This is an optimization exercise on Yosys and OpenROAD, whose aim is small area, a short achievable clock period and few clock cycles per item, not a production implementation. At most, simulation tests tie the RTL to the original design; equivalence was not proved. Some runs may be left out. An edit can pass the tests and still lose a function that they never use. No functional check of the RTL was part of runs 2 to 7, 11 and 12.

==> run_1/floorplan.png <==
Scale bar: 50 um. Pins as bars on the die edge.
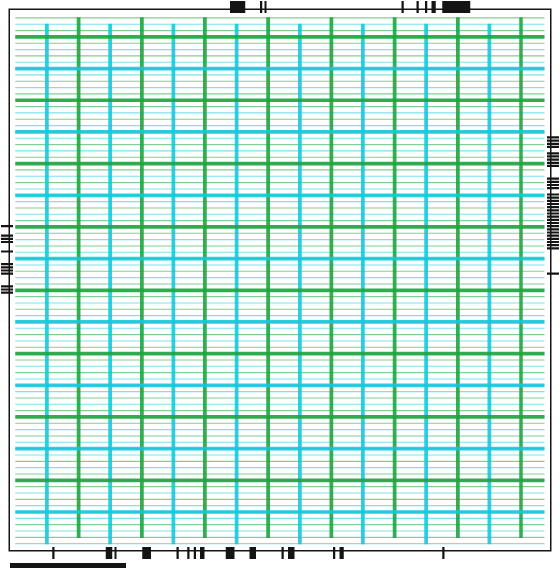
==> run_1/layers.png <==
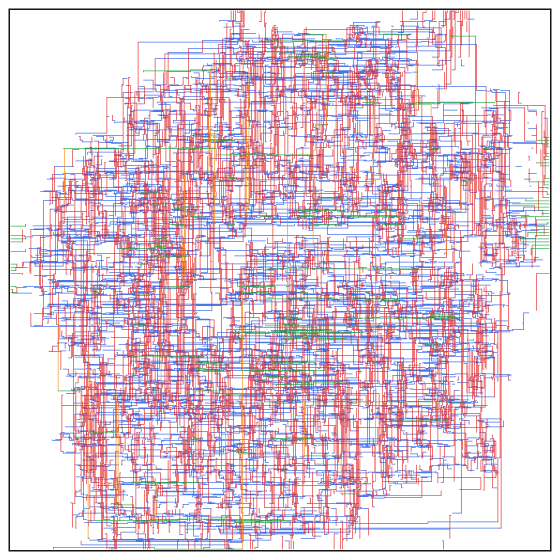
==> run_1/class_map.png <==
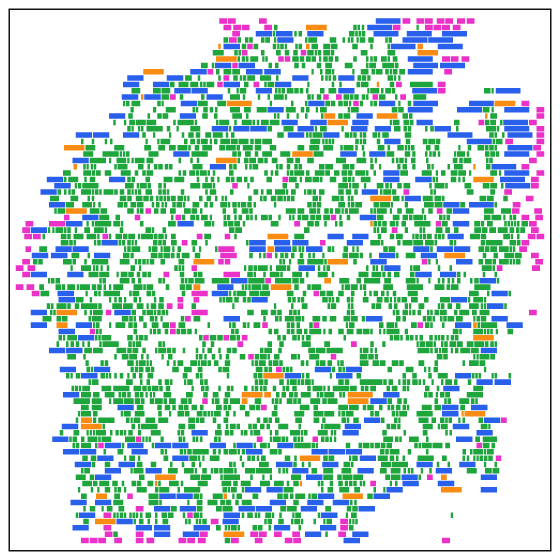
==> run_1/clock_wires.png <==
Scale bar: 50 um.
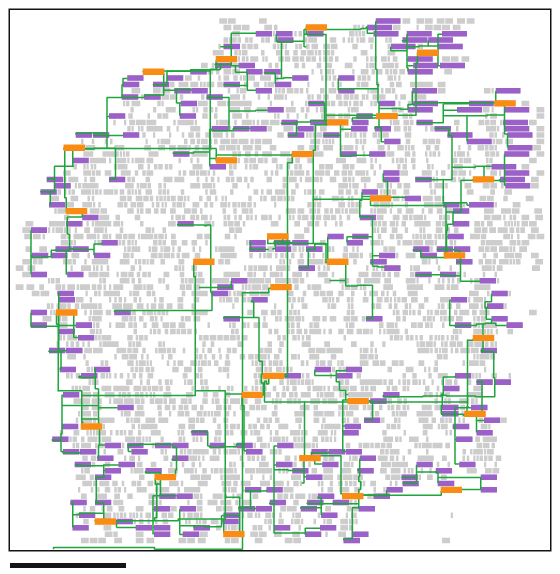
File: flow/run.sh
#!/bin/bash
# synth_recipe.tcl (not shown) runs the flow's synth.tcl, then flattens the netlist and writes it again
# the make line also repeats each setting of config.mk as NAME=value (left out here)
make -C /OpenROAD-flow-scripts/flow DESIGN_CONFIG=/design/flow/config.mk WORK_HOME=/design/flow/orfs CLKGATE_MAP_FILE= SYNTH_SCRIPT=/design/flow/synth_recipe.tcl finish
File: flow/config.mk
export PLATFORM = sky130hd
export DESIGN_NAME = division_float_32
export DESIGN_NICKNAME = division_float_32
export VERILOG_FILES = /design/flow/design.v
export SDC_FILE = /design/flow/constraint.sdc
export NUM_CORES = 4
export LEC_CHECK = 0
export CAP_MARGIN = 20
export CORE_MARGIN = 2
export CORE_UTILIZATION = 40
export SLEW_MARGIN = 20
File: flow/constraint.sdc
create_clock -name core_clock -period 5.5 [get_ports {clock}]
set_input_delay 1.1000 -clock core_clock [delete_from_list [all_inputs] [get_ports {clock}]]
set_output_delay 1.1000 -clock core_clock [all_outputs]
set_load 0.01 [all_outputs]
File: flow/design.v
`timescale 1ns / 1ps
module division_float_32(clock, start, operand1, operand2, result, finish, illegal);
	input clock;  
	input start;  
	input [31:0] operand1, operand2;  
	output reg [31:0] result;  
	output reg finish;  
	output illegal;  
	reg [7:0] exponent;
	reg [23:0] significand1, significand2;
	reg [95:0] temp_operand1, temp_operand2;  
	reg [95:0] sub_result;
	reg [5:0] step;  
	always @(posedge clock) begin  
		if(start) begin
			significand1 = {1'b1, operand1[22:0]};
			significand2 = {1'b1, operand2[22:0]};
			temp_operand1 = {significand1, 24'b0};  
			temp_operand2 = {significand2, 48'b0};  
			finish = 0;
			step = 0;
		end
		if(step == 48) begin  
			sub_result = temp_operand1;  
			exponent = 127 + operand1[30:23] - operand2[30:23];
			if(sub_result[72:48] * 2 > significand2) begin
				sub_result = sub_result + 1;
			end
			if(sub_result[24]) begin
				result[22:0] = sub_result[23:1];
			end else begin
				exponent = exponent - 1;
				result[22:0] = sub_result[22:0];
			end
			if((127 + operand1[30:23]) < operand2[30:23]) begin
				exponent = 0;
			end
			result[31] = operand1[31] ^ operand2[31];
			result[30:23] = exponent;
			if(operand1 == 0) result = 0;
			finish = 1;
		end else begin  
			temp_operand1 = temp_operand1 << 1;  
			if (temp_operand1 >= temp_operand2) temp_operand1 = temp_operand1 - temp_operand2 + 1;
			step = step + 1;  
		end
	end
	assign illegal = (operand2 == 0) ? 1 : 0;  
endmodule
==> results.cfg, run 1 <==
[yosys]
yosys_warnings = 1
synth_flop_cell = dfxtp_1
syn_area_per_cell_um2 = 7.81
synthCells = 2658
synthTopCellsByArea = dfxtp_1, ha_1, nand2_1

[route]
ant_nets = 0
drt_iter0_drc = 1226

[layout]
drive_gt1_share_pct = 7.01
mostFrequentLayoutCells = nand2_1, inv_1, dfxtp_1

[critical_path]
critPathLaunchType = input port
crit_chain = buf_4 -> inv_4 -> buf_12 -> nand2_1 -> ha_1 -> ha_1 -> inv_1 -> fa_1 -> nor2b_1 -> o21bai_1 -> a31o_1 -> a211oi_2 -> o21ai_2 -> o41ai_1 -> buf_4 -> a21o_1 -> a21o_1 -> a21oi_1 -> mux2i_1 -> nor3_1
slowest_delay_ns = 0.48

[cts]
htreeDepth = 1
clk_pin_slew_ns = 0.06
cts_resized = 0
ctsHoldBuffers = 0

[floorplanning]
num_io_pins = 100

[run_status]
status = no timing/DRC/antenna violations

[sta]
fin_setup_tns_ns = 0
finalHoldViolCount = 0
post-route-period-util_pct = 89.7
tightest_slew_ns = 0.764

[worst_hold_path]
worstHoldStart = significand2[23]
hold_depth = 1

[flow_run]
cap_violations = 0

[global_routing]
grt_max_degree = 62

[placement]
port_buffers = 99
Testbench counts for the RTL of run 1, summed over its fixed seeds: cycles 100,352, items 2,048.
Back to the opening pictures, floorplan.png:
- VDD: green
- VSS: cyan
- signal pins: 100
- met1 rails: 84
- rows: 83
- met5 straps: 16
Die Wd: 232 um
core area: 0.0513 mm2
Die H: 232 um

Back to the opening pictures, layers.png:
- M4: orange (wire length 1450 um)
- M2: red (wire length 28.6 mm)
- M1: blue (wire length 28.4 mm)
- M3: green (wire length 2740 um)
overall routing resource usage: 22.6%
DR WL/cell: 17.6 um
routed vias: 18.9k
wirelength, routed: 61100 um

Back to the opening pictures, class_map.png:
- clock drivers and dummy loads: orange (cells 57; share of their area 4.4%)
- remaining logic cells: green (cells 2305; share of their area 65%)
- remaining buffers and delay cells: magenta (cells 182; share of their area 7.3%)
- registers: blue (cells 254; share of their area 23%)

Back to the opening pictures, clock_wires.png:
- flip-flops: purple (count 254)
- clock wires: green (length 4170 um)
- clock-net drivers: orange (count 31)
- flops lie: all over the die
worst clock skew: 0.0248 ns
clock insertion delay at the later pin of the skew report: 0.60 ns

[run 1: layer usage]
layer | vias to the layer above | wire, um | track usage, %
li1 | 9466 | - | -
met1 | 8950 | 28400 | 30.4
met2 | 440 | 28600 | 38.7
met3 | 82 | 2740 | 2.04
met4 | 0 | 1450 | 5.89
met5 | - | 0 | 0
[run 1: worst max path at each step]
stage,cells after the start,startpoint,end
3_3_place_gp,17,operand2[2],temp_operand1[82]
3_5_place_dp,19,start,temp_operand1[89]
2_1_floorplan,21,start,temp_operand1[89]
5_1_grt,21,start,temp_operand1[80]
4_1_cts,17,operand2[2],temp_operand1[82]
6_report,20,start,temp_operand1[82]
[run 1: cell type report]
type	count	area, um2
multi-input combinational	2041	13900
timing repair buffer	182	1690
clock inverter	12	130
clock buffer	45	872
inverter	264	996
tap	680	851
sequential	254	5410
fill	5106	27400
[run 1: cell usage after synthesis (all sizes together) (16+ instances only)]
master  instances
and2           16
o21ai         182
buf            38
ha            217
a21boi         53
clkbuf         61
nand3          53
o21bai         28
nand2b         31
a21o           40
nor2b          97
a21oi         216
fa             36
nand2         313
o21a           17
nand4          44
inv           264
o211ai         20
nor3           45
a31oi          20
edfxtp         32
mux2i          40
xnor2          76
nor2          219
a211oi         25
xor2           56
nor4           27
dfxtp         222
[run 1: state kept, by name (all words and copies together) (netlist names)]
name           cells
result            32
temp_operand1     95
significand2      24
step               6
finish             1
temp_operand2     96
[run 1: kinds of logic (layout without fill, tap and decap cells)]
family                     count (synthesis)  after routing  synth area share (%)
muxes                                     52             52                  2.60
DFF                                      254            254                  26.0
buffers and inverters                    363            503                  6.95
adders and majority gates                254            254                  16.6
xor gates and xnor gates                 132            132                  5.69
AOI/OAI and AO/OA                        688            688                  21.0
and+or+nand+nor                          915            915                  21.2
[run 1: stage by stage]
stage                     hold slack, ns  cells  worst slack, ns  area, um2  util (%)
after CTS                          0.429   3478            0.668      23900      46.5
after global placement             0.416   3421            0.105      22900      44.6
after detailed placement           0.415   3421           0.0737      22900      44.6
final                              0.428   3478            0.565      23900      46.5
after floorplan                    0.403   2658            0.125      20800         -
after global routing               0.457   3478            0.267      23900      46.5
==> run_1/routed.png <==
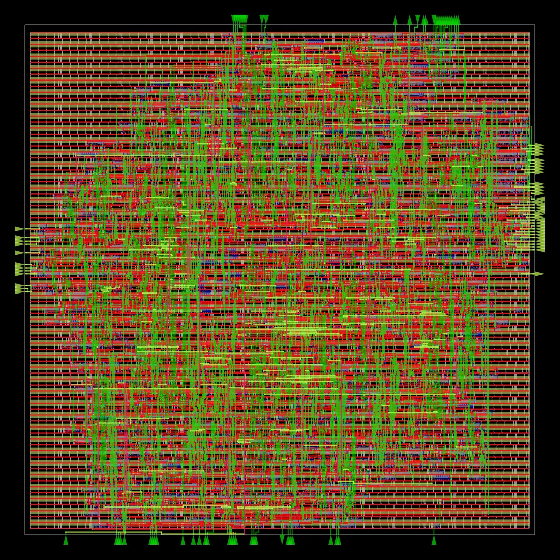

==> run 2, diff against run 1 <==
==> flow/design.v (replaced) <==
module division_float_32(clock, start, operand1, operand2, result, finish, illegal);
	input clock;
	input start;
	input [31:0] operand1, operand2;
	output [31:0] result;
	output finish;
	output illegal;
	wire [23:0] m1 = {1'b1, operand1[22:0]};
	wire [23:0] m2 = {1'b1, operand2[22:0]};
	reg  [25:0] d3;
	reg  [7:0]  exp_r;
	reg         unf_r, zero_r, sign_r;
	always @(posedge clock) begin
		d3     <= {1'b0, m2, 1'b0} + {2'b0, m2};
		exp_r  <= 8'd127 + operand1[30:23] - operand2[30:23];
		unf_r  <= ({1'b0, operand1[30:23]} + 9'd127) < {1'b0, operand2[30:23]};
		zero_r <= (operand1 == 32'd0);
		sign_r <= operand1[31] ^ operand2[31];
	end
	reg  [25:1] x;
	reg  [26:0] q;
	wire done = q[26];
	wire [26:0] c1 = {1'b0, x, 1'b0} - {3'b0, m2};
	wire [26:0] c2 = {1'b0, x, 1'b0} - {2'b0, m2, 1'b0};
	wire [26:0] c3 = {1'b0, x, 1'b0} - {1'b0, d3};
	wire ge1 = ~c1[26];
	wire ge2 = ~c2[26];
	wire ge3 = ~c3[26];
	wire [1:0] dig = ge3 ? 2'd3 : ge2 ? 2'd2 : ge1 ? 2'd1 : 2'd0;
	wire [23:0] w = ge3 ? c3[23:0] : ge2 ? c2[23:0] : ge1 ? c1[23:0] : {x[23:1], 1'b0};
	always @(posedge clock) begin
		if (start) begin
			x <= {1'b0, m1};
			q <= 27'd1;
		end else if (!done) begin
			x <= {w, 1'b0};
			q <= {q[24:0], dig};
		end
	end
	wire [24:0] Q = q[25:1];
	wire rnd = q[0] & (x[25:2] != 24'd0);
	wire [25:0] Qr = {1'b0, Q} + rnd;
	wire [22:0] frac = Qr[24] ? Qr[23:1] : Qr[22:0];
	wire [7:0] expo = unf_r ? 8'd0 : (Qr[24] ? exp_r : exp_r - 8'd1);
	assign result = zero_r ? 32'd0 : {sign_r, expo, frac};
	assign finish = done;
	assign illegal = (operand2 == 32'd0);
endmodule
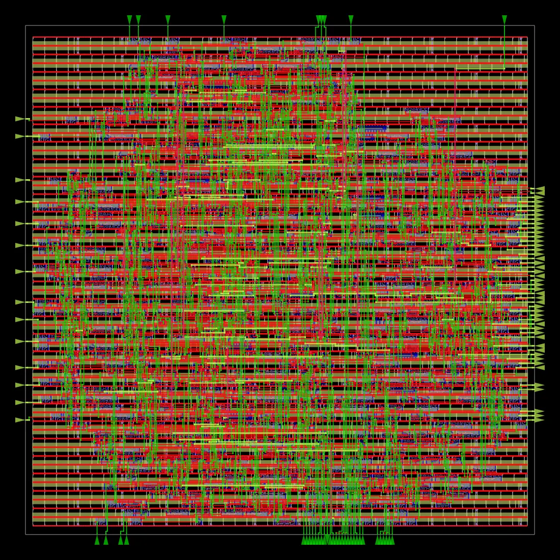
(run_2/routed.png)
wirelength, routed: 27700 um
Highest Signal Layer: met4
metal2 WL: 12200 um
metal1 wirelength: 13400 um

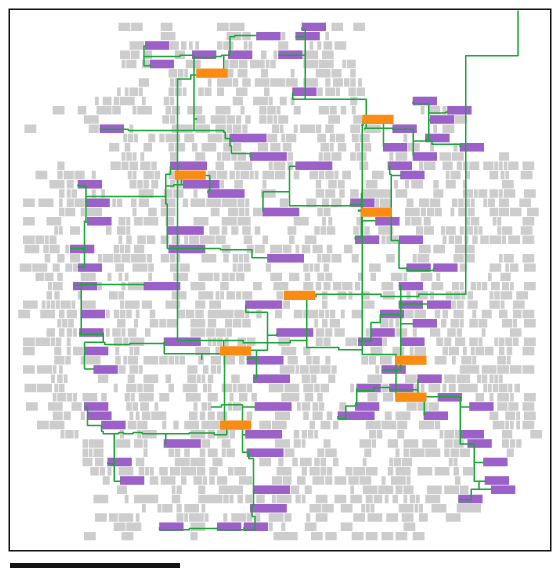
(run_2/clock_wires.png)
Scale bar: 50 um.
- clock-net drivers: orange (count 9)
- clock wires: green (length 1450 um)
- flip-flops: purple (count 89)
- routed clock nets: 10

==> results.cfg, run 2 <==
[yosys]
synth_top_family_by_area = compound AO/OA/AOI/OAI gates
synth_flop_cell = dfxtp_1
synthTopCellsByArea = ha_1, dfxtp_1, edfxtp_1
synthMuxAreaShare_pct = 3.36
synth_compound_area_share_pct = 23.3
syn_area_per_cell_um2 = 7.93
synth_xor_area_share_pct = 10.4
synth_most_common_cell = nor2_1
netlist_top_cells_count = nor2_1, ha_1, a21oi_1
synthSimpleGateAreaFrac_pct = 18.7

[floorplanning]
num_io_pins = 100
die_y_um = 159
core_mm2 = 0.0235

[critical_path]
crit_chain = nor4_2 -> buf_4 -> nand4_1 -> o21a_1 -> ha_1 -> ha_1 -> nand4_1 -> nor3_4 -> nand4_1 -> nor2_4 -> xor2_2 -> or4_1 -> nor3_2 -> xnor2_1 -> nor2_1 -> clkdlybuf4s50_1
critPathLaunchType = flip-flop

[flow_run]
cap_violations = 0

[placement]
placedCellCount = 1611
port_buffers = 99

[cts]
ctsHoldBuffers = 0
insertion_delay_ns = 0.36
clk_pin_slew_ns = 0.07
htreeDepth = 3

[run_status]
status = no timing/DRC/antenna violations

[sta]
finalHoldViolCount = 0
post-route-period-util_pct = 96.3
worst_slack_ns = 0.202
clock_skew_ns = 0.0141
tightest_slew_ns = 0.934

[layout]
instances_no_fill = 1634
largest_reg_flops = 27
utilization_pct = 48.4
drive_gt1_share_pct = 5.25
mostFrequentLayoutCells = nor2_1, ha_1, clkdlybuf4s50_1
-- run 2: cell types whose count changed after synthesis, moves of 33 or more --
| cell | previous run | this run |
|---|---|---|
| o21ai_0 | 141 | 69 |
| a21boi_0 | 49 | 7 |
| inv_1 | 260 | 84 |
| ha_1 | 217 | 129 |
| a21oi_1 | 215 | 90 |
| nand2_1 | 312 | 72 |
| nor2_1 | 217 | 130 |
| dfxtp_1 | 222 | 66 |
| nor2b_1 | 94 | 18 |
| clkbuf_1 | 60 | 27 |
-- run 2: per-stage QoR --
step                setup TNS (ns)  area, um2
finish                           0      11400
floorplan                        0       9570
CTS                              0      11300
global route               -0.0839      11400
global placement                 0      11000
detailed placement               0      11000
-- run 2: worst reg2reg max path, stage by stage, from the launching register on --
cell	delay (ns)
edfxtp_1	0.51
ha_1	0.41
a2111oi_2	0.49
o21ai_0	0.23
a41oi_1	0.43
o211ai_1	0.19
nand2_1	0.13
a32oi_1	0.13
nor2_1	0.74
o21ai_0	0.34
a21oi_1	0.23
a211o_1	0.12
-- run 2: layer usage --
metal / vias to the layer above / GRT usage [%] / share of wire (%)
li1: 4569 / - / -
met1: 4126 / 31.7 / 49
met2: 218 / 36.4 / 44
met3: 28 / 2.18 / 5.2
met4: 0 / 7.34 / 2.0
met5: - / 0 / 0
-- run 2: path summary, 6_finish.rpt --
check / start / slack (ns) / cells after the start / to
max reg2reg: x[4] / 1.42 / 11 / x[15]
min reg2reg: q[1] / 0.53 / 2 / q[1]
max: x[18] / 0.20 / 16 / result[30]
min: q[1] / 0.53 / 2 / q[1]
-- run 2: cells by family after synthesis --
logic type | after synthesis
xor gates and xnor gates | 114
buffers and inverters | 123
and+or+nand+nor | 371
adders and majority gates | 134
muxes | 32
AOI/OAI and AO/OA | 343
DFF | 89
-- run 2: repair_timing --
action,CTS,global route
setup buffers,0,7
cloned,0,0
setup endpoints to repair,3,20
pin swaps,0,2
resized for setup,4,5
-- run 2: final cells by class --
type	instances	area [um2]
fill	2356	12100
clock buffer	12	268
sequential	89	2010
tap	319	399
clock inverter	4	26.3
timing repair buffer	132	1230
multi-input combinational	994	7110
inverter	84	315
==> run_2/layers.png <==
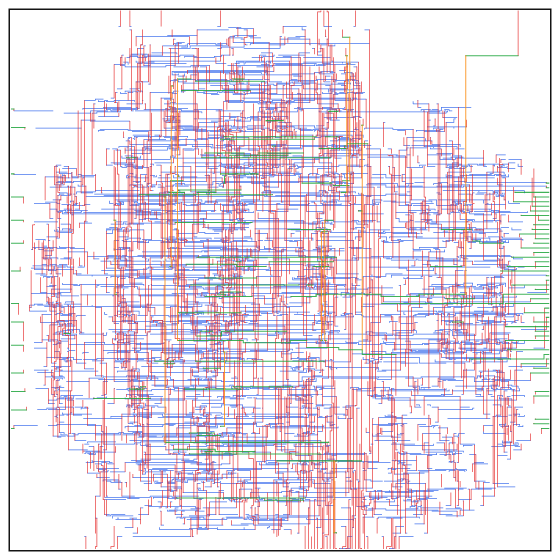

==> run 3, diff against run 2 <==
==> flow/design.v (replaced) <==
module division_float_32(clock, start, operand1, operand2, result, finish, illegal);
	input clock;
	input start;
	input [31:0] operand1, operand2;
	output [31:0] result;
	output finish;
	output illegal;
	wire [23:0] m1 = {1'b1, operand1[22:0]};
	wire [23:0] m2 = {1'b1, operand2[22:0]};
	reg  [23:0] d1;
	reg  [25:0] d3;
	reg  [7:0]  exp_r;
	reg         unf_r, zero_r, sign_r;
	always @(posedge clock) begin
		d1     <= m2;
		d3     <= {1'b0, m2, 1'b0} + {2'b0, m2};
		exp_r  <= 8'd127 + operand1[30:23] - operand2[30:23];
		unf_r  <= ({1'b0, operand1[30:23]} + 9'd127) < {1'b0, operand2[30:23]};
		zero_r <= (operand1 == 32'd0);
		sign_r <= operand1[31] ^ operand2[31];
	end
	function automatic [25:0] digit(input [25:0] X, input [23:0] d, input [25:0] t);
		reg [26:0] c1, c2, c3;
		begin
			c1 = {1'b0, X} - {3'b0, d};
			c2 = {1'b0, X} - {2'b0, d, 1'b0};
			c3 = {1'b0, X} - {1'b0, t};
			if (!c3[26])      digit = {2'd3, c3[23:0]};
			else if (!c2[26]) digit = {2'd2, c2[23:0]};
			else if (!c1[26]) digit = {2'd1, c1[23:0]};
			else              digit = {2'd0, X[23:0]};
		end
	endfunction
	reg  [25:1] x;
	reg  [28:0] q;
	wire done = q[28];
	wire [25:0] s1 = digit({x, 1'b0}, d1, d3);
	wire [25:0] s2 = digit({s1[23:0], 2'b0}, d1, d3);
	always @(posedge clock) begin
		if (start) begin
			x <= {1'b0, m1};
			q <= 29'd1;
		end else if (!done) begin
			x <= {s2[23:0], 1'b0};
			q <= {q[24:0], s1[25:24], s2[25:24]};
		end
	end
	wire [24:0] Q = q[27:3];
	wire rnd = q[2] & ((q[1:0] != 2'd0) | (x[25:2] != 24'd0));
	wire [25:0] Qr = {1'b0, Q} + rnd;
	wire [22:0] frac = Qr[24] ? Qr[23:1] : Qr[22:0];
	wire [7:0] expo = unf_r ? 8'd0 : (Qr[24] ? exp_r : exp_r - 8'd1);
	assign result = zero_r ? 32'd0 : {sign_r, expo, frac};
	assign finish = done;
	assign illegal = (operand2 == 32'd0);
endmodule
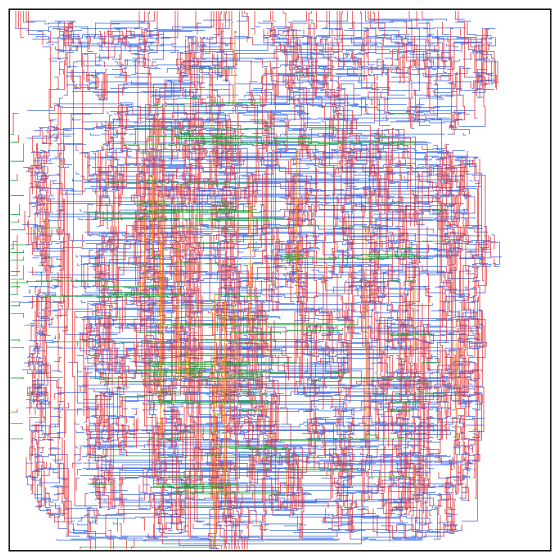
(run_3/layers.png)
- M4: orange (wire length 1440 um)
- M1: blue (wire length 25.8 mm)
- M2: red (wire length 24.2 mm)
- M3: green (wire length 3690 um)

==> results.cfg, run 3 <==
[cts]
clk_pin_slew_ns = 0.06
insertion_delay_ns = 0.43

[yosys]
synthTopCellsByArea = ha_1, dfxtp_1, xnor2_1
synth_most_common_cell = ha_1
netlist_top_cells_count = ha_1, nor2_1, a21oi_1

[worst_hold_path]
whs_endpoint = q[7]
worstHoldStart = q[3]

[run_status]
check-failures = negative setup slack
status = complete, but fails checks

[critical_path]
regToRegStartpoint = x[4]
reg2reg_to = x[11]
r2r_cells = 23
critPathLaunchType = flip-flop
crit_chain = buf_6 -> ha_1 -> o21a_1 -> o31a_1 -> o41a_1 -> o21ai_4 -> a21oi_4 -> buf_6 -> mux2i_4 -> o21ai_4 -> ha_4 -> or3_4 -> or3_4 -> o2111a_2 -> o31ai_2 -> nand2b_1 -> a41o_1 -> a21o_4 -> a31oi_4 -> buf_12 -> o41ai_4 -> a31oi_1 -> o21ai_1

[sta]
worst_slack_ns = -0.215
setup_viol = 25
tightest_slew_ns = 0.826

[placement]
port_buffers = 99

[route]
wl_um = 55200

[floorplanning]
die_y_um = 193
num_io_pins = 100

[layout]
largest_reg_flops = 29

[flow_run]
cap_violations = 0
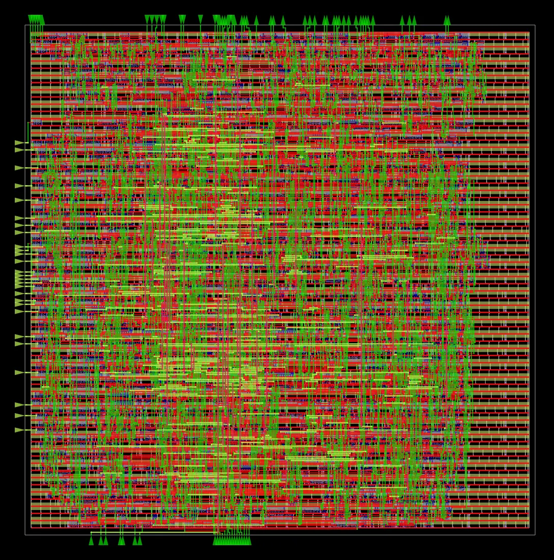
(run_3/routed.png)
met3 WL: 3690 um
metal1 wirelength: 25800 um

run 3: cell count changes in the layout (fill, tap and decap cells not counted), sizes merged, moves of 29 or more:
cell           change
a21o              +29
clkdlybuf4s50     -30
o21ai             +39
buf              +458
nor2              +38
inv               +43
nand2             +70
a21oi             +66
ha                +69
run 3: worst max-delay path by stage:
| stage | slack, ns | cells after the start | to | startpoint |
|---|---|---|---|---|
| floorplan | 0.008 | 26 | x[16] | d1[1] |
| global placement | -0.68 | 25 | x[5] | x[4] |
| detailed placement | -0.79 | 25 | x[7] | x[2] |
| CTS | -0.22 | 24 | x[3] | x[2] |
| global route | -0.36 | 26 | x[23] | x[3] |
| finish | -0.22 | 23 | x[11] | x[4] |
run 3: cell families after synthesis:
group	synth area share (%)
buffers and inverters	5.00
AOI/OAI and AO/OA	26.8
xor gates and xnor gates	9.91
adders and majority gates	18.0
DFF	17.4
muxes	3.66
and+or+nand+nor	19.2
run 3: worst reg2reg max path, stage by stage, from the launching register on:
cell and delay [ns]:
edfxtp_1 0.50, buf_6 0.17, ha_1 0.29, o21a_1 0.13
o31a_1 0.19, o41a_1 0.28, o21ai_4 0.12, a21oi_4 0.29
buf_6 0.19, mux2i_4 0.26, o21ai_4 0.12, ha_4 0.18
or3_4 0.33, or3_4 0.34, o2111a_2 0.28, o31ai_2 0.21
nand2b_1 0.11, a41o_1 0.25, a21o_4 0.24, a31oi_4 0.25
buf_12 0.18, o41ai_4 0.09, a31oi_1 0.27, o21ai_1 0.17
run 3: area by class of cell:
type                            instances  share of cell area, %
Clock buffer                           21                   2.23
Clock inverter                         11                  0.573
Inverter                              124                   2.16
Multi-Input combinational cell       1553                   57.4
Sequential cell                       113                   11.6
Tap cell                              461                   2.67
Timing Repair Buffer                  594                   23.4
run 3: routing by layer:
metal  GRT usage [%]  vias up  part of all wire, %
met4            8.22        0                  2.6
met1            41.3     7689                   47
li1                -     7861                    -
met2            44.6      512                   44
met5               0        -                    0
met3            3.51       75                  6.7
run 3: what timing repair did:
action	in CTS	in global routing
pin swaps	64	94
setup buffers	44	32
endpoints found under the setup margin	49	57
gates resized for setup	154	195
gates cloned	2	4
run 3: per-stage QoR:
| step | TNS, ns | area, um2 | instances |
|---|---|---|---|
| 2_1_floorplan | 0 | 14400 | 1841 |
| 3_3_place_gp | -14.05 | 18800 | 2765 |
| 3_5_place_dp | -14.75 | 18800 | 2765 |
| 4_1_cts | -3.40 | 20500 | 2843 |
| 5_1_grt | -7.08 | 21600 | 2877 |
| 6_report | -2.88 | 21600 | 2877 |
==> run_3/class_map.png <==
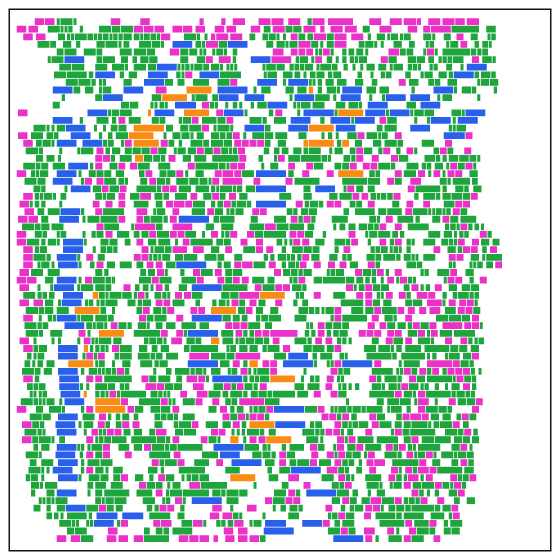

==> run 4, diff against run 3 <==
==> flow/design.v (replaced) <==
module division_float_32(clock, start, operand1, operand2, result, finish, illegal);
	input clock;
	input start;
	input [31:0] operand1, operand2;
	output [31:0] result;
	output finish;
	output illegal;
	wire [23:0] m1 = {1'b1, operand1[22:0]};
	wire [23:0] m2 = {1'b1, operand2[22:0]};
	wire        big = operand1[22:0] >= operand2[22:0];    
	wire [23:0] m2d = m2 - 24'd1;                          
	reg  [7:0]  exp_r;
	reg         zero_r, sign_r;
	reg  [22:0] d;
	always @(posedge clock) begin
		d <= operand2[22:0];
		exp_r  <= (({1'b0, operand1[30:23]} + 9'd127) < {1'b0, operand2[30:23]} || operand1 == 32'd0) ? 8'd0 :
		          operand1[30:23] + ~operand2[30:23] + 8'd127 + {7'd0, big};
		zero_r <= (operand1 == 32'd0);
		sign_r <= (operand1[31] ^ operand2[31]) & (operand1 != 32'd0);
	end
	function automatic [25:0] step(input [24:0] r, input [22:0] dd, input inj);
		reg [25:0] c;
		begin
			c = {1'b0, r} - {2'b01, dd};
			step = c[25] ? {1'b0, r[23:0], inj} : {1'b1, c[23:0], inj};
		end
	endfunction
	reg  [24:0] r;       
	reg  [22:0] L;       
	reg  [3:0]  cnt;
	wire done = (cnt == 4'd12);
	wire [25:0] s0 = step(r, d, L[22]);
	wire [25:0] s1 = step(s0[24:0], d, L[21]);
	always @(posedge clock) begin
		if (start)
			r <= big ? {1'b0, m1} : {m1, 1'b0};
		else
			r <= s1[24:0];
		if (start) begin
			L   <= big ? {1'b0, m2d[23:2]} : m2d[23:1];
			cnt <= 4'd0;
		end else if (!done) begin
			L   <= {L[20:0], s0[25], s1[25]};
			cnt <= cnt + 4'd1;
		end
	end
	assign result = {sign_r, exp_r, L & {23{~zero_r}}};
	assign finish = done;
	assign illegal = (operand2 == 32'd0);
endmodule
--- a/flow/config.mk
+++ b/flow/config.mk
@@ -9,3 +9,4 @@
 export CORE_MARGIN = 2
 export CORE_UTILIZATION = 40
+export SETUP_SLACK_MARGIN = 1.5
 export SLEW_MARGIN = 20
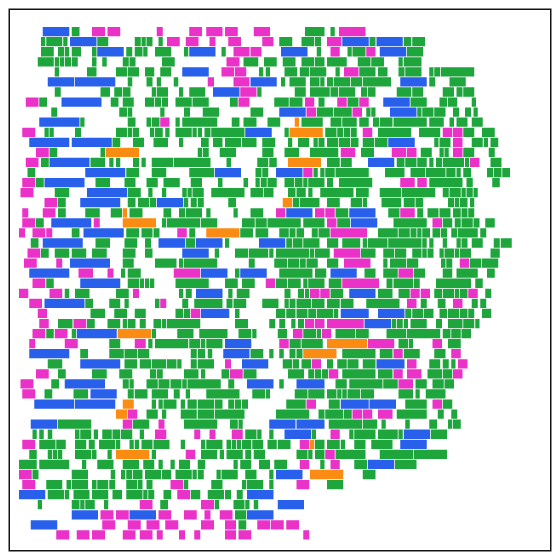
(run_4/class_map.png)
- remaining buffers and delay cells: magenta (cells 175; share of their area 15%)
- remaining logic cells: green (cells 837; share of their area 64%)
- registers: blue (cells 85; share of their area 18%)
- clock drivers and dummy loads: orange (cells 16; share of their area 2.7%)

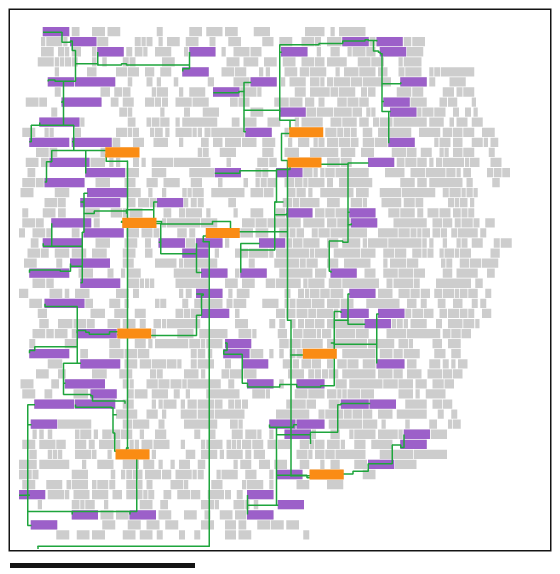
(run_4/clock_wires.png)
Scale bar: 50 um.
- flip-flops: purple (count 85)
- clock wires: green (length 1390 um)
- clock-net drivers: orange (count 9)
- routed clock nets: 10
- flops lie: all over the die

==> results.cfg, run 4 <==
[critical_path]
r2r_cells = 21
critPathLaunchType = flip-flop
regToRegStartpoint = d[8]
crit_chain = inv_2 -> ha_4 -> a21o_1 -> a21o_1 -> a221oi_2 -> nand2_2 -> a221o_2 -> buf_6 -> mux2_4 -> ha_4 -> a21o_1 -> a31o_2 -> a22oi_2 -> nand3b_1 -> o221ai_2 -> o2bb2ai_2 -> o21a_4 -> buf_12 -> buf_16 -> mux2i_2 -> mux2i_1

[cts]
clk_pin_slew_ns = 0.07
insertion_delay_ns = 0.36
cts_tree = built

[worst_hold_path]
hold_depth = 1
worstHoldStart = cnt[3]

[run_status]
status = no timing/DRC/antenna violations

[sta]
worst_slack_ns = 0.895
tightest_slew_ns = 0.980
setup_viol = 0

[yosys]
synth_xor_area_share_pct = 7.38
synthSimpleGateAreaFrac_pct = 16.4
synth_most_common_cell = inv_1
synth_top_family_by_area = compound AO/OA/AOI/OAI gates
synth_adder_area_share_pct = 15.5
netlist_top_cells_count = inv_1, ha_1, nor2_1
synthMuxAreaShare_pct = 12.9
synth_compound_area_share_pct = 17.6

[floorplanning]
die_y_um = 146
num_io_pins = 100

[flow_run]
cap_violations = 0
## run 4: cell types whose count changed in the layout (fill, tap and decap cells not counted), moves of 45 or more
cell	delta
xnor2_1	-48
ha_1	-119
nor2_1	-80
nand2_1	-104
o21ai_0	-45
a21oi_1	-75
buf_4	-388
## run 4: worst max path at each step
stage,cells after the start,to,startpoint
finish,21,r[13],d[8]
global placement,19,exp_r[6],operand2[15]
global route,21,r[13],d[8]
floorplan,22,r[4],d[4]
detailed placement,19,exp_r[6],operand2[15]
CTS,21,r[4],d[4]
## run 4: area by class of cell
cell class	instances	area (um2)
antenna	1	2.50
clock buffer	10	229
clock inverter	6	62.6
fill	1755	8480
inverter	98	368
multi-input combinational	739	6570
sequential	85	1940
tap	265	332
timing repair buffer	175	1610
## run 4: logic make-up (layout without fill, tap and decap cells)
kind of cell    count (synthesis)  after routing
simple gates                  261            261
xor+xnor                       67             67
mux                           100            100
compound gates                213            213
flops                          85             85
fa+ha+maj                      98             98
buf+inv                       125            289
other cells                     0              1
## run 4: per-stage QoR
stage	std cells	util (%)	hold slack, ns	area (um2)
final	1379	56.7	0.507	11100
after global routing	1379	56.7	0.520	11100
after CTS	1363	55.0	0.503	10800
after detailed placement	1295	48.2	0.490	9450
after global placement	1295	48.2	0.494	9450
after floorplan	949	-	0.461	8200
## run 4: metal layers
layer | share of wire [%] | track usage, %
met1 | 47 | 31.5
met2 | 45 | 36.8
met3 | 4.7 | 2.85
met4 | 3.6 | 9.71
met5 | 0 | 0
## run 4: timing repair
action                                  4_1_cts  5_1_grt
pin swaps                                    45       51
gates resized for setup                     171      121
buffers inserted                             49       15
endpoints found under the setup margin       54       30
cloned                                        3        0
==> run_4/floorplan.png <==
Scale bar: 50 um. Pins as bars on the die edge.
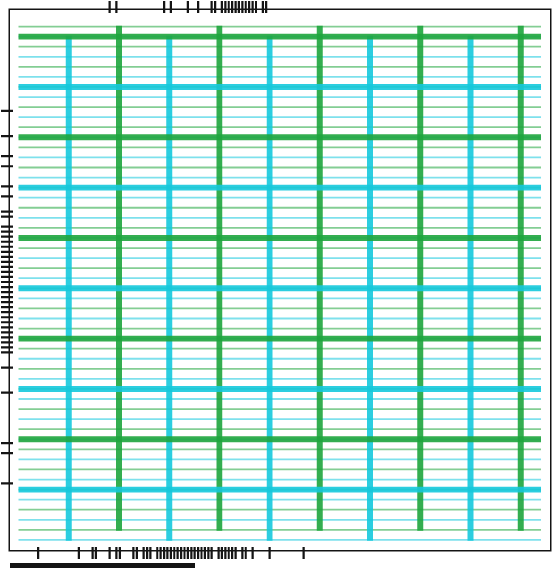

==> run 5, diff against run 4 <==
--- a/flow/config.mk
+++ b/flow/config.mk
@@ -9,4 +9,3 @@
 export CORE_MARGIN = 2
 export CORE_UTILIZATION = 40
-export SETUP_SLACK_MARGIN = 1.5
 export SLEW_MARGIN = 20
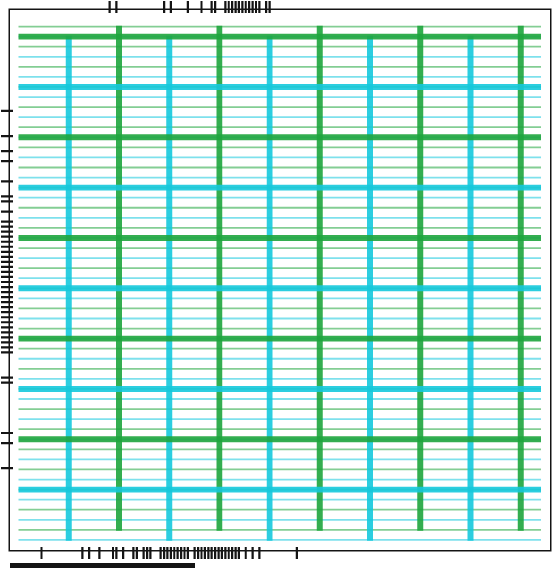
(run_5/floorplan.png)
Scale bar: 50 um. Pins as bars on the die edge.
- VSS: cyan
- VDD: green
- met4 straps: 10
- rows: 51
- met1 rails: 52
- met5 straps: 10

==> results.cfg, run 5 <==
[run_status]
status = no timing/DRC/antenna violations

[global_routing]
grt_pass1_wl_um = 36300

[cts]
insertion_delay_ns = 0.35
clk_pin_slew_ns = 0.06
cts_tree = built
cts_max_path_buffers = 2
numClockSinks = 85
postCtsSetupBuffers = 0

[sta]
tightest_slew_ns = 1.02
fin_setup_tns_ns = 0
worst_slack_ns = 0.377
slew_viol_final = 0
setup_viol = 0
maxSlewHeadroom_pct = 32.2
post-route-min-period_ns = 5.12

[floorplanning]
num_io_pins = 100
die_y_um = 146
start_util_pct = 41.1

[flow_run]
cap_violations = 0

[layout]
diodes = 0
syn_to_final_growth_pct = 20.6
utilization_pct = 49.6
final_cell_area_mm2 = 0.00972
drive_gt1_share_pct = 7.13

[yosys]
netlist.area_leader.share_pct = 15.4
synth_most_common_cell = inv_1
syn_area_per_cell_um2 = 8.49
synth_flop_cell = dfxtp_1
netlist_top_cells_count = inv_1, ha_1, nor2_1
synth-edff-count = 23

[critical_path]
crit_chain = ha_1 -> inv_1 -> fa_1 -> a21o_1 -> a22oi_1 -> o211ai_1 -> or2_2 -> a21oi_1 -> xor2_1 -> a21oi_1 -> ha_2 -> and4_1 -> and2_1 -> nand3_1 -> a21oi_2 -> o221ai_1 -> o2bb2ai_1 -> o21a_4 -> buf_12 -> a311o_1
cp_top_family = compound AO/OA/AOI/OAI gates
critPathLaunchType = flip-flop
worstPathArrival_ns = 5.36
crit_buf_inv = 2
critPathMostFrequentCell = a21oi_1

[placement]
dp_hpwl_um = 18000
place_ws_ns = 0.245
place_area_mm2 = 0.00939
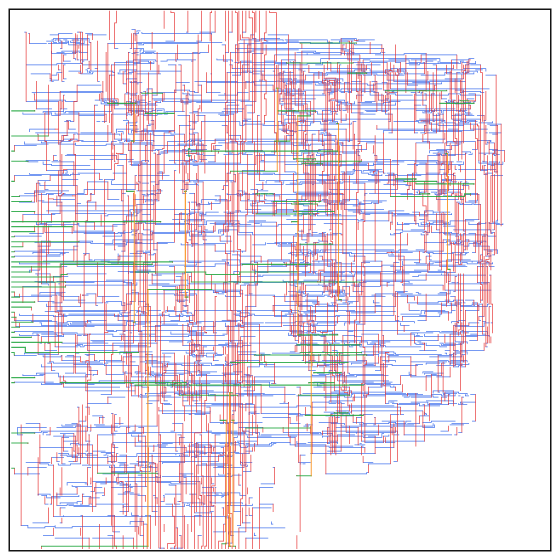
(run_5/layers.png)
- M2: red (wire length 9690 um)
- M3: green (wire length 1120 um)
- M4: orange (wire length 451 um)
- M1: blue (wire length 11000 um)
overall routing resource usage: 21.2%
DR WL/cell: 16.9 um
wirelength, routed: 22300 um

## run 5: logic make-up after synthesis
kind of cell / synth area share, %
buf+inv: 6.31
simple gates: 16.4
compound gates: 17.6
flops: 24.0
xor+xnor: 7.38
fa+ha+maj: 15.5
mux: 12.9
## run 5: final cells by class
cell class,count,area [um2]
timing repair buffer,114,1120
clock inverter,4,47.5
tap,265,332
inverter,98,368
fill,1916,9870
sequential,85,1930
multi-input combinational,739,5670
clock buffer,12,246
## run 5: worst paths after layout
path	start	endpoint	slack [ns]	cells after the start
max reg2reg	d[0]	r[4]	0.38	20
min reg2reg	cnt[3]	cnt[3]	0.51	1
min	cnt[3]	cnt[3]	0.51	1
max	d[0]	r[4]	0.38	20
## run 5: worst register-to-register path, cell delays in order (launching register included)
cell,delay (ns)
dfxtp_1,0.36
ha_1,0.18
inv_1,0.05
fa_1,0.40
a21o_1,0.22
a22oi_1,0.16
o211ai_1,0.22
or2_2,0.37
a21oi_1,0.27
xor2_1,0.21
a21oi_1,0.15
ha_2,0.45
and4_1,0.25
and2_1,0.15
nand3_1,0.14
a21oi_2,0.23
o221ai_1,0.17
o2bb2ai_1,0.21
o21a_4,0.30
buf_12,0.17
a311o_1,0.36
## run 5: what timing repair did
item / CTS / global route
setup endpoints to repair: 0 / 23
resized for setup: 0 / 8
endpoints found under the hold margin: 0 / 0
## run 5: through the flow
stage | hold WS [ns] | cells
2_1_floorplan | 0.461 | 949
3_3_place_gp | 0.488 | 1301
3_5_place_dp | 0.488 | 1301
4_1_cts | 0.504 | 1317
5_1_grt | 0.551 | 1317
6_report | 0.507 | 1317
## run 5: per-layer routing
layer / GRT usage (%) / vias up / part of all wire [%]
li1: - / 3628 / -
met1: 30.4 / 3245 / 49
met2: 32.7 / 162 / 43
met3: 2.63 / 27 / 5.0
met4: 7.45 / 0 / 2.0
met5: 0 / - / 0
==> run_5/class_map.png <==
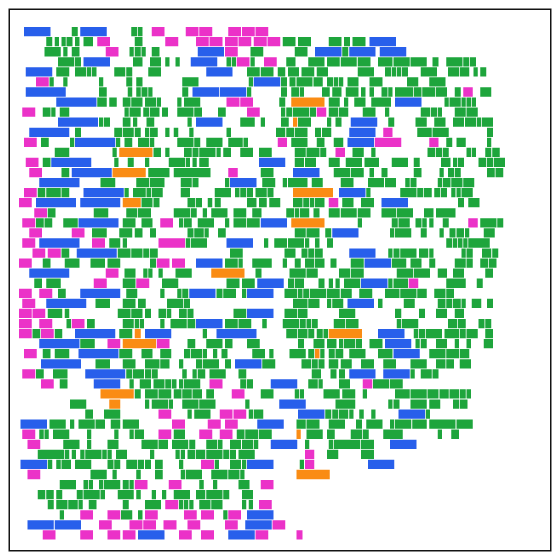

==> run 6, diff against run 5 <==
--- a/flow/config.mk
+++ b/flow/config.mk
@@ -8,4 +8,4 @@
 export CAP_MARGIN = 20
 export CORE_MARGIN = 2
-export CORE_UTILIZATION = 40
+export CORE_UTILIZATION = 70
 export SLEW_MARGIN = 20
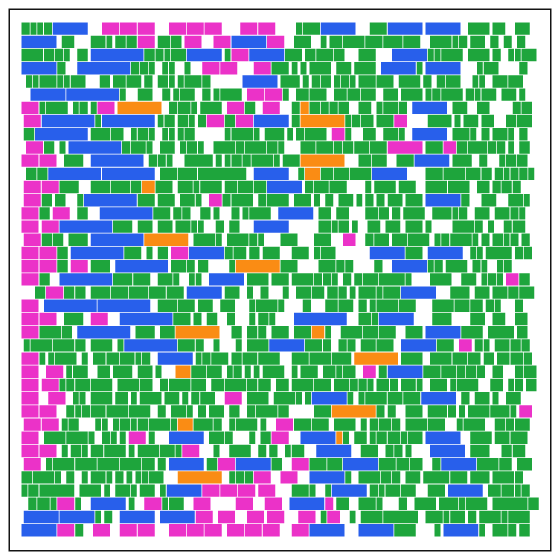
(run_6/class_map.png)
- registers: blue (cells 85; share of their area 21%)
- clock drivers and dummy loads: orange (cells 16; share of their area 3.0%)
- remaining buffers and delay cells: magenta (cells 110; share of their area 12%)
- remaining logic cells: green (cells 837; share of their area 65%)
# rows: 39
final core occ: 83.7%
sequential cell area share: 20.4%

==> results.cfg, run 6 <==
[critical_path]
crit_chain = ha_1 -> inv_1 -> fa_1 -> a21o_1 -> a22oi_1 -> o211ai_1 -> o41ai_1 -> nor4b_1 -> a311oi_1 -> mux2_2 -> ha_1 -> and3_1 -> and2_1 -> a22oi_1 -> nand3b_1 -> o221ai_1 -> o2bb2ai_1 -> o21a_2 -> buf_12 -> mux2i_1 -> mux2i_1
startpoint = d[0]
cp_top_family = compound AO/OA/AOI/OAI gates
crit_buf_inv = 2
worstPathArrival_ns = 5.34
critPathLaunchType = flip-flop

[placement]
dp_hpwl_um = 16700
place_ws_ns = 0.207

[sta]
tightest_slew_ns = 0.968
post-route-min-period_ns = 5.14
hold_slack_ns = 0.508
maxSlewHeadroom_pct = 35.3
worst_slack_ns = 0.362
slew_viol_final = 0
setup_viol = 0

[cts]
insertion_delay_ns = 0.35
clk_pin_slew_ns = 0.07
cts_max_path_buffers = 2
numClockSinks = 85
cts_tree = built

[yosys]
netlist.area_leader.share_pct = 15.4
synth_top_family_by_area = compound AO/OA/AOI/OAI gates
synth_adder_area_share_pct = 15.5
synth_flop_cell = dfxtp_1
synthSimpleGateAreaFrac_pct = 16.4
synth_most_common_cell = inv_1
syn_area_per_cell_um2 = 8.49
synthMuxAreaShare_pct = 12.9
netlist_top_cells_count = inv_1, ha_1, nor2_1
synth_compound_area_share_pct = 17.6

[run_status]
status = no timing/DRC/antenna violations

[floorplanning]
die_y_um = 111
num_io_pins = 100
start_util_pct = 71.2

[global_routing]
grt_pass1_wl_um = 34500

[layout]
diodes = 0
drive_gt1_share_pct = 6.49

[route]
drt_iter0_drc = 523
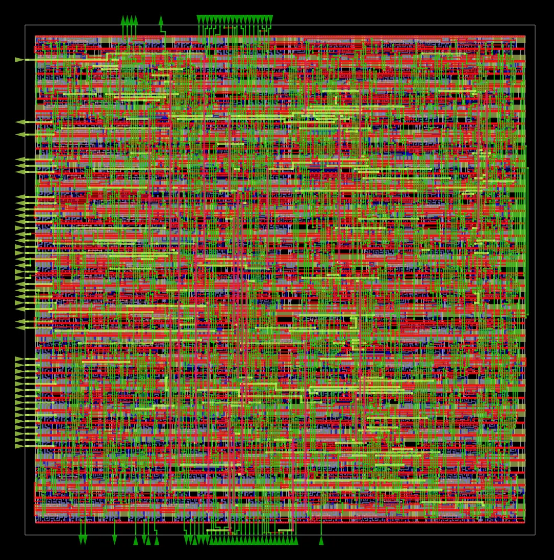
(run_6/routed.png)
met3 WL: 1410 um
wirelength, routed: 21400 um
overall routing resource usage: 34.2%
routed vias: 7447

==> run 6: logic make-up after synthesis <==
group / after synthesis
AOI/OAI and AO/OA: 213
and+or+nand+nor: 261
buffers and inverters: 125
adders and majority gates: 98
muxes: 100
DFF: 85
xor gates and xnor gates: 67
==> run 6: area by class of cell <==
class | instances | area, um2
inverters | 98 | 368
fillers | 725 | 1850
clock buffers | 9 | 225
multi-input cells | 739 | 5640
repair buffers | 110 | 1080
flip-flops and latches | 85 | 1930
clock inverters | 7 | 50.0
well taps | 143 | 179
==> run 6: path summary, 6_finish.rpt <==
check / cells past startpoint / slack [ns] / to
setup / recovery: 21 / 0.36 / r[5]
hold / removal: 1 / 0.51 / cnt[3]
setup reg to reg: 21 / 0.36 / r[5]
hold reg to reg: 1 / 0.51 / cnt[3]
==> run 6: metrics by stage <==
stage	util (%)	area [um2]	instances
floorplan	-	8060	949
global placement	81.2	9190	1174
detailed placement	81.2	9190	1174
CTS	83.6	9460	1190
global route	83.7	9480	1191
finish	83.7	9480	1191
==> run 6: worst reg2reg max path: stages, from the launching register on <==
cell and delay (ns):
dfxtp_1 0.36, ha_1 0.18, inv_1 0.05, fa_1 0.40, a21o_1 0.21, a22oi_1 0.18, o211ai_1 0.18, o41ai_1 0.59
nor4b_1 0.13, a311oi_1 0.26, mux2_2 0.24, ha_1 0.28, and3_1 0.26, and2_1 0.19, a22oi_1 0.22, nand3b_1 0.11
o221ai_1 0.21, o2bb2ai_1 0.20, o21a_2 0.20, buf_12 0.19, mux2i_1 0.26, mux2i_1 0.10
==> run 6: routing by layer <==
layer / GRT usage [%] / share of wire, %
met3: 5.63 / 6.6
met1: 44.5 / 43
met4: 13.7 / 3.5
met2: 56.7 / 47
met5: 0 / 0
==> run 6: timing repair <==
action                                  CTS  global route
gates resized for setup                   0             2
setup buffers                             0             1
endpoints found under the setup margin    0            18
==> run_6/floorplan.png <==
Scale bar: 20 um. Pins as bars on the die edge.
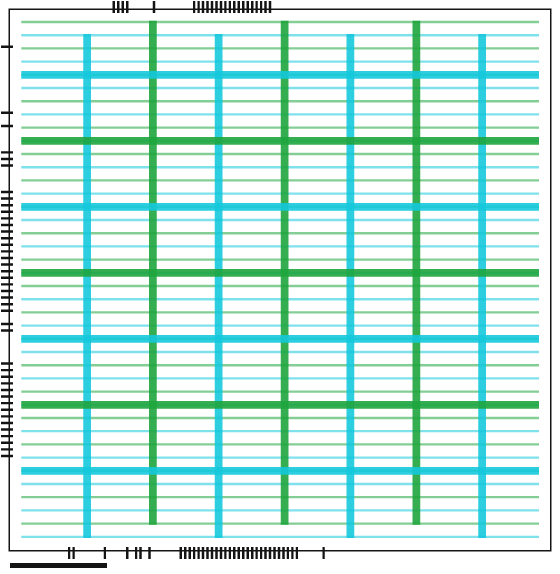

==> run 7, diff against run 6 <==
--- a/flow/design.v
+++ b/flow/design.v
@@ -9,5 +9,4 @@
 	wire [23:0] m2 = {1'b1, operand2[22:0]};
 	wire        big = operand1[22:0] >= operand2[22:0];    
-	wire [23:0] m2d = m2 - 24'd1;                          
 	reg  [7:0]  exp_r;
 	reg         zero_r, sign_r;
@@ -29,19 +28,18 @@
 	reg  [24:0] r;       
 	reg  [22:0] L;       
-	reg  [3:0]  cnt;
-	wire done = (cnt == 4'd12);
+	reg  [4:0]  cnt;
+	wire done = (cnt == 5'd24);
 	wire [25:0] s0 = step(r, d, L[22]);
-	wire [25:0] s1 = step(s0[24:0], d, L[21]);
 	always @(posedge clock) begin
 		if (start)
 			r <= big ? {1'b0, m1} : {m1, 1'b0};
 		else
-			r <= s1[24:0];
+			r <= s0[24:0];
 		if (start) begin
-			L   <= big ? {1'b0, m2d[23:2]} : m2d[23:1];
-			cnt <= 4'd0;
+			L   <= big ? {1'b0, m2[23:2]} : m2[23:1];
+			cnt <= 5'd0;
 		end else if (!done) begin
-			L   <= {L[20:0], s0[25], s1[25]};
-			cnt <= cnt + 4'd1;
+			L   <= {L[21:0], s0[25]};
+			cnt <= cnt + 5'd1;
 		end
 	end
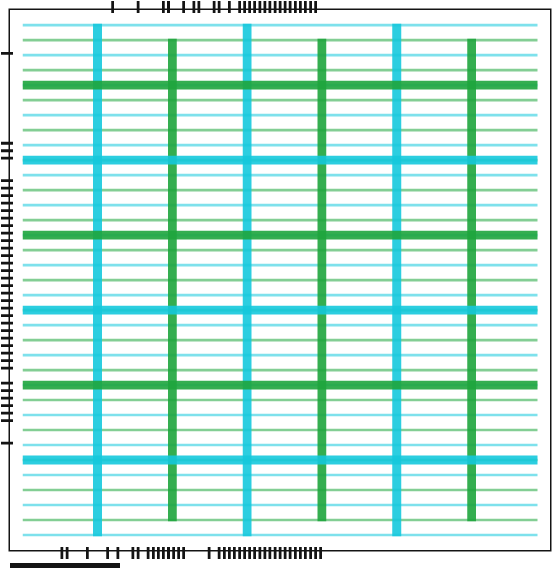
(run_7/floorplan.png)
Scale bar: 20 um. Pins as bars on the die edge.
- VDD: green
- VSS: cyan
- met1 rails: 35
- signal pins: 100
- met5 straps: 6
Die Wd: 98.0 um
Die H: 98.0 um

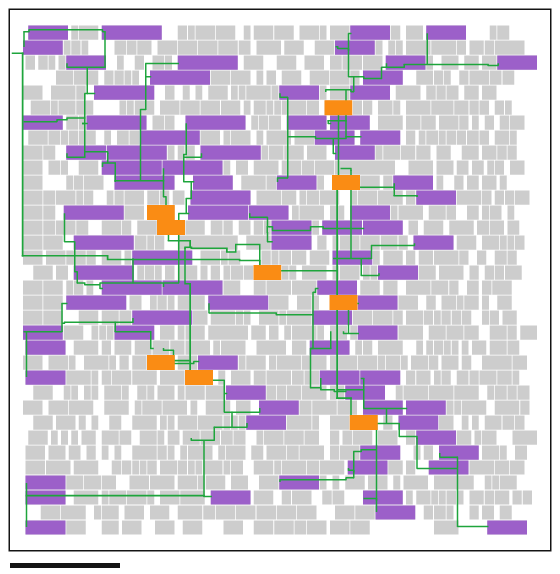
(run_7/clock_wires.png)
Scale bar: 20 um.
- flip-flops: purple (count 86)
- clock-net drivers: orange (count 9)
- clock wires: green (length 946 um)
- routed clock nets: 10
- flops lie: all over the die
worst clock skew: 0.0143 ns
clock insertion delay at the later pin of the skew report: 0.36 ns

==> results.cfg, run 7 <==
[layout]
fillers = 481
final_cell_area_mm2 = 0.00739
drive_gt1_share_pct = 3.60
area.sequential_mm2 = 0.00195
multiInputGateArea_mm2 = 0.00375
utilization_pct = 85.6
diodes = 0

[route]
vias = 5650
wl_um = 16900

[floorplanning]
start_util_pct = 71.5
std_cell_rows = 34
num_io_pins = 100

[critical_path]
r2r_setup_slack_ns = 2.10
r2r_cells = 11
startpoint = operand2[4]
crit_end = exp_r[6]

[yosys]
synth_most_common_cell = inv_1
netlist_top_cells_count = inv_1, a21oi_1, ha_1
syn_area_per_cell_um2 = 8.67
netlist.area_leader.share_pct = 20.4

[run_status]
status = no timing/DRC/antenna violations

[sta]
tightest_slew_ns = 0.946
slew_viol_final = 0
post-route-min-period_ns = 4.48
setup_viol = 0

[cts]
postCtsSetupBuffers = 0
cts_tree = built
clk_pin_slew_ns = 0.09
cts_resized = 0

[placement]
dp_hpwl_um = 12800

[worst_hold_path]
hold_depth = 2
[run 7: area by class of cell]
type	count	area share [%]
repair buffers	102	13.6
clock inverters	6	1.22
multi-input cells	514	50.7
inverters	88	4.47
clock buffers	10	1.73
flip-flops and latches	86	26.4
well taps	108	1.83
[run 7: stage by stage]
stage	setup WS, ns	cells
after global placement	0.810	898
after global routing	0.773	914
final	1.02	914
after floorplan	1.23	713
after detailed placement	0.702	898
after CTS	1.05	914
[run 7: critical path, stage by stage]
cell             delay [ns]
clkdlybuf4s50_1        0.57
inv_1                  0.07
ha_1                   0.29
a21o_1                 0.16
a211oi_1               0.24
o21ai_1                0.12
a221oi_2               0.22
o21ai_1                0.10
a211o_2                0.31
ha_1                   0.22
fa_1                   0.41
a21o_1                 0.17
a21o_1                 0.19
a21o_1                 0.17
a21oi_1                0.16
xor2_1                 0.17
nor2_1                 0.05
[run 7: cells by family (layout without fill, tap and decap cells)]
logic type	after synthesis	after routing	share of synthesized area [%]
flops	86	86	31.6
simple gates	174	174	14.0
fa+ha+maj	73	73	15.0
buf+inv	113	206	7.76
compound gates	183	183	18.7
mux	51	51	8.26
xor+xnor	33	33	4.68
[run 7: metal layers]
| metal | GRT usage [%] | share of wire, % | up-vias |
|---|---|---|---|
| met1 | 46.1 | 41 | 2634 |
| met4 | 17.7 | 4.5 | 0 |
| met5 | 0 | 0 | - |
| met3 | 4.80 | 6.8 | 56 |
| met2 | 58.5 | 48 | 279 |
| li1 | - | - | 2681 |
[run 7: how the worst min path moves through the flow]
| stage | from | endpoint | slack (ns) |
|---|---|---|---|
| CTS | cnt[1] | cnt[1] | 0.52 |
| floorplan | cnt[1] | cnt[1] | 0.46 |
| finish | cnt[1] | cnt[1] | 0.52 |
| global route | cnt[4] | cnt[4] | 0.55 |
| global placement | cnt[1] | cnt[1] | 0.47 |
| detailed placement | cnt[4] | cnt[4] | 0.51 |
==> run_7/routed.png <==
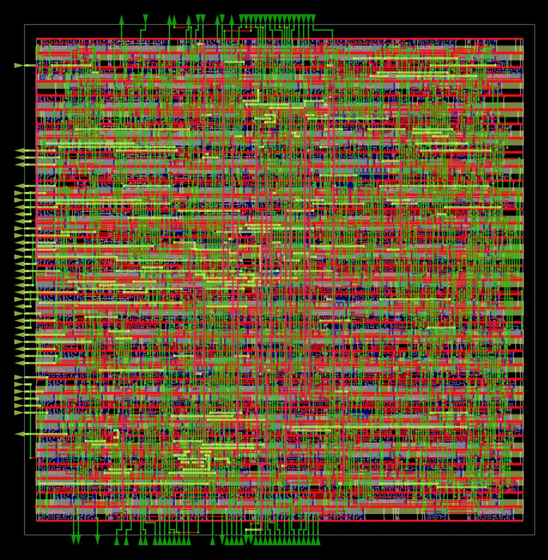

==> run 8, diff against run 7 <==
--- a/flow/design.v
+++ b/flow/design.v
@@ -28,18 +28,19 @@
 	reg  [24:0] r;       
 	reg  [22:0] L;       
-	reg  [4:0]  cnt;
-	wire done = (cnt == 5'd24);
+	reg  [3:0]  cnt;
+	wire done = (cnt == 4'd12);
 	wire [25:0] s0 = step(r, d, L[22]);
+	wire [25:0] s1 = step(s0[24:0], d, L[21]);
 	always @(posedge clock) begin
 		if (start)
 			r <= big ? {1'b0, m1} : {m1, 1'b0};
 		else
-			r <= s0[24:0];
+			r <= s1[24:0];
 		if (start) begin
 			L   <= big ? {1'b0, m2[23:2]} : m2[23:1];
-			cnt <= 5'd0;
+			cnt <= 4'd0;
 		end else if (!done) begin
-			L   <= {L[21:0], s0[25]};
-			cnt <= cnt + 5'd1;
+			L   <= {L[20:0], s0[25], s1[25]};
+			cnt <= cnt + 4'd1;
 		end
 	end
==> flow/flow/run.sh (new file) <==
#!/bin/bash
# The standard layout, with plain buffers (sky130_fd_sc_hd__buf_1) on the
# ports instead of the default delay-cell buffers.
set -euo pipefail
bash standard.sh BUFFER_PORTS_ARGS="-buffer_cell sky130_fd_sc_hd__buf_1" finish > standard_flow.log 2>&1
==> flow/standard.sh (new file) <==
#!/bin/bash
# synth_recipe.tcl (not shown) runs the flow's synth.tcl, then flattens the netlist and writes it again
# the make line also repeats each setting of config.mk as NAME=value (left out here)
make -C /OpenROAD-flow-scripts/flow DESIGN_CONFIG=/design/flow/config.mk WORK_HOME=/design/flow/orfs CLKGATE_MAP_FILE= SYNTH_SCRIPT=/design/flow/synth_recipe.tcl "${@:-finish}"
removed: flow/run.sh
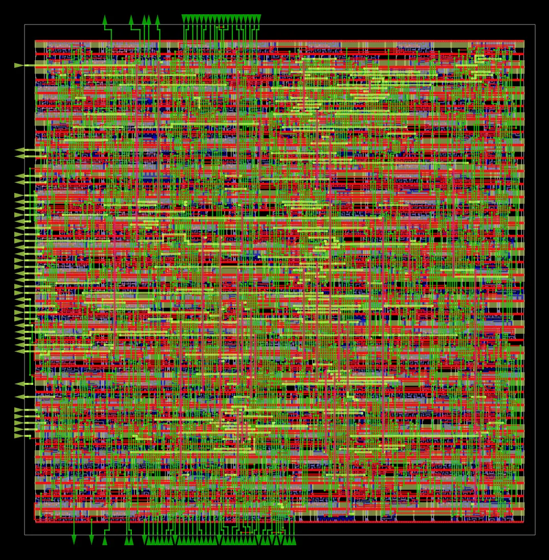
(run_8/routed.png)
met3 WL: 1660 um
DR WL/cell: 18.4 um

==> results.cfg, run 8 <==
[cts]
cts_root_buffer = clkbuf_8
insertion_delay_ns = 0.39
cts_tree = built
numClockSinks = 85
clk_pin_slew_ns = 0.10

[critical_path]
required_ns = 5.77
slowest_delay_ns = 0.41
r2r_setup_slack_ns = 0.20
slowest_stage = a2111oi_2
r2r_cells = 20
crit_chain = inv_1 -> ha_1 -> nand4_1 -> a211o_1 -> a21oi_4 -> o31ai_4 -> a211oi_4 -> buf_4 -> mux2_2 -> ha_1 -> a21o_1 -> nor4_4 -> a2111oi_2 -> o211ai_1 -> a21oi_1 -> o32a_1 -> a21boi_4 -> nor3_4 -> buf_4 -> a221o_1
crit_buf_inv = 3
critPathLaunchType = flip-flop
cp_top_family = compound AO/OA/AOI/OAI gates

[floorplanning]
std_cell_rows = 37
die_y_um = 107
die_x_um = 107
num_io_pins = 100
start_util_pct = 72.0

[yosys]
netlist.area_leader.share_pct = 16.8
synth_most_common_cell = nor2_1
netlist_top_cells_count = nor2_1, inv_1, a21oi_1

[sta]
tightest_slew_ns = 1.04
post-route-min-period_ns = 5.30
clock_skew_ns = 0.0107
setup_viol = 0
slew_viol_final = 0

[global_routing]
grt_pass1_vias = 7010

[layout]
drive_gt1_share_pct = 6.69
final_cell_area_mm2 = 0.00823
mostFrequentLayoutCells = nor2_1, inv_1, buf_1
instances_no_fill = 1138
syn_to_final_growth_pct = 11.3

[worst_hold_path]
worstHoldStart = cnt[3]
whs_endpoint = cnt[3]
hold_depth = 1

[route]
vias = 7133
drc = 0
wl_um = 21000

[run_status]
status = no timing/DRC/antenna violations

[placement]
dp_hpwl_um = 16200
placedCellCount = 1116
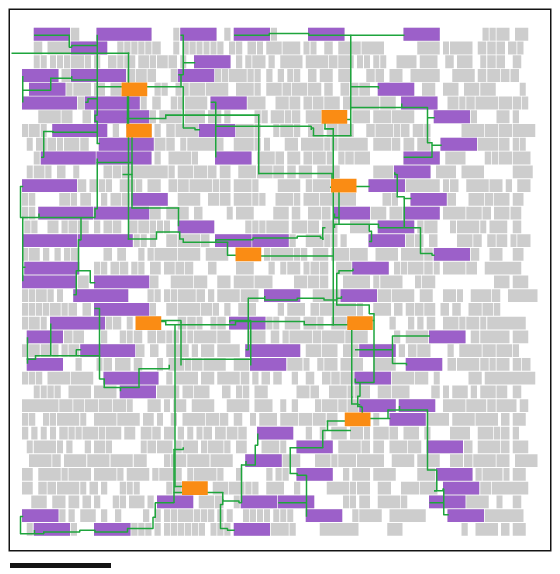
(run_8/clock_wires.png)
Scale bar: 20 um.
- flip-flops: purple (count 85)
- clock-net drivers: orange (count 9)
- clock wires: green (length 1170 um)
- flops lie: all over the die

[run 8: how the worst max path moves through the flow]
stage	startpoint	endpoint	slack (ns)	depth (start not counted)
2_1_floorplan	d[6]	L[0]	0.52	21
3_3_place_gp	d[6]	r[13]	0.30	18
3_5_place_dp	d[9]	L[0]	0.12	19
4_1_cts	d[1]	r[13]	0.14	21
5_1_grt	d[1]	r[13]	-0.14	20
6_report	d[9]	r[13]	0.20	20
[run 8: layer usage]
metal	global-route usage [%]	share of wire, %	up-vias
li1	-	-	3400
met1	48.1	42	3318
met2	60.1	47	343
met3	6.99	7.9	72
met4	16.2	3.2	0
met5	0	0	-
[run 8: area by class of cell]
type | count | area (um2)
Antenna cell | 1 | 2.50
Timing Repair Buffer | 111 | 479
Multi-Input combinational cell | 688 | 5070
Fill cell | 721 | 2040
Clock inverter | 6 | 51.3
Inverter | 101 | 379
Tap cell | 136 | 170
Sequential cell | 85 | 1930
Clock buffer | 10 | 149
[run 8: metrics by stage]
step	worst slack, ns	util (%)
after floorplan	0.523	-
after global placement	0.301	76.8
after detailed placement	0.121	76.8
after CTS	0.140	78.8
after global routing	-0.141	80.1
final	0.197	80.1
[run 8: kinds of logic after synthesis]
| logic type | Yosys count | synth area share [%] |
|---|---|---|
| multiplexers | 33 | 4.62 |
| AO/OA/AOI/OAI | 260 | 24.3 |
| AND/OR/NAND/NOR | 251 | 16.1 |
| XOR/XNOR | 47 | 5.56 |
| flip-flops | 85 | 26.1 |
| adder cells (fa/ha/maj) | 97 | 16.7 |
| buffers and inverters | 126 | 6.66 |
[run 8: what timing repair did]
item,in CTS,in global routing
endpoints found under the setup margin,1,24
resized for setup,1,16
pin swaps,0,7
cloned,0,0
buffers inserted,0,5
==> run_8/layers.png <==
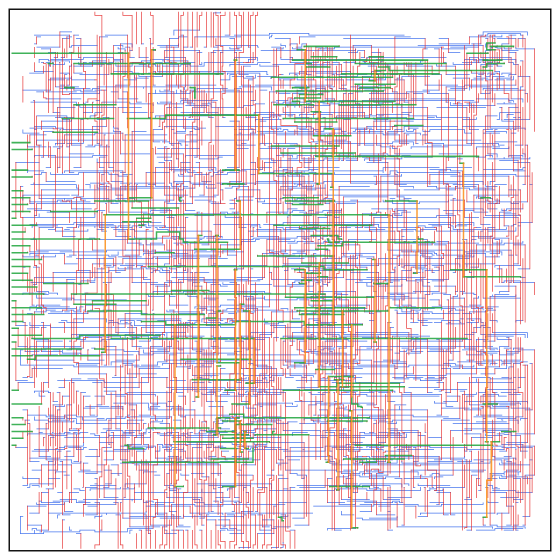

==> run 9, diff against run 8 <==
--- a/flow/design.v
+++ b/flow/design.v
@@ -21,11 +21,18 @@
 	function automatic [25:0] step(input [24:0] r, input [22:0] dd, input inj);
 		reg [25:0] c;
+		reg [31:0] gt, eq;
+		reg [24:0] b;
+		reg ge;
+		reg [12:0] lo;
+		reg [13:0] h0, h1, hi;
+		integer i, s;
 		begin
+			gt = 0; eq = 0;
 			c = {1'b0, r} - {2'b01, dd};
 			step = c[25] ? {1'b0, r[23:0], inj} : {1'b1, c[23:0], inj};
 		end
 	endfunction
-	reg  [24:0] r;       
-	reg  [22:0] L;       
+	reg  [24:0] r;
+	reg  [22:0] L;
 	reg  [3:0]  cnt;
 	wire done = (cnt == 4'd12);
--- a/flow/config.mk
+++ b/flow/config.mk
@@ -6,6 +6,7 @@
 export NUM_CORES = 4
 export LEC_CHECK = 0
+export ABC_AREA = 1
 export CAP_MARGIN = 20
 export CORE_MARGIN = 2
-export CORE_UTILIZATION = 70
+export CORE_UTILIZATION = 55
 export SLEW_MARGIN = 20
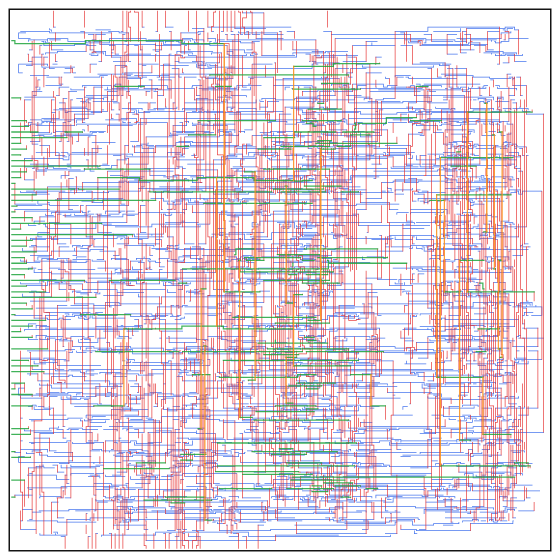
(run_9/layers.png)
- M3: green (wire length 1870 um)
- M2: red (wire length 11200 um)
- M4: orange (wire length 781 um)
- M1: blue (wire length 11800 um)

==> results.cfg, run 9 <==
[placement]
place_ws_ns = 1.11
dp_hpwl_um = 21000

[cts]
clk_pin_slew_ns = 0.06
cts_root_buffer = clkbuf_16
cts_tree = built
cts_resized = 0
insertion_delay_ns = 0.35
numClockSinks = 85

[layout]
syn_to_final_growth_pct = 8.78
diodes = 0
mostFrequentLayoutCells = nand2_1, inv_1, nor2_1
area.sequential_mm2 = 0.00193
drive_gt1_share_pct = 4.21
utilization_pct = 61.2
fillers = 1543

[critical_path]
crit_chain = inv_1 -> ha_1 -> nand2_2 -> inv_2 -> nand2_1 -> nand2_1 -> nand2_1 -> nand3_2 -> nand2_2 -> nand3_4 -> inv_4 -> nand2_1 -> o21ai_1 -> ha_1 -> a21oi_1 -> nor2_1 -> nor2_1 -> nand2_1 -> nand4_1 -> nand3_1 -> nand3_4 -> nand2_8 -> nor2_2 -> a21oi_1
critPathLaunchType = flip-flop
slowest_stage = ha_1
required_ns = 5.60

[route]
wl_per_cell_um = 16.1
vias = 8710
drc = 0

[yosys]
synth_most_common_cell = nand2_1
synth_compound_area_share_pct = 12.0
synth_adder_area_share_pct = 14.5
netlist.area_leader.share_pct = 14.6

[floorplanning]
die_y_um = 129
die_x_um = 129
std_cell_rows = 45
start_util_pct = 56.3

[sta]
worst_slack_ns = 1.03
post-route-min-period_ns = 4.47
slew_viol_final = 0
setup_viol = 0

[run_status]
status = no timing/DRC/antenna violations
Testbench counts for the RTL of run 9, summed over its fixed seeds: cycles 26,624, items 2,048.
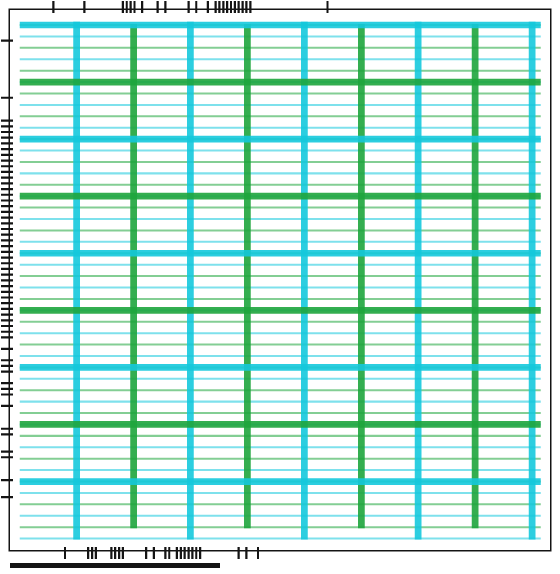
(run_9/floorplan.png)
Scale bar: 50 um. Pins as bars on the die edge.
- VDD: green
- VSS: cyan
- met1 rails: 46
- met4 straps: 9
- met5 straps: 9
- rows: 45

-- run 9: cell count changes after synthesis, moves of 15 or more --
cell     delta
a21o_1     -18
a221o_1    -16
inv_1     +119
mux2i_1    -24
nand2_1   +294
nand3_1    +74
nand4_1    +40
nor2b_1    -30
o21ai_0    +35
xnor2_1    -15
-- run 9: cell type report --
class,instances,share of cell area [%]
clock inverters,3,0.430
multi-input cells,973,59.6
flip-flops and latches,85,20.8
repair buffers,103,4.53
well taps,188,2.53
clock buffers,13,3.04
inverters,224,9.07
-- run 9: final timing paths --
path                  to  depth (start not counted)   start
setup / recovery    L[0]                         24    d[3]
hold / removal    cnt[2]                          1  cnt[2]
setup reg to reg    L[0]                         24    d[3]
hold reg to reg   cnt[2]                          1  cnt[2]
-- run 9: cells by family after synthesis --
logic type	after synthesis
AND/OR/NAND/NOR	642
buffers and inverters	259
AO/OA/AOI/OAI	190
adder cells (fa/ha/maj)	97
flip-flops	85
XOR/XNOR	44
-- run 9: metal layers --
layer | vias up | wire (um) | GRT usage [%]
met1 | 3883 | 11800 | 42.2
li1 | 4463 | - | -
met4 | 0 | 781 | 10.9
met3 | 48 | 1870 | 6.74
met2 | 316 | 11200 | 49.7
met5 | - | 0 | 0
-- run 9: through the flow --
stage | instance area [um2] | instances
after detailed placement | 8950 | 1572
after global routing | 9300 | 1589
after global placement | 8950 | 1572
final | 9300 | 1589
after CTS | 9280 | 1588
after floorplan | 8550 | 1317
-- run 9: worst max-delay path: cells and delay by family (launching register included) --
family | cells | cell delay (ns)
fa+ha+maj | 2 | 0.72
buf+inv | 3 | 0.44
compound gates | 3 | 0.50
simple gates | 16 | 2.20
flops | 1 | 0.31
==> run_9/class_map.png <==
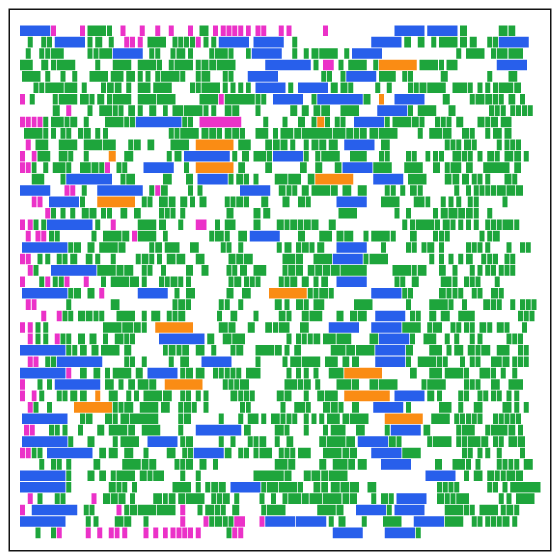

==> run 10, diff against run 9 <==
==> flow/run.sh (new file) <==
#!/bin/bash
# synth_recipe.tcl (not shown) runs the flow's synth.tcl, then flattens the netlist and writes it again
# the make line also repeats each setting of config.mk as NAME=value (left out here)
make -C /OpenROAD-flow-scripts/flow DESIGN_CONFIG=/design/flow/config.mk WORK_HOME=/design/flow/orfs CLKGATE_MAP_FILE= SYNTH_SCRIPT=/design/flow/synth_recipe.tcl finish
removed: flow/flow/run.sh
removed: flow/standard.sh
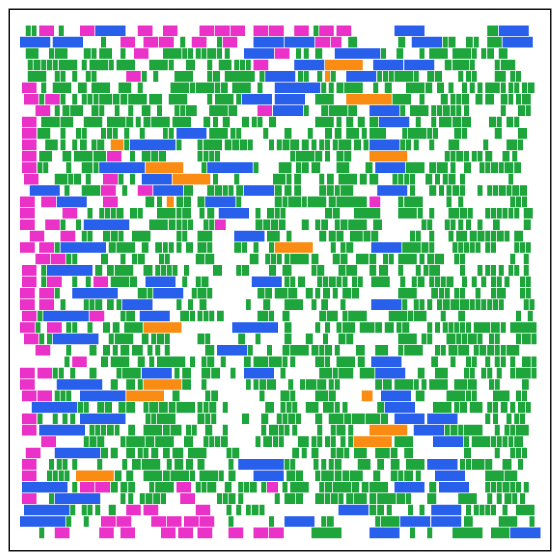
(run_10/class_map.png)
- remaining logic cells: green (cells 1197; share of their area 66%)
- registers: blue (cells 85; share of their area 20%)
- clock drivers and dummy loads: orange (cells 16; share of their area 3.4%)
- remaining buffers and delay cells: magenta (cells 103; share of their area 11%)

==> results.cfg, run 10 <==
[yosys]
yosys_warnings = 1
ys_seq_elements = 85
synth_most_common_cell = nand2_1
netlist.area_leader.share_pct = 14.6

[critical_path]
r2r_cells = 22
crit_buf_inv = 3
regToRegStartpoint = d[16]
slowest_stage = ha_1
critPathLaunchType = flip-flop
cp_top_family = simple AND/OR/NAND/NOR gates
reg2reg_to = r[23]
crit_type = reg -> reg
required_ns = 5.74
startpoint = d[16]

[floorplanning]
start_util_pct = 56.3
die_y_um = 129
std_cell_rows = 45
die_x_um = 129

[layout]
drive_gt1_share_pct = 4.35
syn_to_final_growth_pct = 15.9
mostFrequentLayoutCells = nand2_1, inv_1, nor2_1
final_cell_area_mm2 = 0.00991

[worst_hold_path]
whs_endpoint = cnt[2]
min_path_type = reg -> reg
hold_depth = 1
worstHoldStart = cnt[2]

[placement]
place_area_mm2 = 0.00958
place_ws_ns = 0.854
dp_hpwl_um = 20900

[sta]
worst_slack_ns = 1.20
post-route-min-period_ns = 4.30
fin_setup_tns_ns = 0
rsz0062_at_grt = false
setup_viol = 0

[cts]
insertion_delay_ns = 0.36
cts_root_buffer = clkbuf_16
cts_tree = built
cts_resized = 0
clk_pin_slew_ns = 0.06
numClockSinks = 85

[global_routing]
antenna_found_initial = 0

[route]
wl_per_cell_um = 16.3

[run_status]
status = no timing/DRC/antenna violations
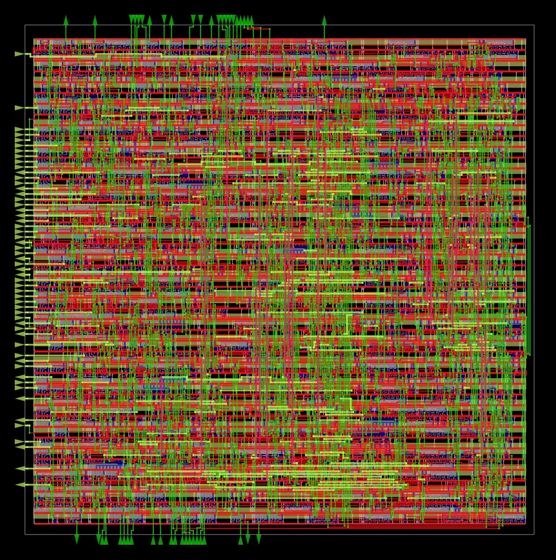
(run_10/routed.png)
met3 WL: 1950 um
overall routing resource usage: 31.6%
routed vias: 8748

[run 10: metal layers]
layer,share of wire [%],vias to the layer above,track usage (%)
met3,7.5,59,7.03
met4,4.1,0,14.0
met1,46,3915,42.0
li1,-,4453,-
met2,43,321,49.3
met5,0,-,0
[run 10: cell families (layout without fill, tap and decap cells)]
group,Yosys count,after routing,synth area share (%)
buffers and inverters,259,343,12.5
adders and majority gates,97,97,14.5
and+or+nand+nor,642,642,33.9
DFF,85,85,22.6
AOI/OAI and AO/OA,190,190,12.0
xor gates and xnor gates,44,44,4.51
[run 10: how the worst max path moves through the flow]
stage | end | slack, ns | cells after the start
final | r[23] | 1.20 | 22
after global routing | r[23] | 0.92 | 24
after CTS | exp_r[6] | 1.19 | 19
after detailed placement | exp_r[6] | 0.85 | 19
after global placement | exp_r[6] | 0.96 | 19
after floorplan | exp_r[6] | 1.76 | 23
[run 10: cell type report]
class                      count  area (um2)
tap                          188         235
timing repair buffer         103        1020
sequential                    85        1930
fill                        1491        5290
multi-input combinational    973        5550
inverter                     224         843
clock buffer                  12         279
clock inverter                 4        51.3
[run 10: metrics by stage]
| step | cells |
|---|---|
| 2_1_floorplan | 1317 |
| 3_3_place_gp | 1573 |
| 3_5_place_dp | 1573 |
| 4_1_cts | 1589 |
| 5_1_grt | 1589 |
| 6_report | 1589 |
[run 10: worst reg2reg max path, stage by stage, from the launching register on]
cell and delay [ns]:
dfxtp_1 0.30, inv_1 0.07, ha_1 0.37, a21oi_1 0.27, nand2_1 0.15, inv_1 0.07, nand2_1 0.07, nand2_1 0.10
nand3_4 0.27, inv_4 0.36, nand2_1 0.10, nand2_1 0.11, ha_1 0.35, a21oi_1 0.28, nand2_1 0.19, a21boi_0 0.33
or2_2 0.20, nand3_1 0.16, xor2_1 0.18, nand2_1 0.09, nand2_1 0.05, nand2_1 0.05, nand2_1 0.06
==> run_10/layers.png <==
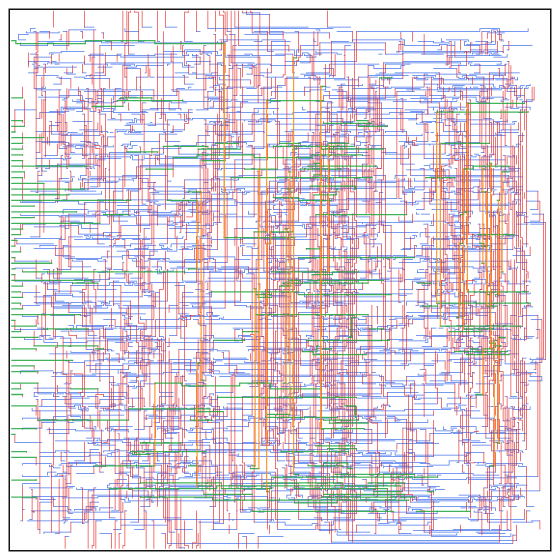

==> run 11, diff against run 10 <==
--- a/flow/design.v
+++ b/flow/design.v
@@ -20,15 +20,17 @@
 	end
 	function automatic [25:0] step(input [24:0] r, input [22:0] dd, input inj);
+		reg [24:0] b, g, p, G, P, G2, P2;
 		reg [25:0] c;
-		reg [31:0] gt, eq;
-		reg [24:0] b;
-		reg ge;
-		reg [12:0] lo;
-		reg [13:0] h0, h1, hi;
+		reg [23:0] diff;
 		integer i, s;
 		begin
-			gt = 0; eq = 0;
-			c = {1'b0, r} - {2'b01, dd};
-			step = c[25] ? {1'b0, r[23:0], inj} : {1'b1, c[23:0], inj};
+			b = {1'b1, 1'b0, ~dd};
+			g = r & b;
+			p = r | b;
+			G = g; P = p; G[0] = g[0] | p[0]; P[0] = 1'b0;
+			for (s = 1; s < 25; s = s * 2) begin G2 = G; P2 = P; for (i = 0; i < 25; i = i + 1) if ((i / s) % 2 == 1) begin G2[i] = G[i] | (P[i] & G[(i/s)*s-1]); P2[i] = P[i] & P[(i/s)*s-1]; end G = G2; P = P2; end
+			c = {G, 1'b1};
+			diff = r[23:0] ^ ({24{c[25]}} & (b[23:0] ^ c[23:0]));
+			step = {c[25], diff, inj};
 		end
 	endfunction
==> flow/flow/run.sh (new file) <==
#!/bin/bash
# The standard layout, with plain buffers (sky130_fd_sc_hd__buf_1) on the
# ports instead of the default delay-cell buffers.
set -euo pipefail
bash standard.sh BUFFER_PORTS_ARGS="-buffer_cell sky130_fd_sc_hd__buf_1" finish > standard_flow.log 2>&1
==> flow/standard.sh (new file) <==
#!/bin/bash
# synth_recipe.tcl (not shown) runs the flow's synth.tcl, then flattens the netlist and writes it again
# the make line also repeats each setting of config.mk as NAME=value (left out here)
make -C /OpenROAD-flow-scripts/flow DESIGN_CONFIG=/design/flow/config.mk WORK_HOME=/design/flow/orfs CLKGATE_MAP_FILE= SYNTH_SCRIPT=/design/flow/synth_recipe.tcl "${@:-finish}"
removed: flow/run.sh
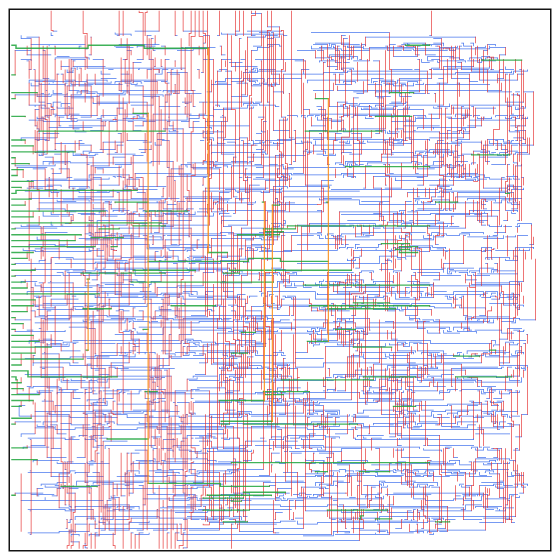
(run_11/layers.png)
- M2: red (wire length 8490 um)
- M4: orange (wire length 299 um)
- M1: blue (wire length 10700 um)
- M3: green (wire length 1200 um)
wirelength, routed: 20700 um
overall routing resource usage: 27.7%
DR WL/cell: 13.7 um

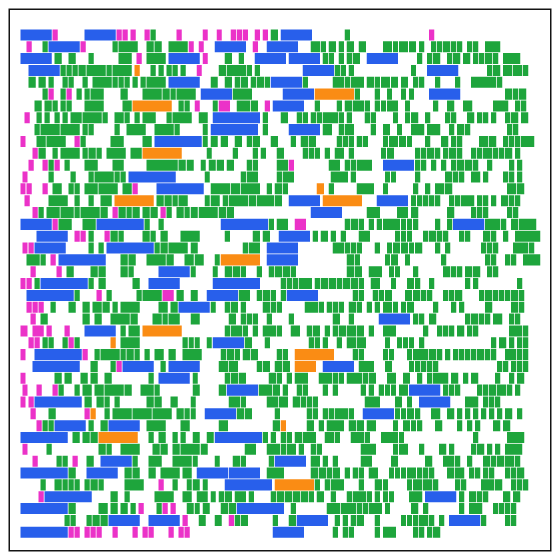
(run_11/class_map.png)
- remaining buffers and delay cells: magenta (cells 103; share of their area 4.8%)
- registers: blue (cells 85; share of their area 23%)
- remaining logic cells: green (cells 1133; share of their area 69%)
- clock drivers and dummy loads: orange (cells 16; share of their area 3.4%)
sequential cell area share: 22.6%
core area: 0.0140 mm2
final core occ: 61.2%
final instance area: 0.00856 mm2
# rows: 43

==> results.cfg, run 11 <==
[run_status]
status = no timing/DRC/antenna violations

[worst_hold_path]
hold_depth = 2
whs_endpoint = cnt[1]
worstHoldStart = cnt[1]
min_path_type = reg -> reg

[sta]
post-route-min-period_ns = 3.99
setup_viol = 0
maxSlewHeadroom_pct = 38.8
fin_setup_tns_ns = 0
rsz0062_at_grt = false

[yosys]
netlist.area_leader.share_pct = 15.7
synth_area_mm2 = 0.00793
synth_most_common_cell = nand2_1
synth-edff-count = 23
ys_seq_elements = 85
synthCells = 1255
yosys_warnings = 1

[layout]
drive_gt1_share_pct = 6.81
mostFrequentLayoutCells = nand2_1, inv_1, nand3_1
multiInputGateArea_mm2 = 0.00488
instances_no_fill = 1517
area.sequential_mm2 = 0.00193

[global_routing]
antenna_found_initial = 0
grt_max_degree = 66

[placement]
placedCellCount = 1501
dp_hpwl_um = 16300
port_buffers = 99

[cts]
insertion_delay_ns = 0.35
numClockSinks = 85
htreeDepth = 3
clk_pin_slew_ns = 0.06
cts_root_buffer = clkbuf_16
cts_tree = built
cts_resized = 0

[route]
vias = 7907
ant_nets = 0
drtPass1Iterations = 5

[critical_path]
required_ns = 5.78
regToRegStartpoint = d[6]
critPathLaunchType = input port
r2r_cells = 26
reg2reg_to = r[10]
[run 11: cell count changes after synthesis, sizes merged, moves of 3 or more]
cell	before	now
ha	94	48
xnor2	16	4
o21ai	80	86
nand4	50	20
nand2	343	361
or2	4	1
nand3	100	121
nor2	110	99
a21oi	88	74
o211ai	0	13
o21bai	10	3
[run 11: worst max-delay path by stage]
stage                      startpoint        to  slack, ns  depth (start not counted)
after floorplan           operand2[2]  exp_r[6]       1.26                         23
after CTS                 operand2[2]  exp_r[6]       1.49                         22
after global placement    operand2[2]  exp_r[6]       1.25                         22
after global routing             r[1]     r[10]       1.11                         28
after detailed placement  operand2[2]  exp_r[6]       1.16                         22
final                     operand2[2]  exp_r[6]       1.51                         22
[run 11: cell families (layout without fill, tap and decap cells)]
kind of cell / count (synthesis) / count (layout) / share of synthesized area [%]
AND/OR/NAND/NOR: 636 / 636 / 36.4
buffers and inverters: 260 / 342 / 14.1
AO/OA/AOI/OAI: 192 / 192 / 13.6
flip-flops: 85 / 85 / 24.4
adder cells (fa/ha/maj): 49 / 49 / 7.83
XOR/XNOR: 33 / 33 / 3.74
[run 11: per-layer routing]
metal	share of wire (%)	vias up	track usage, %	routed length (um)
li1	-	4190	-	-
met1	52	3488	41.4	10700
met2	41	211	41.4	8490
met3	5.8	18	4.30	1200
met4	1.4	0	7.23	299
met5	0	-	0	0
[run 11: area by class of cell]
type | count | share of cell area [%]
Clock inverter | 1 | 0.0585
Timing Repair Buffer | 103 | 4.71
Multi-Input combinational cell | 910 | 57.0
Inverter | 223 | 9.78
Sequential cell | 85 | 22.6
Clock buffer | 15 | 3.26
Tap cell | 180 | 2.63
[run 11: critical path, cell delays in order]
cell	delay, ns
buf_1	0.15
inv_1	0.07
ha_1	0.29
nand2_1	0.06
o21ai_0	0.14
a41oi_1	0.14
o221ai_1	0.18
nand2_1	0.08
o211ai_1	0.09
nand4_1	0.12
nand2_2	0.11
ha_1	0.17
inv_1	0.06
fa_1	0.42
o31ai_1	0.34
inv_1	0.07
nor2_1	0.12
nor2_1	0.05
nor2_1	0.08
nor2_1	0.05
or2_2	0.27
a21oi_1	0.14
[run 11: stage by stage]
stage	area (um2)	utilization [%]	setup slack [ns]	hold WS, ns
final	8560	61.2	1.51	0.496
after global routing	8560	61.2	1.11	0.510
after CTS	8560	61.2	1.49	0.502
after detailed placement	8280	59.2	1.16	0.491
after global placement	8280	59.2	1.25	0.461
after floorplan	7930	-	1.26	0.444
==> run_11/clock_wires.png <==
Scale bar: 20 um.
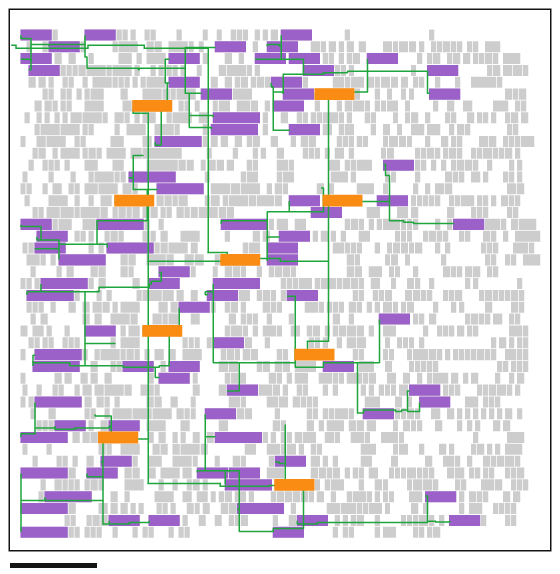

==> run 12, diff against run 11 <==
--- a/flow/design.v
+++ b/flow/design.v
@@ -38,17 +38,18 @@
 	reg  [22:0] L;
 	reg  [3:0]  cnt;
-	wire done = (cnt == 4'd12);
+	wire done = (cnt == 4'd8);
 	wire [25:0] s0 = step(r, d, L[22]);
 	wire [25:0] s1 = step(s0[24:0], d, L[21]);
+	wire [25:0] s2 = step(s1[24:0], d, L[20]);
 	always @(posedge clock) begin
 		if (start)
 			r <= big ? {1'b0, m1} : {m1, 1'b0};
 		else
-			r <= s1[24:0];
+			r <= s2[24:0];
 		if (start) begin
 			L   <= big ? {1'b0, m2[23:2]} : m2[23:1];
 			cnt <= 4'd0;
 		end else if (!done) begin
-			L   <= {L[20:0], s0[25], s1[25]};
+			L   <= {L[19:0], s0[25], s1[25], s2[25]};
 			cnt <= cnt + 4'd1;
 		end
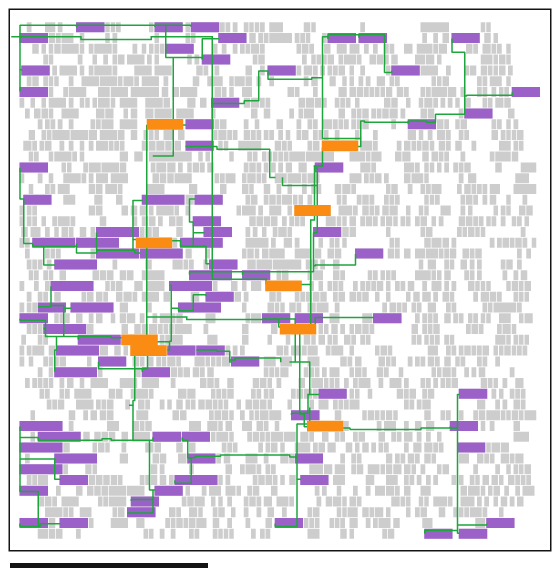
(run_12/clock_wires.png)
Scale bar: 50 um.
- clock wires: green (length 1400 um)
- clock-net drivers: orange (count 9)
- flip-flops: purple (count 85)
- flops lie: all over the die
- routed clock nets: 10

==> results.cfg, run 12 <==
[critical_path]
crit_type = reg -> reg
cp_top_family = simple AND/OR/NAND/NOR gates
critPathLaunchType = flip-flop
slowest_stage = dfxtp_1
slowest_delay_ns = 0.41
crit_buf_inv = 5
required_ns = 5.79

[placement]
dp_hpwl_um = 22700
place_area_mm2 = 0.0101
placedCellCount = 1924
place_ws_ns = 0.384
port_buffers = 99

[cts]
numClockSinks = 85
htreeDepth = 3
cts_root_buffer = clkbuf_16
clk_pin_slew_ns = 0.07
cts_tree = built
insertion_delay_ns = 0.35

[sta]
rsz0062_at_grt = false
tightest_slew_ns = 1.04
fmax_ghz = 0.202
post-route-min-period_ns = 4.96
fin_setup_tns_ns = 0
setup_viol = 0
maxSlewHeadroom_pct = 30.4
worst_slack_ns = 0.543

[yosys]
async_flop_share_pct = 0
netlist.area_leader.share_pct = 18.9
synth_area_mm2 = 0.00962
synth-edff-count = 23
synth_most_common_cell = nand2_1
synthCells = 1629
yosys_warnings = 1
ys_seq_elements = 85

[layout]
final_cell_area_mm2 = 0.0104
instances_no_fill = 1939
utilization_pct = 60.6
mostFrequentLayoutCells = nand2_1, inv_1, nand3_1
drive_gt1_share_pct = 9.51
multiInputGateArea_mm2 = 0.00627
area.sequential_mm2 = 0.00193

[floorplanning]
start_util_pct = 56.0
core_mm2 = 0.0172
std_cell_rows = 48

[global_routing]
grt_max_degree = 65
grt_pass1_vias = 9448
grt_pass1_wl_um = 45800

[route]
ant_nets = 0
vias = 10403
wl_per_cell_um = 14.6
drtPass1Iterations = 5

[worst_hold_path]
min_path_type = reg -> reg

[run_status]
status = no timing/DRC/antenna violations

[flow_run]
cap_violations = 0
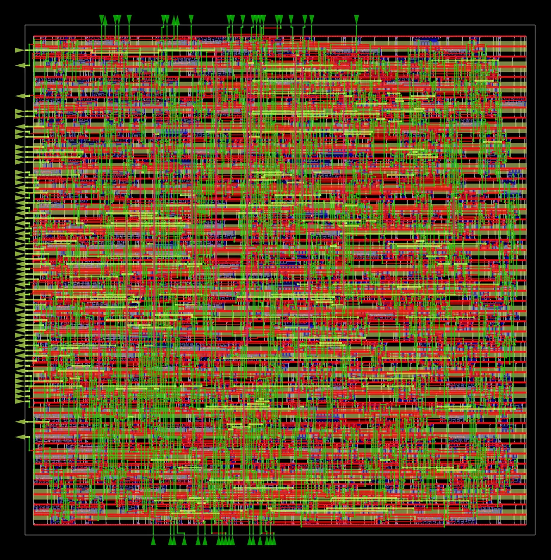
(run_12/routed.png)
met3 WL: 1990 um
overall routing resource usage: 31.0%
wirelength, routed: 28300 um

[run 12: cell types whose count changed after synthesis, sizes merged, moves of 7 or more]
| cell | before | now |
|---|---|---|
| nand2 | 361 | 523 |
| xor2 | 29 | 37 |
| inv | 223 | 279 |
| nor2 | 99 | 122 |
| a21oi | 74 | 82 |
| nand4 | 20 | 27 |
| buf | 21 | 41 |
| o21ai | 86 | 95 |
| nand3 | 121 | 197 |
[run 12: stage by stage]
step / hold slack [ns]
floorplan: 0.464
CTS: 0.502
global route: 0.539
finish: 0.501
global placement: 0.476
detailed placement: 0.485
[run 12: cell type report]
class / instances / share of cell area, %
repair buffers: 126 / 5.65
well taps: 225 / 2.70
clock buffers: 10 / 2.20
multi-input cells: 1208 / 60.2
clock inverters: 5 / 0.565
inverters: 280 / 10.1
flip-flops and latches: 85 / 18.6
[run 12: worst paths after layout]
kind	from	to	slack, ns	depth (start not counted)
setup / recovery	r[3]	r[21]	0.54	40
hold / removal	cnt[3]	cnt[3]	0.50	1
setup reg to reg	r[3]	r[21]	0.54	40
hold reg to reg	cnt[3]	cnt[3]	0.50	1
[run 12: kinds of logic (layout without fill, tap and decap cells)]
logic type	Yosys count	after routing	share of synthesized area (%)
compound gates	213	213	12.4
xor+xnor	42	42	4.06
fa+ha+maj	49	49	6.45
buf+inv	337	421	15.2
flops	85	85	20.1
simple gates	903	904	41.8
[run 12: layer usage]
metal	wire length (um)	part of all wire (%)	up-vias	global-route usage (%)
li1	-	-	5385	-
met1	13800	49	4625	44.6
met2	11800	42	350	47.9
met3	1990	7.0	43	4.55
met4	681	2.4	0	9.38
met5	0	0	-	0
[run 12: what timing repair did]
| item | CTS | global route |
|---|---|---|
| setup endpoints to repair | 0 | 25 |
| resized for setup | 0 | 3 |
| hold buffers | 0 | 0 |
| hold endpoints to repair | 0 | 0 |
==> run_12/class_map.png <==
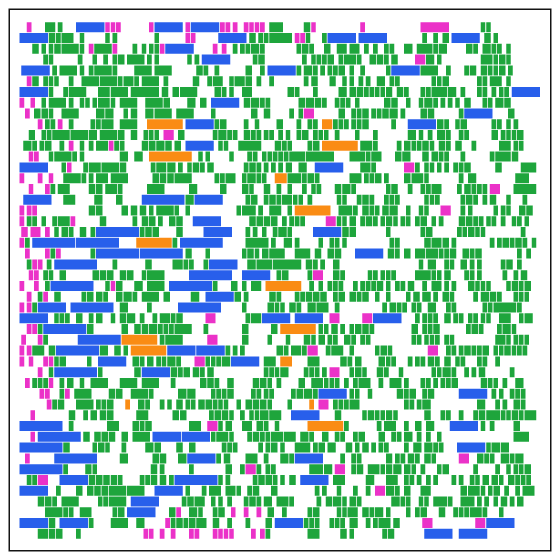

==> run 13: a larger rewrite; changed files in full <==
==> flow/design.v <==
module division_float_32(clock, start, operand1, operand2, result, finish, illegal);
	input clock;
	input start;
	input [31:0] operand1, operand2;
	output [31:0] result;
	output finish;
	output illegal;
	wire [23:0] m1 = {1'b1, operand1[22:0]};
	wire [23:0] m2 = {1'b1, operand2[22:0]};
	wire        big = operand1[22:0] >= operand2[22:0];    
	wire [7:0]  ex0 = operand1[30:23] + ~operand2[30:23] + 8'd127;
	wire [7:0]  ex1 = operand1[30:23] + ~operand2[30:23] + 8'd128;
	reg  [7:0]  exp_r;
	reg         zero_r, sign_r;
	reg  [22:0] d;
	always @(posedge clock) begin
		d <= operand2[22:0];
		exp_r  <= (({1'b0, operand1[30:23]} + 9'd127) < {1'b0, operand2[30:23]} || operand1 == 32'd0) ? 8'd0 :
		          big ? ex1 : ex0;
		zero_r <= (operand1 == 32'd0);
		sign_r <= (operand1[31] ^ operand2[31]) & (operand1 != 32'd0);
	end
	function automatic [25:0] step(input [24:0] r, input [22:0] dd, input inj);
		reg [24:0] b, g, p;
		reg [24:0] G1, P1;
		reg [24:0] G2, P2;
		reg [24:0] G3, P3;
		reg [24:0] G4, P4;
		reg [24:0] G5, P5;
		reg [24:0] G6, P6;
		reg [25:0] c;
		reg [23:0] diff;
		begin
			b = {1'b1, 1'b0, ~dd};
			g = r & b;
			p = r | b;
			g[0] = g[0] | p[0];   
			G1 = g; P1 = p;
			G1[1] = g[1] | (p[1] & g[0]); P1[1] = p[1] & p[0];
			G1[3] = g[3] | (p[3] & g[2]); P1[3] = p[3] & p[2];
			G1[5] = g[5] | (p[5] & g[4]); P1[5] = p[5] & p[4];
			G1[7] = g[7] | (p[7] & g[6]); P1[7] = p[7] & p[6];
			G1[9] = g[9] | (p[9] & g[8]); P1[9] = p[9] & p[8];
			G1[11] = g[11] | (p[11] & g[10]); P1[11] = p[11] & p[10];
			G1[13] = g[13] | (p[13] & g[12]); P1[13] = p[13] & p[12];
			G1[15] = g[15] | (p[15] & g[14]); P1[15] = p[15] & p[14];
			G1[17] = g[17] | (p[17] & g[16]); P1[17] = p[17] & p[16];
			G1[19] = g[19] | (p[19] & g[18]); P1[19] = p[19] & p[18];
			G1[21] = g[21] | (p[21] & g[20]); P1[21] = p[21] & p[20];
			G1[23] = g[23] | (p[23] & g[22]); P1[23] = p[23] & p[22];
			G2 = G1; P2 = P1;
			G2[3] = G1[3] | (P1[3] & G1[1]); P2[3] = P1[3] & P1[1];
			G2[7] = G1[7] | (P1[7] & G1[5]); P2[7] = P1[7] & P1[5];
			G2[11] = G1[11] | (P1[11] & G1[9]); P2[11] = P1[11] & P1[9];
			G2[15] = G1[15] | (P1[15] & G1[13]); P2[15] = P1[15] & P1[13];
			G2[19] = G1[19] | (P1[19] & G1[17]); P2[19] = P1[19] & P1[17];
			G2[23] = G1[23] | (P1[23] & G1[21]); P2[23] = P1[23] & P1[21];
			G3 = G2; P3 = P2;
			G3[5] = G2[5] | (P2[5] & G2[3]); P3[5] = P2[5] & P2[3];
			G3[7] = G2[7] | (P2[7] & G2[3]); P3[7] = P2[7] & P2[3];
			G3[13] = G2[13] | (P2[13] & G2[11]); P3[13] = P2[13] & P2[11];
			G3[15] = G2[15] | (P2[15] & G2[11]); P3[15] = P2[15] & P2[11];
			G3[21] = G2[21] | (P2[21] & G2[19]); P3[21] = P2[21] & P2[19];
			G3[23] = G2[23] | (P2[23] & G2[19]); P3[23] = P2[23] & P2[19];
			G4 = G3; P4 = P3;
			G4[9] = G3[9] | (P3[9] & G3[7]); P4[9] = P3[9] & P3[7];
			G4[11] = G3[11] | (P3[11] & G3[7]); P4[11] = P3[11] & P3[7];
			G4[13] = G3[13] | (P3[13] & G3[7]); P4[13] = P3[13] & P3[7];
			G4[15] = G3[15] | (P3[15] & G3[7]); P4[15] = P3[15] & P3[7];
			G5 = G4; P5 = P4;
			G5[17] = G4[17] | (P4[17] & G4[15]); P5[17] = P4[17] & P4[15];
			G5[19] = G4[19] | (P4[19] & G4[15]); P5[19] = P4[19] & P4[15];
			G5[21] = G4[21] | (P4[21] & G4[15]); P5[21] = P4[21] & P4[15];
			G5[23] = G4[23] | (P4[23] & G4[15]); P5[23] = P4[23] & P4[15];
			G6 = G5; P6 = P5;
			G6[2] = G5[2] | (P5[2] & G5[1]); P6[2] = P5[2] & P5[1];
			G6[4] = G5[4] | (P5[4] & G5[3]); P6[4] = P5[4] & P5[3];
			G6[6] = G5[6] | (P5[6] & G5[5]); P6[6] = P5[6] & P5[5];
			G6[8] = G5[8] | (P5[8] & G5[7]); P6[8] = P5[8] & P5[7];
			G6[10] = G5[10] | (P5[10] & G5[9]); P6[10] = P5[10] & P5[9];
			G6[12] = G5[12] | (P5[12] & G5[11]); P6[12] = P5[12] & P5[11];
			G6[14] = G5[14] | (P5[14] & G5[13]); P6[14] = P5[14] & P5[13];
			G6[16] = G5[16] | (P5[16] & G5[15]); P6[16] = P5[16] & P5[15];
			G6[18] = G5[18] | (P5[18] & G5[17]); P6[18] = P5[18] & P5[17];
			G6[20] = G5[20] | (P5[20] & G5[19]); P6[20] = P5[20] & P5[19];
			G6[22] = G5[22] | (P5[22] & G5[21]); P6[22] = P5[22] & P5[21];
			G6[24] = G5[24] | (P5[24] & G5[23]); P6[24] = P5[24] & P5[23];
			c = {G6, 1'b1};
			diff = r[23:0] ^ ({24{c[25]}} & (b[23:0] ^ c[23:0]));
			step = {c[25], diff, inj};
		end
	endfunction
	reg  [24:0] r;
	reg  [22:0] L;
	reg  [3:0]  cnt;
	wire done = (cnt == 4'd12);
	wire [25:0] s0 = step(r, d, L[22]);
	wire [25:0] s1 = step(s0[24:0], d, L[21]);
	always @(posedge clock) begin
		if (start)
			r <= big ? {1'b0, m1} : {m1, 1'b0};
		else
			r <= s1[24:0];
		if (start) begin
			L   <= big ? {1'b0, m2[23:2]} : m2[23:1];
			cnt <= 4'd0;
		end else if (!done) begin
			L   <= {L[20:0], s0[25], s1[25]};
			cnt <= cnt + 4'd1;
		end
	end
	assign result = {sign_r, exp_r, L & {23{~zero_r}}};
	assign finish = done;
	assign illegal = (operand2 == 32'd0);
endmodule
==> flow/config.mk <==
export PLATFORM = sky130hd
export DESIGN_NAME = division_float_32
export DESIGN_NICKNAME = division_float_32
export VERILOG_FILES = /design/flow/design.v
export SDC_FILE = /design/flow/constraint.sdc
export NUM_CORES = 4
export LEC_CHECK = 0
export ABC_AREA = 1
export CAP_MARGIN = 20
export CORE_MARGIN = 2
export CORE_UTILIZATION = 55
export SETUP_SLACK_MARGIN = 1.0
export SLEW_MARGIN = 20
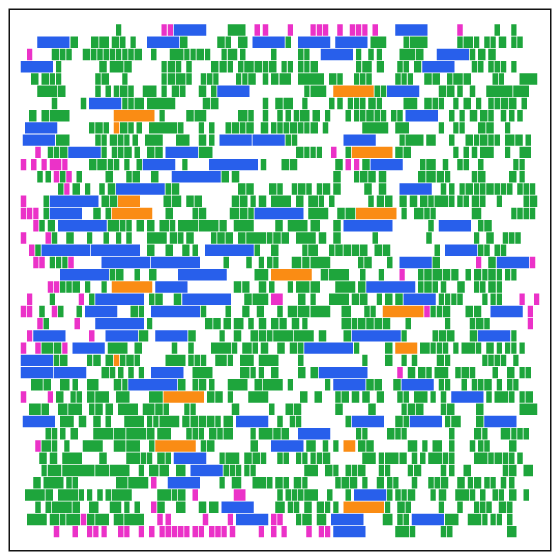
(run_13/class_map.png)
- remaining buffers and delay cells: magenta (cells 102; share of their area 5.0%)
- remaining logic cells: green (cells 1054; share of their area 67%)
- clock drivers and dummy loads: orange (cells 16; share of their area 4.0%)
- registers: blue (cells 85; share of their area 24%)
# rows: 42
sequential cell area share: 23.6%
final instance area: 0.00817 mm2
core area: 0.0132 mm2

==> results.cfg, run 13 <==
[sta]
setup_viol = 0
tightest_slew_ns = 1.08
rsz0062_at_grt = false
worst_slack_ns = 1.58
fmax_ghz = 0.255

[cts]
cts_resized = 0
insertion_delay_ns = 0.35
cts_tree = built
ctsHoldBuffers = 0
htreeDepth = 3
clk_pin_slew_ns = 0.06

[yosys]
synth_adder_area_share_pct = 7.36
async_flop_share_pct = 0
ys_seq_elements = 85
synth_area_mm2 = 0.00741
synth_xor_area_share_pct = 5.05
yosys_warnings = 1
synth-edff-count = 23
synth_most_common_cell = nand2_1
synth_top_family_by_area = simple AND/OR/NAND/NOR gates
synthMuxAreaShare_pct = 0
synth_compound_area_share_pct = 14.9
netlist.area_leader.share_pct = 16.8

[route]
wl_um = 20400
wl_per_cell_um = 14.2
vias = 7688
ant_nets = 0
drtPass1Iterations = 5

[layout]
instances_no_fill = 1433
mostFrequentLayoutCells = nand2_1, inv_1, nand3_1

[run_status]
status = no timing/DRC/antenna violations

[placement]
place_ws_ns = 1.38
place_area_mm2 = 0.00786
dp_hpwl_um = 15800
port_buffers = 99
placedCellCount = 1417

[critical_path]
crit_type = reg -> reg
r2r_cells = 27
slowest_delay_ns = 0.42
reg2reg_to = r[4]

[worst_hold_path]
whs_endpoint = cnt[3]
worstHoldStart = cnt[3]
hold_depth = 2
min_path_type = reg -> reg

[global_routing]
grt_pass1_wl_um = 34200

[flow_run]
cap_violations = 0

[floorplanning]
start_util_pct = 56.2
Testbench counts for the RTL of run 13, summed over its fixed seeds: cycles 26,624, items 2,048.
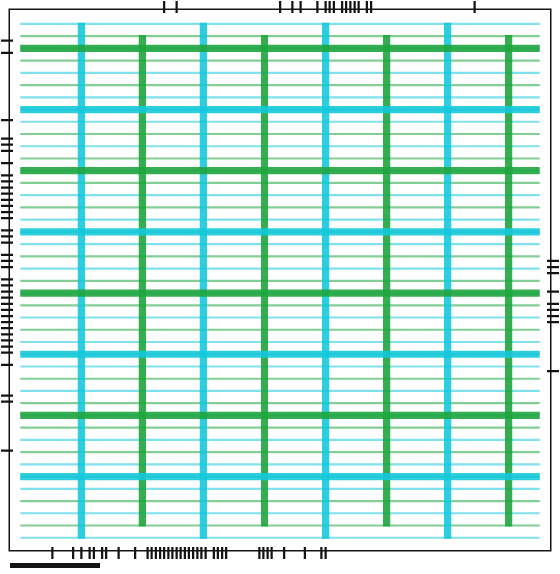
(run_13/floorplan.png)
Scale bar: 20 um. Pins as bars on the die edge.
- VSS: cyan
- VDD: green
- rows: 42
- signal pins: 100
- met4 straps: 8
- met5 straps: 8
Die Wd: 120 um
Die H: 120 um

[run 13: changes by cell type after synthesis, moves of 10 or more]
cell	previous run	this run
a21oi_1	77	91
nand3_1	190	125
nor2_1	108	74
nand2_1	484	296
buf_4	13	2
nand2_2	29	10
inv_2	40	18
buf_2	15	5
inv_1	238	165
[run 13: final cells by class]
| type | count | area, um2 |
|---|---|---|
| inverter | 185 | 694 |
| sequential | 85 | 1930 |
| tap | 176 | 220 |
| fill | 1326 | 5020 |
| timing repair buffer | 102 | 394 |
| clock inverter | 1 | 7.51 |
| clock buffer | 15 | 310 |
| multi-input combinational | 869 | 4610 |
[run 13: metrics by stage]
stage | utilization, % | hold slack (ns)
after global placement | 59.6 | 0.465
after floorplan | - | 0.444
final | 62.0 | 0.468
after CTS | 62.0 | 0.472
after global routing | 62.0 | 0.509
after detailed placement | 59.6 | 0.463
[run 13: critical path: cells and delay by family (launching register included)]
family / cells / cell delay, ns
simple gates: 21 / 2.65
flops: 1 / 0.37
compound gates: 3 / 0.42
buf+inv: 3 / 0.31
[run 13: metal layers]
layer,track usage [%],wire [um],vias to the layer above,part of all wire (%)
li1,-,-,3989,-
met1,42.0,9570,3419,47
met2,46.3,8880,242,44
met3,3.61,1370,38,6.7
met4,11.4,546,0,2.7
met5,0,0,-,0
[run 13: cell families after synthesis]
family	after synthesis
compound gates	208
simple gates	577
fa+ha+maj	43
xor+xnor	41
buf+inv	217
flops	85
[run 13: how the worst max path moves through the flow]
| stage | startpoint | to | slack, ns | cells past startpoint |
|---|---|---|---|---|
| final | r[0] | r[4] | 1.58 | 27 |
| after global routing | r[0] | r[10] | 1.13 | 27 |
| after CTS | r[0] | r[18] | 1.56 | 27 |
| after detailed placement | operand2[8] | exp_r[7] | 1.38 | 15 |
| after global placement | operand2[8] | exp_r[7] | 1.44 | 15 |
| after floorplan | operand2[8] | exp_r[7] | 2.32 | 14 |
==> run_13/routed.png <==
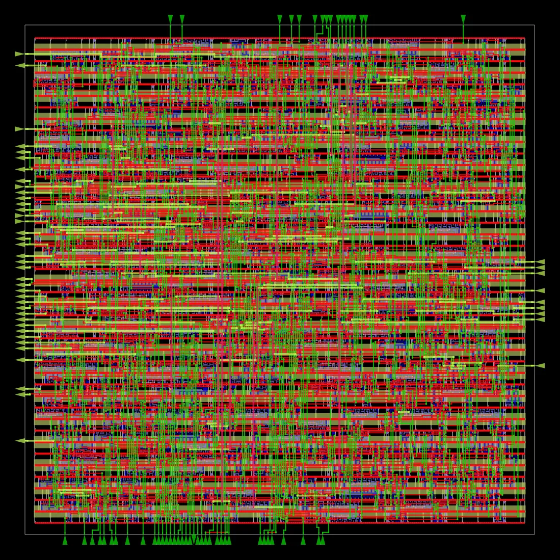

==> run 14, diff against run 13 <==
--- a/flow/config.mk
+++ b/flow/config.mk
@@ -10,4 +10,4 @@
 export CORE_MARGIN = 2
 export CORE_UTILIZATION = 55
-export SETUP_SLACK_MARGIN = 1.0
+export SETUP_SLACK_MARGIN = 2.0
 export SLEW_MARGIN = 20
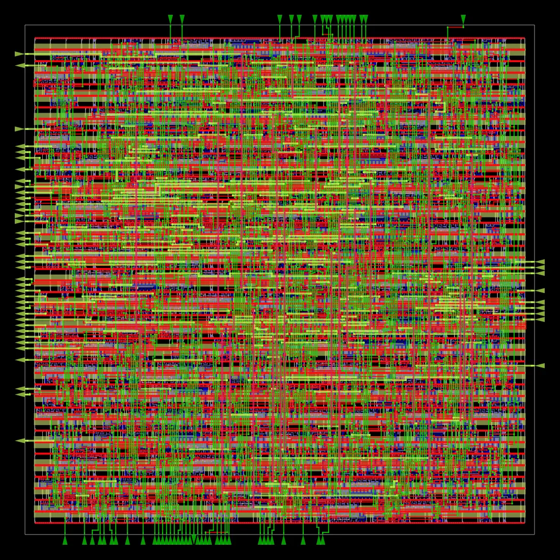
(run_14/routed.png)
routed vias: 8500
overall routing resource usage: 32.2%
metal1 wirelength: 10500 um

==> results.cfg, run 14 <==
[cts]
clk_pin_slew_ns = 0.06
insertion_delay_ns = 0.35
ctsHoldBuffers = 0
cts_tree = built
htreeDepth = 3

[layout]
mostFrequentLayoutCells = nand2_1, inv_1, nand3_1
fillers = 1155
instances_no_fill = 1502
multiInputGateArea_mm2 = 0.00541

[sta]
finalHoldViolCount = 0
setup_viol = 0
fmax_ghz = 0.288
tightest_slew_ns = 1.13
post-route-min-period_ns = 3.48

[yosys]
synth_most_common_cell = nand2_1
yosys_warnings = 1
async_flop_share_pct = 0
synth_area_mm2 = 0.00741
netlist.area_leader.share_pct = 16.8
ys_seq_elements = 85

[critical_path]
crit_type = in -> out
r2r_setup_slack_ns = 2.07
reg2reg_to = r[7]
r2r_cells = 19

[floorplanning]
die_y_um = 120
core_mm2 = 0.0132
die_x_um = 120
std_cell_rows = 42

[route]
ant_nets = 0
dr_wl_met3_um = 2300
drtPass1Iterations = 5
maxUsedRoutingLayer = met4
route.met2.wl_um = 11100
wl_per_cell_um = 16.6

[placement]
dp_hpwl_um = 15800
port_buffers = 99
placedCellCount = 1417

[worst_hold_path]
worstHoldStart = cnt[3]
min_path_type = reg -> reg
hold_depth = 2

[global_routing]
grt_pass1_wl_um = 36300

[run_status]
status = no timing/DRC/antenna violations

[flow_run]
cap_violations = 0
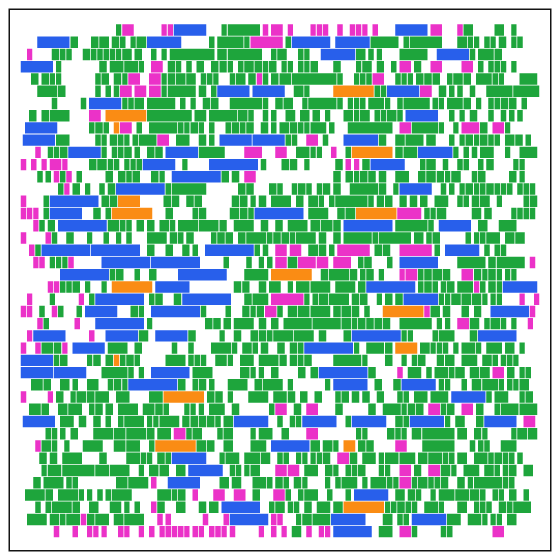
(run_14/class_map.png)
- remaining buffers and delay cells: magenta (cells 159; share of their area 9.6%)
- registers: blue (cells 85; share of their area 21%)
- remaining logic cells: green (cells 1066; share of their area 66%)
- clock drivers and dummy loads: orange (cells 16; share of their area 3.4%)

==> run 14: cell counts after synthesis <==
No cell type changed its count.
==> run 14: logic make-up after synthesis <==
logic type	share of synthesized area [%]
buffers and inverters	11.7
AND/OR/NAND/NOR	34.9
adder cells (fa/ha/maj)	7.36
AO/OA/AOI/OAI	14.9
flip-flops	26.1
XOR/XNOR	5.05
==> run 14: worst max-delay path by stage <==
stage | depth (start not counted) | slack [ns] | end | from
6_report | 5 | 2.02 | illegal | operand2[16]
5_1_grt | 28 | 1.89 | r[10] | r[0]
4_1_cts | 26 | 1.99 | r[7] | r[0]
3_5_place_dp | 15 | 1.38 | exp_r[7] | operand2[8]
3_3_place_gp | 15 | 1.44 | exp_r[7] | operand2[8]
2_1_floorplan | 14 | 2.32 | exp_r[7] | operand2[8]
==> run 14: worst max-delay path: stages <==
cell and delay (ns):
buf_1 0.20, nor4_4 0.38, nand4_1 0.22, nor4_2 0.27
buf_1 0.20
==> run 14: metal layers <==
| layer | GRT usage, % | vias to the layer above |
|---|---|---|
| li1 | - | 4153 |
| met2 | 50.0 | 405 |
| met5 | 0 | - |
| met4 | 12.8 | 0 |
| met3 | 4.61 | 61 |
| met1 | 45.0 | 3881 |
==> run 14: cell type report <==
cell class | count | share of cell area [%]
Clock inverter | 1 | 0.0786
Sequential cell | 85 | 20.9
Multi-Input combinational cell | 880 | 56.6
Inverter | 185 | 7.39
Clock buffer | 15 | 3.25
Tap cell | 176 | 2.31
Timing Repair inverter | 1 | 0.0786
Timing Repair Buffer | 159 | 9.37
==> run 14: what timing repair did <==
| item | 4_1_cts | 5_1_grt |
|---|---|---|
| pin swaps | 6 | 73 |
| buffers inserted | 7 | 50 |
| cloned | 6 | 6 |
| endpoints found under the setup margin | 30 | 50 |
| hold endpoints to repair | 0 | 0 |
| gates resized for setup | 21 | 197 |
==> run 14: per-stage QoR <==
step	hold slack (ns)	setup slack, ns	instance area, um2	util, %
after global placement	0.465	1.44	7860	59.6
after CTS	0.472	1.99	8410	63.8
after detailed placement	0.463	1.38	7860	59.6
final	0.469	2.02	9550	72.4
after floorplan	0.444	2.32	7410	-
after global routing	0.509	1.89	9550	72.4

==> screenshots <==
Power grid.
picture 1
Scale bar: 50 um. Pins as bars on the die edge.
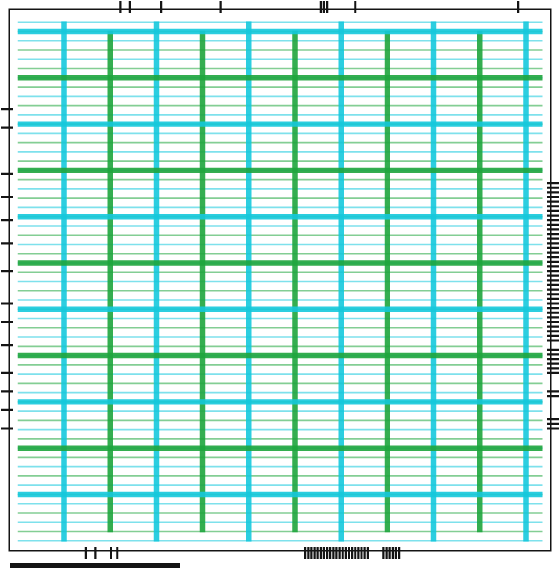
picture 2
Scale bar: 50 um. Pins as bars on the die edge.
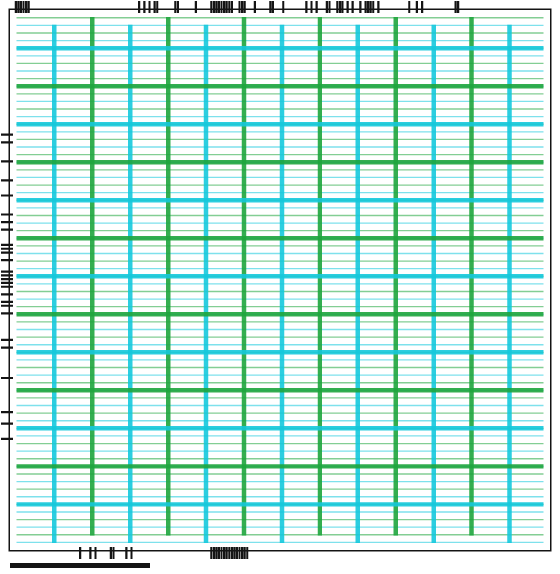
picture 3
Scale bar: 20 um. Pins as bars on the die edge.
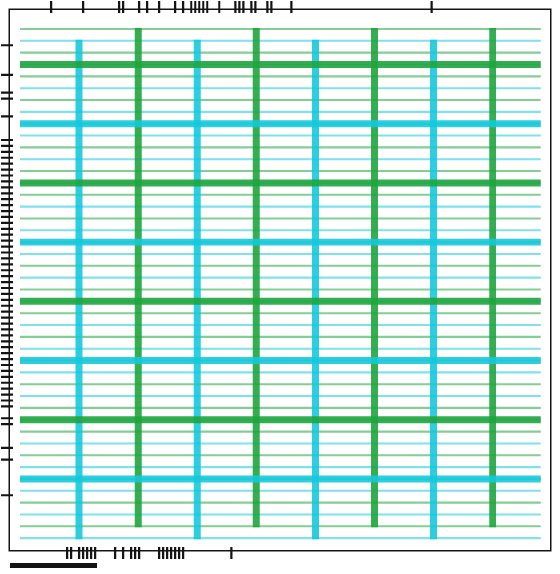
picture 4
Scale bar: 50 um. Pins as bars on the die edge.
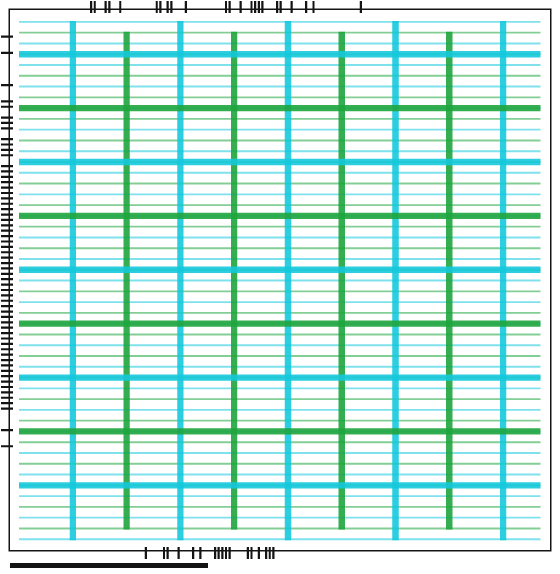
- picture 3 = run 11
- picture 1 = run 2
- picture 2 = run 3
- picture 4 = run 12

Key to picture 1:
- VDD: green
- VSS: cyan
- signal pins: 100
- rows: 56
- met1 rails: 57
- met5 straps: 11
- met4 straps: 11


==> layout pictures side by side <==
Routed metal, one color a layer.
shot_01.png
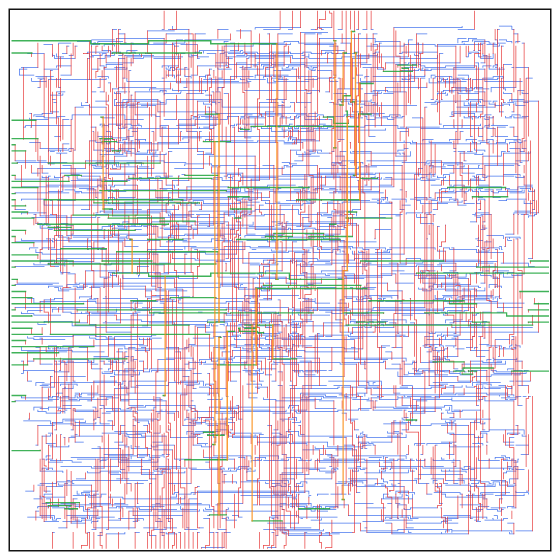
shot_02.png
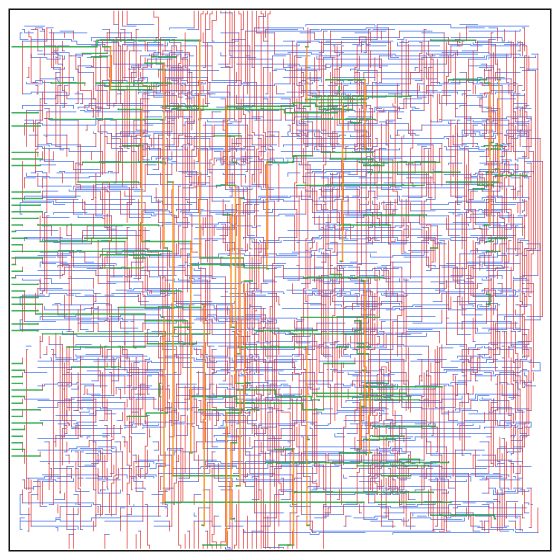
shot_03.png
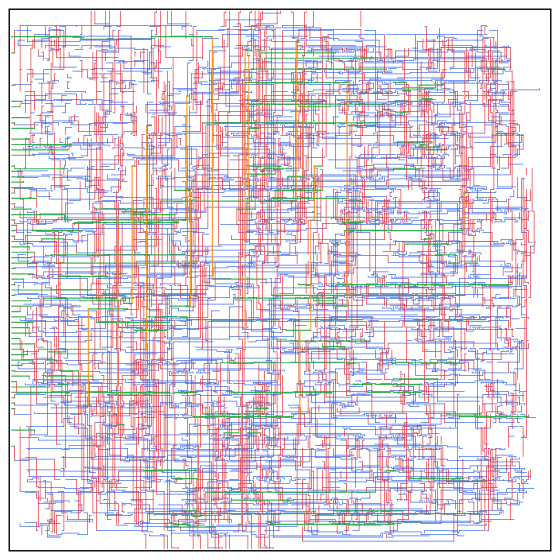
shot_04.png
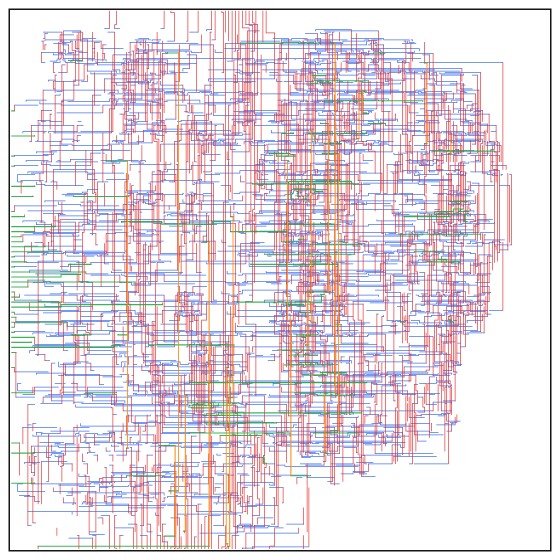
shot_05.png
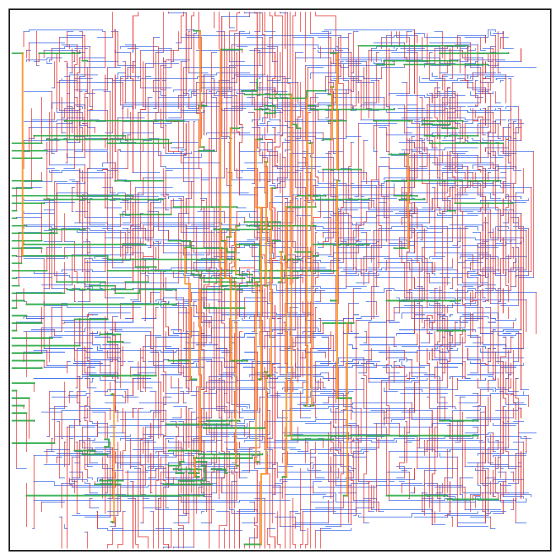
For run 7, see shot_05.png.
For run 4, see shot_04.png.
For run 13, see shot_01.png.
For run 12, see shot_03.png.
For run 6, see shot_02.png.

Key to shot_03.png:
- M2: red (wire length 11800 um)
- M1: blue (wire length 13800 um)
- M3: green (wire length 1990 um)
- M4: orange (wire length 682 um)

-- what the ideal ports hide --
Ports are ideal in the flow. The routed layouts listed here were re-timed in OpenROAD. Step 1: set_driving_cell puts a clkbuf_16 on clock and a buf_2 on each other input, an assumption about the parent block. Step 2 moves the port delays by t, midway between the first and last clock arrival at a register: inputs arrive t later, outputs are due t later. That takes back most of the time a late clock gives input paths. a / b / c = ideal ports / drivers / drivers and shift; a / b = the first two.
run | t (ns) | slack for setup (ns) | worst hold slack (ns) | latest minus earliest clock arrival (ns) | pins driven straight from the clock port
run 1 | 0.645 | 0.565 / 0.598 / -0.046 | 0.428 / 0.428 / 0.428 | 0.025 / 0.025 | 1
run 2 | 0.401 | 0.202 / 0.154 / 0.312 | 0.526 / 0.526 / 0.526 | 0.015 / 0.015 | 1
run 3 | 0.480 | -0.215 / -0.215 / -0.215 | 0.542 / 0.542 / 0.542 | 0.008 / 0.009 | 1
run 4 | 0.398 | 0.895 / 0.895 / 0.895 | 0.507 / 0.507 / 0.507 | 0.006 / 0.006 | 1
run 5 | 0.392 | 0.377 / 0.377 / 0.377 | 0.507 / 0.507 / 0.507 | 0.007 / 0.007 | 1
run 6 | 0.384 | 0.362 / 0.362 / 0.238 | 0.508 / 0.508 / 0.508 | 0.010 / 0.009 | 1
run 7 | 0.382 | 1.023 / 1.008 / 0.626 | 0.522 / 0.522 / 0.522 | 0.016 / 0.016 | 1
run 8 | 0.419 | 0.197 / 0.197 / 0.197 | 0.536 / 0.536 / 0.536 | 0.011 / 0.010 | 1
run 9 | 0.400 | 1.031 / 1.031 / 1.031 | 0.465 / 0.465 / 0.465 | 0.005 / 0.005 | 1
run 10 | 0.399 | 1.202 / 1.202 / 0.835 | 0.474 / 0.474 / 0.474 | 0.010 / 0.010 | 1
run 11 | 0.389 | 1.507 / 1.526 / 1.137 | 0.496 / 0.496 / 0.496 | 0.009 / 0.008 | 1
run 12 | 0.389 | 0.543 / 0.543 / 0.543 | 0.501 / 0.501 / 0.501 | 0.010 / 0.010 | 1
run 13 | 0.390 | 1.577 / 1.577 / 1.293 | 0.468 / 0.468 / 0.468 | 0.009 / 0.009 | 1
run 14 | 0.395 | 2.024 / 2.003 / 1.678 | 0.469 / 0.469 / 0.469 | 0.009 / 0.009 | 1
With both steps, setup timing fails in run 1, where it was met with ideal ports. The setup slack of run 1, which loses most, moves by +0.033 ns with the drivers and by -0.611 ns with both steps.
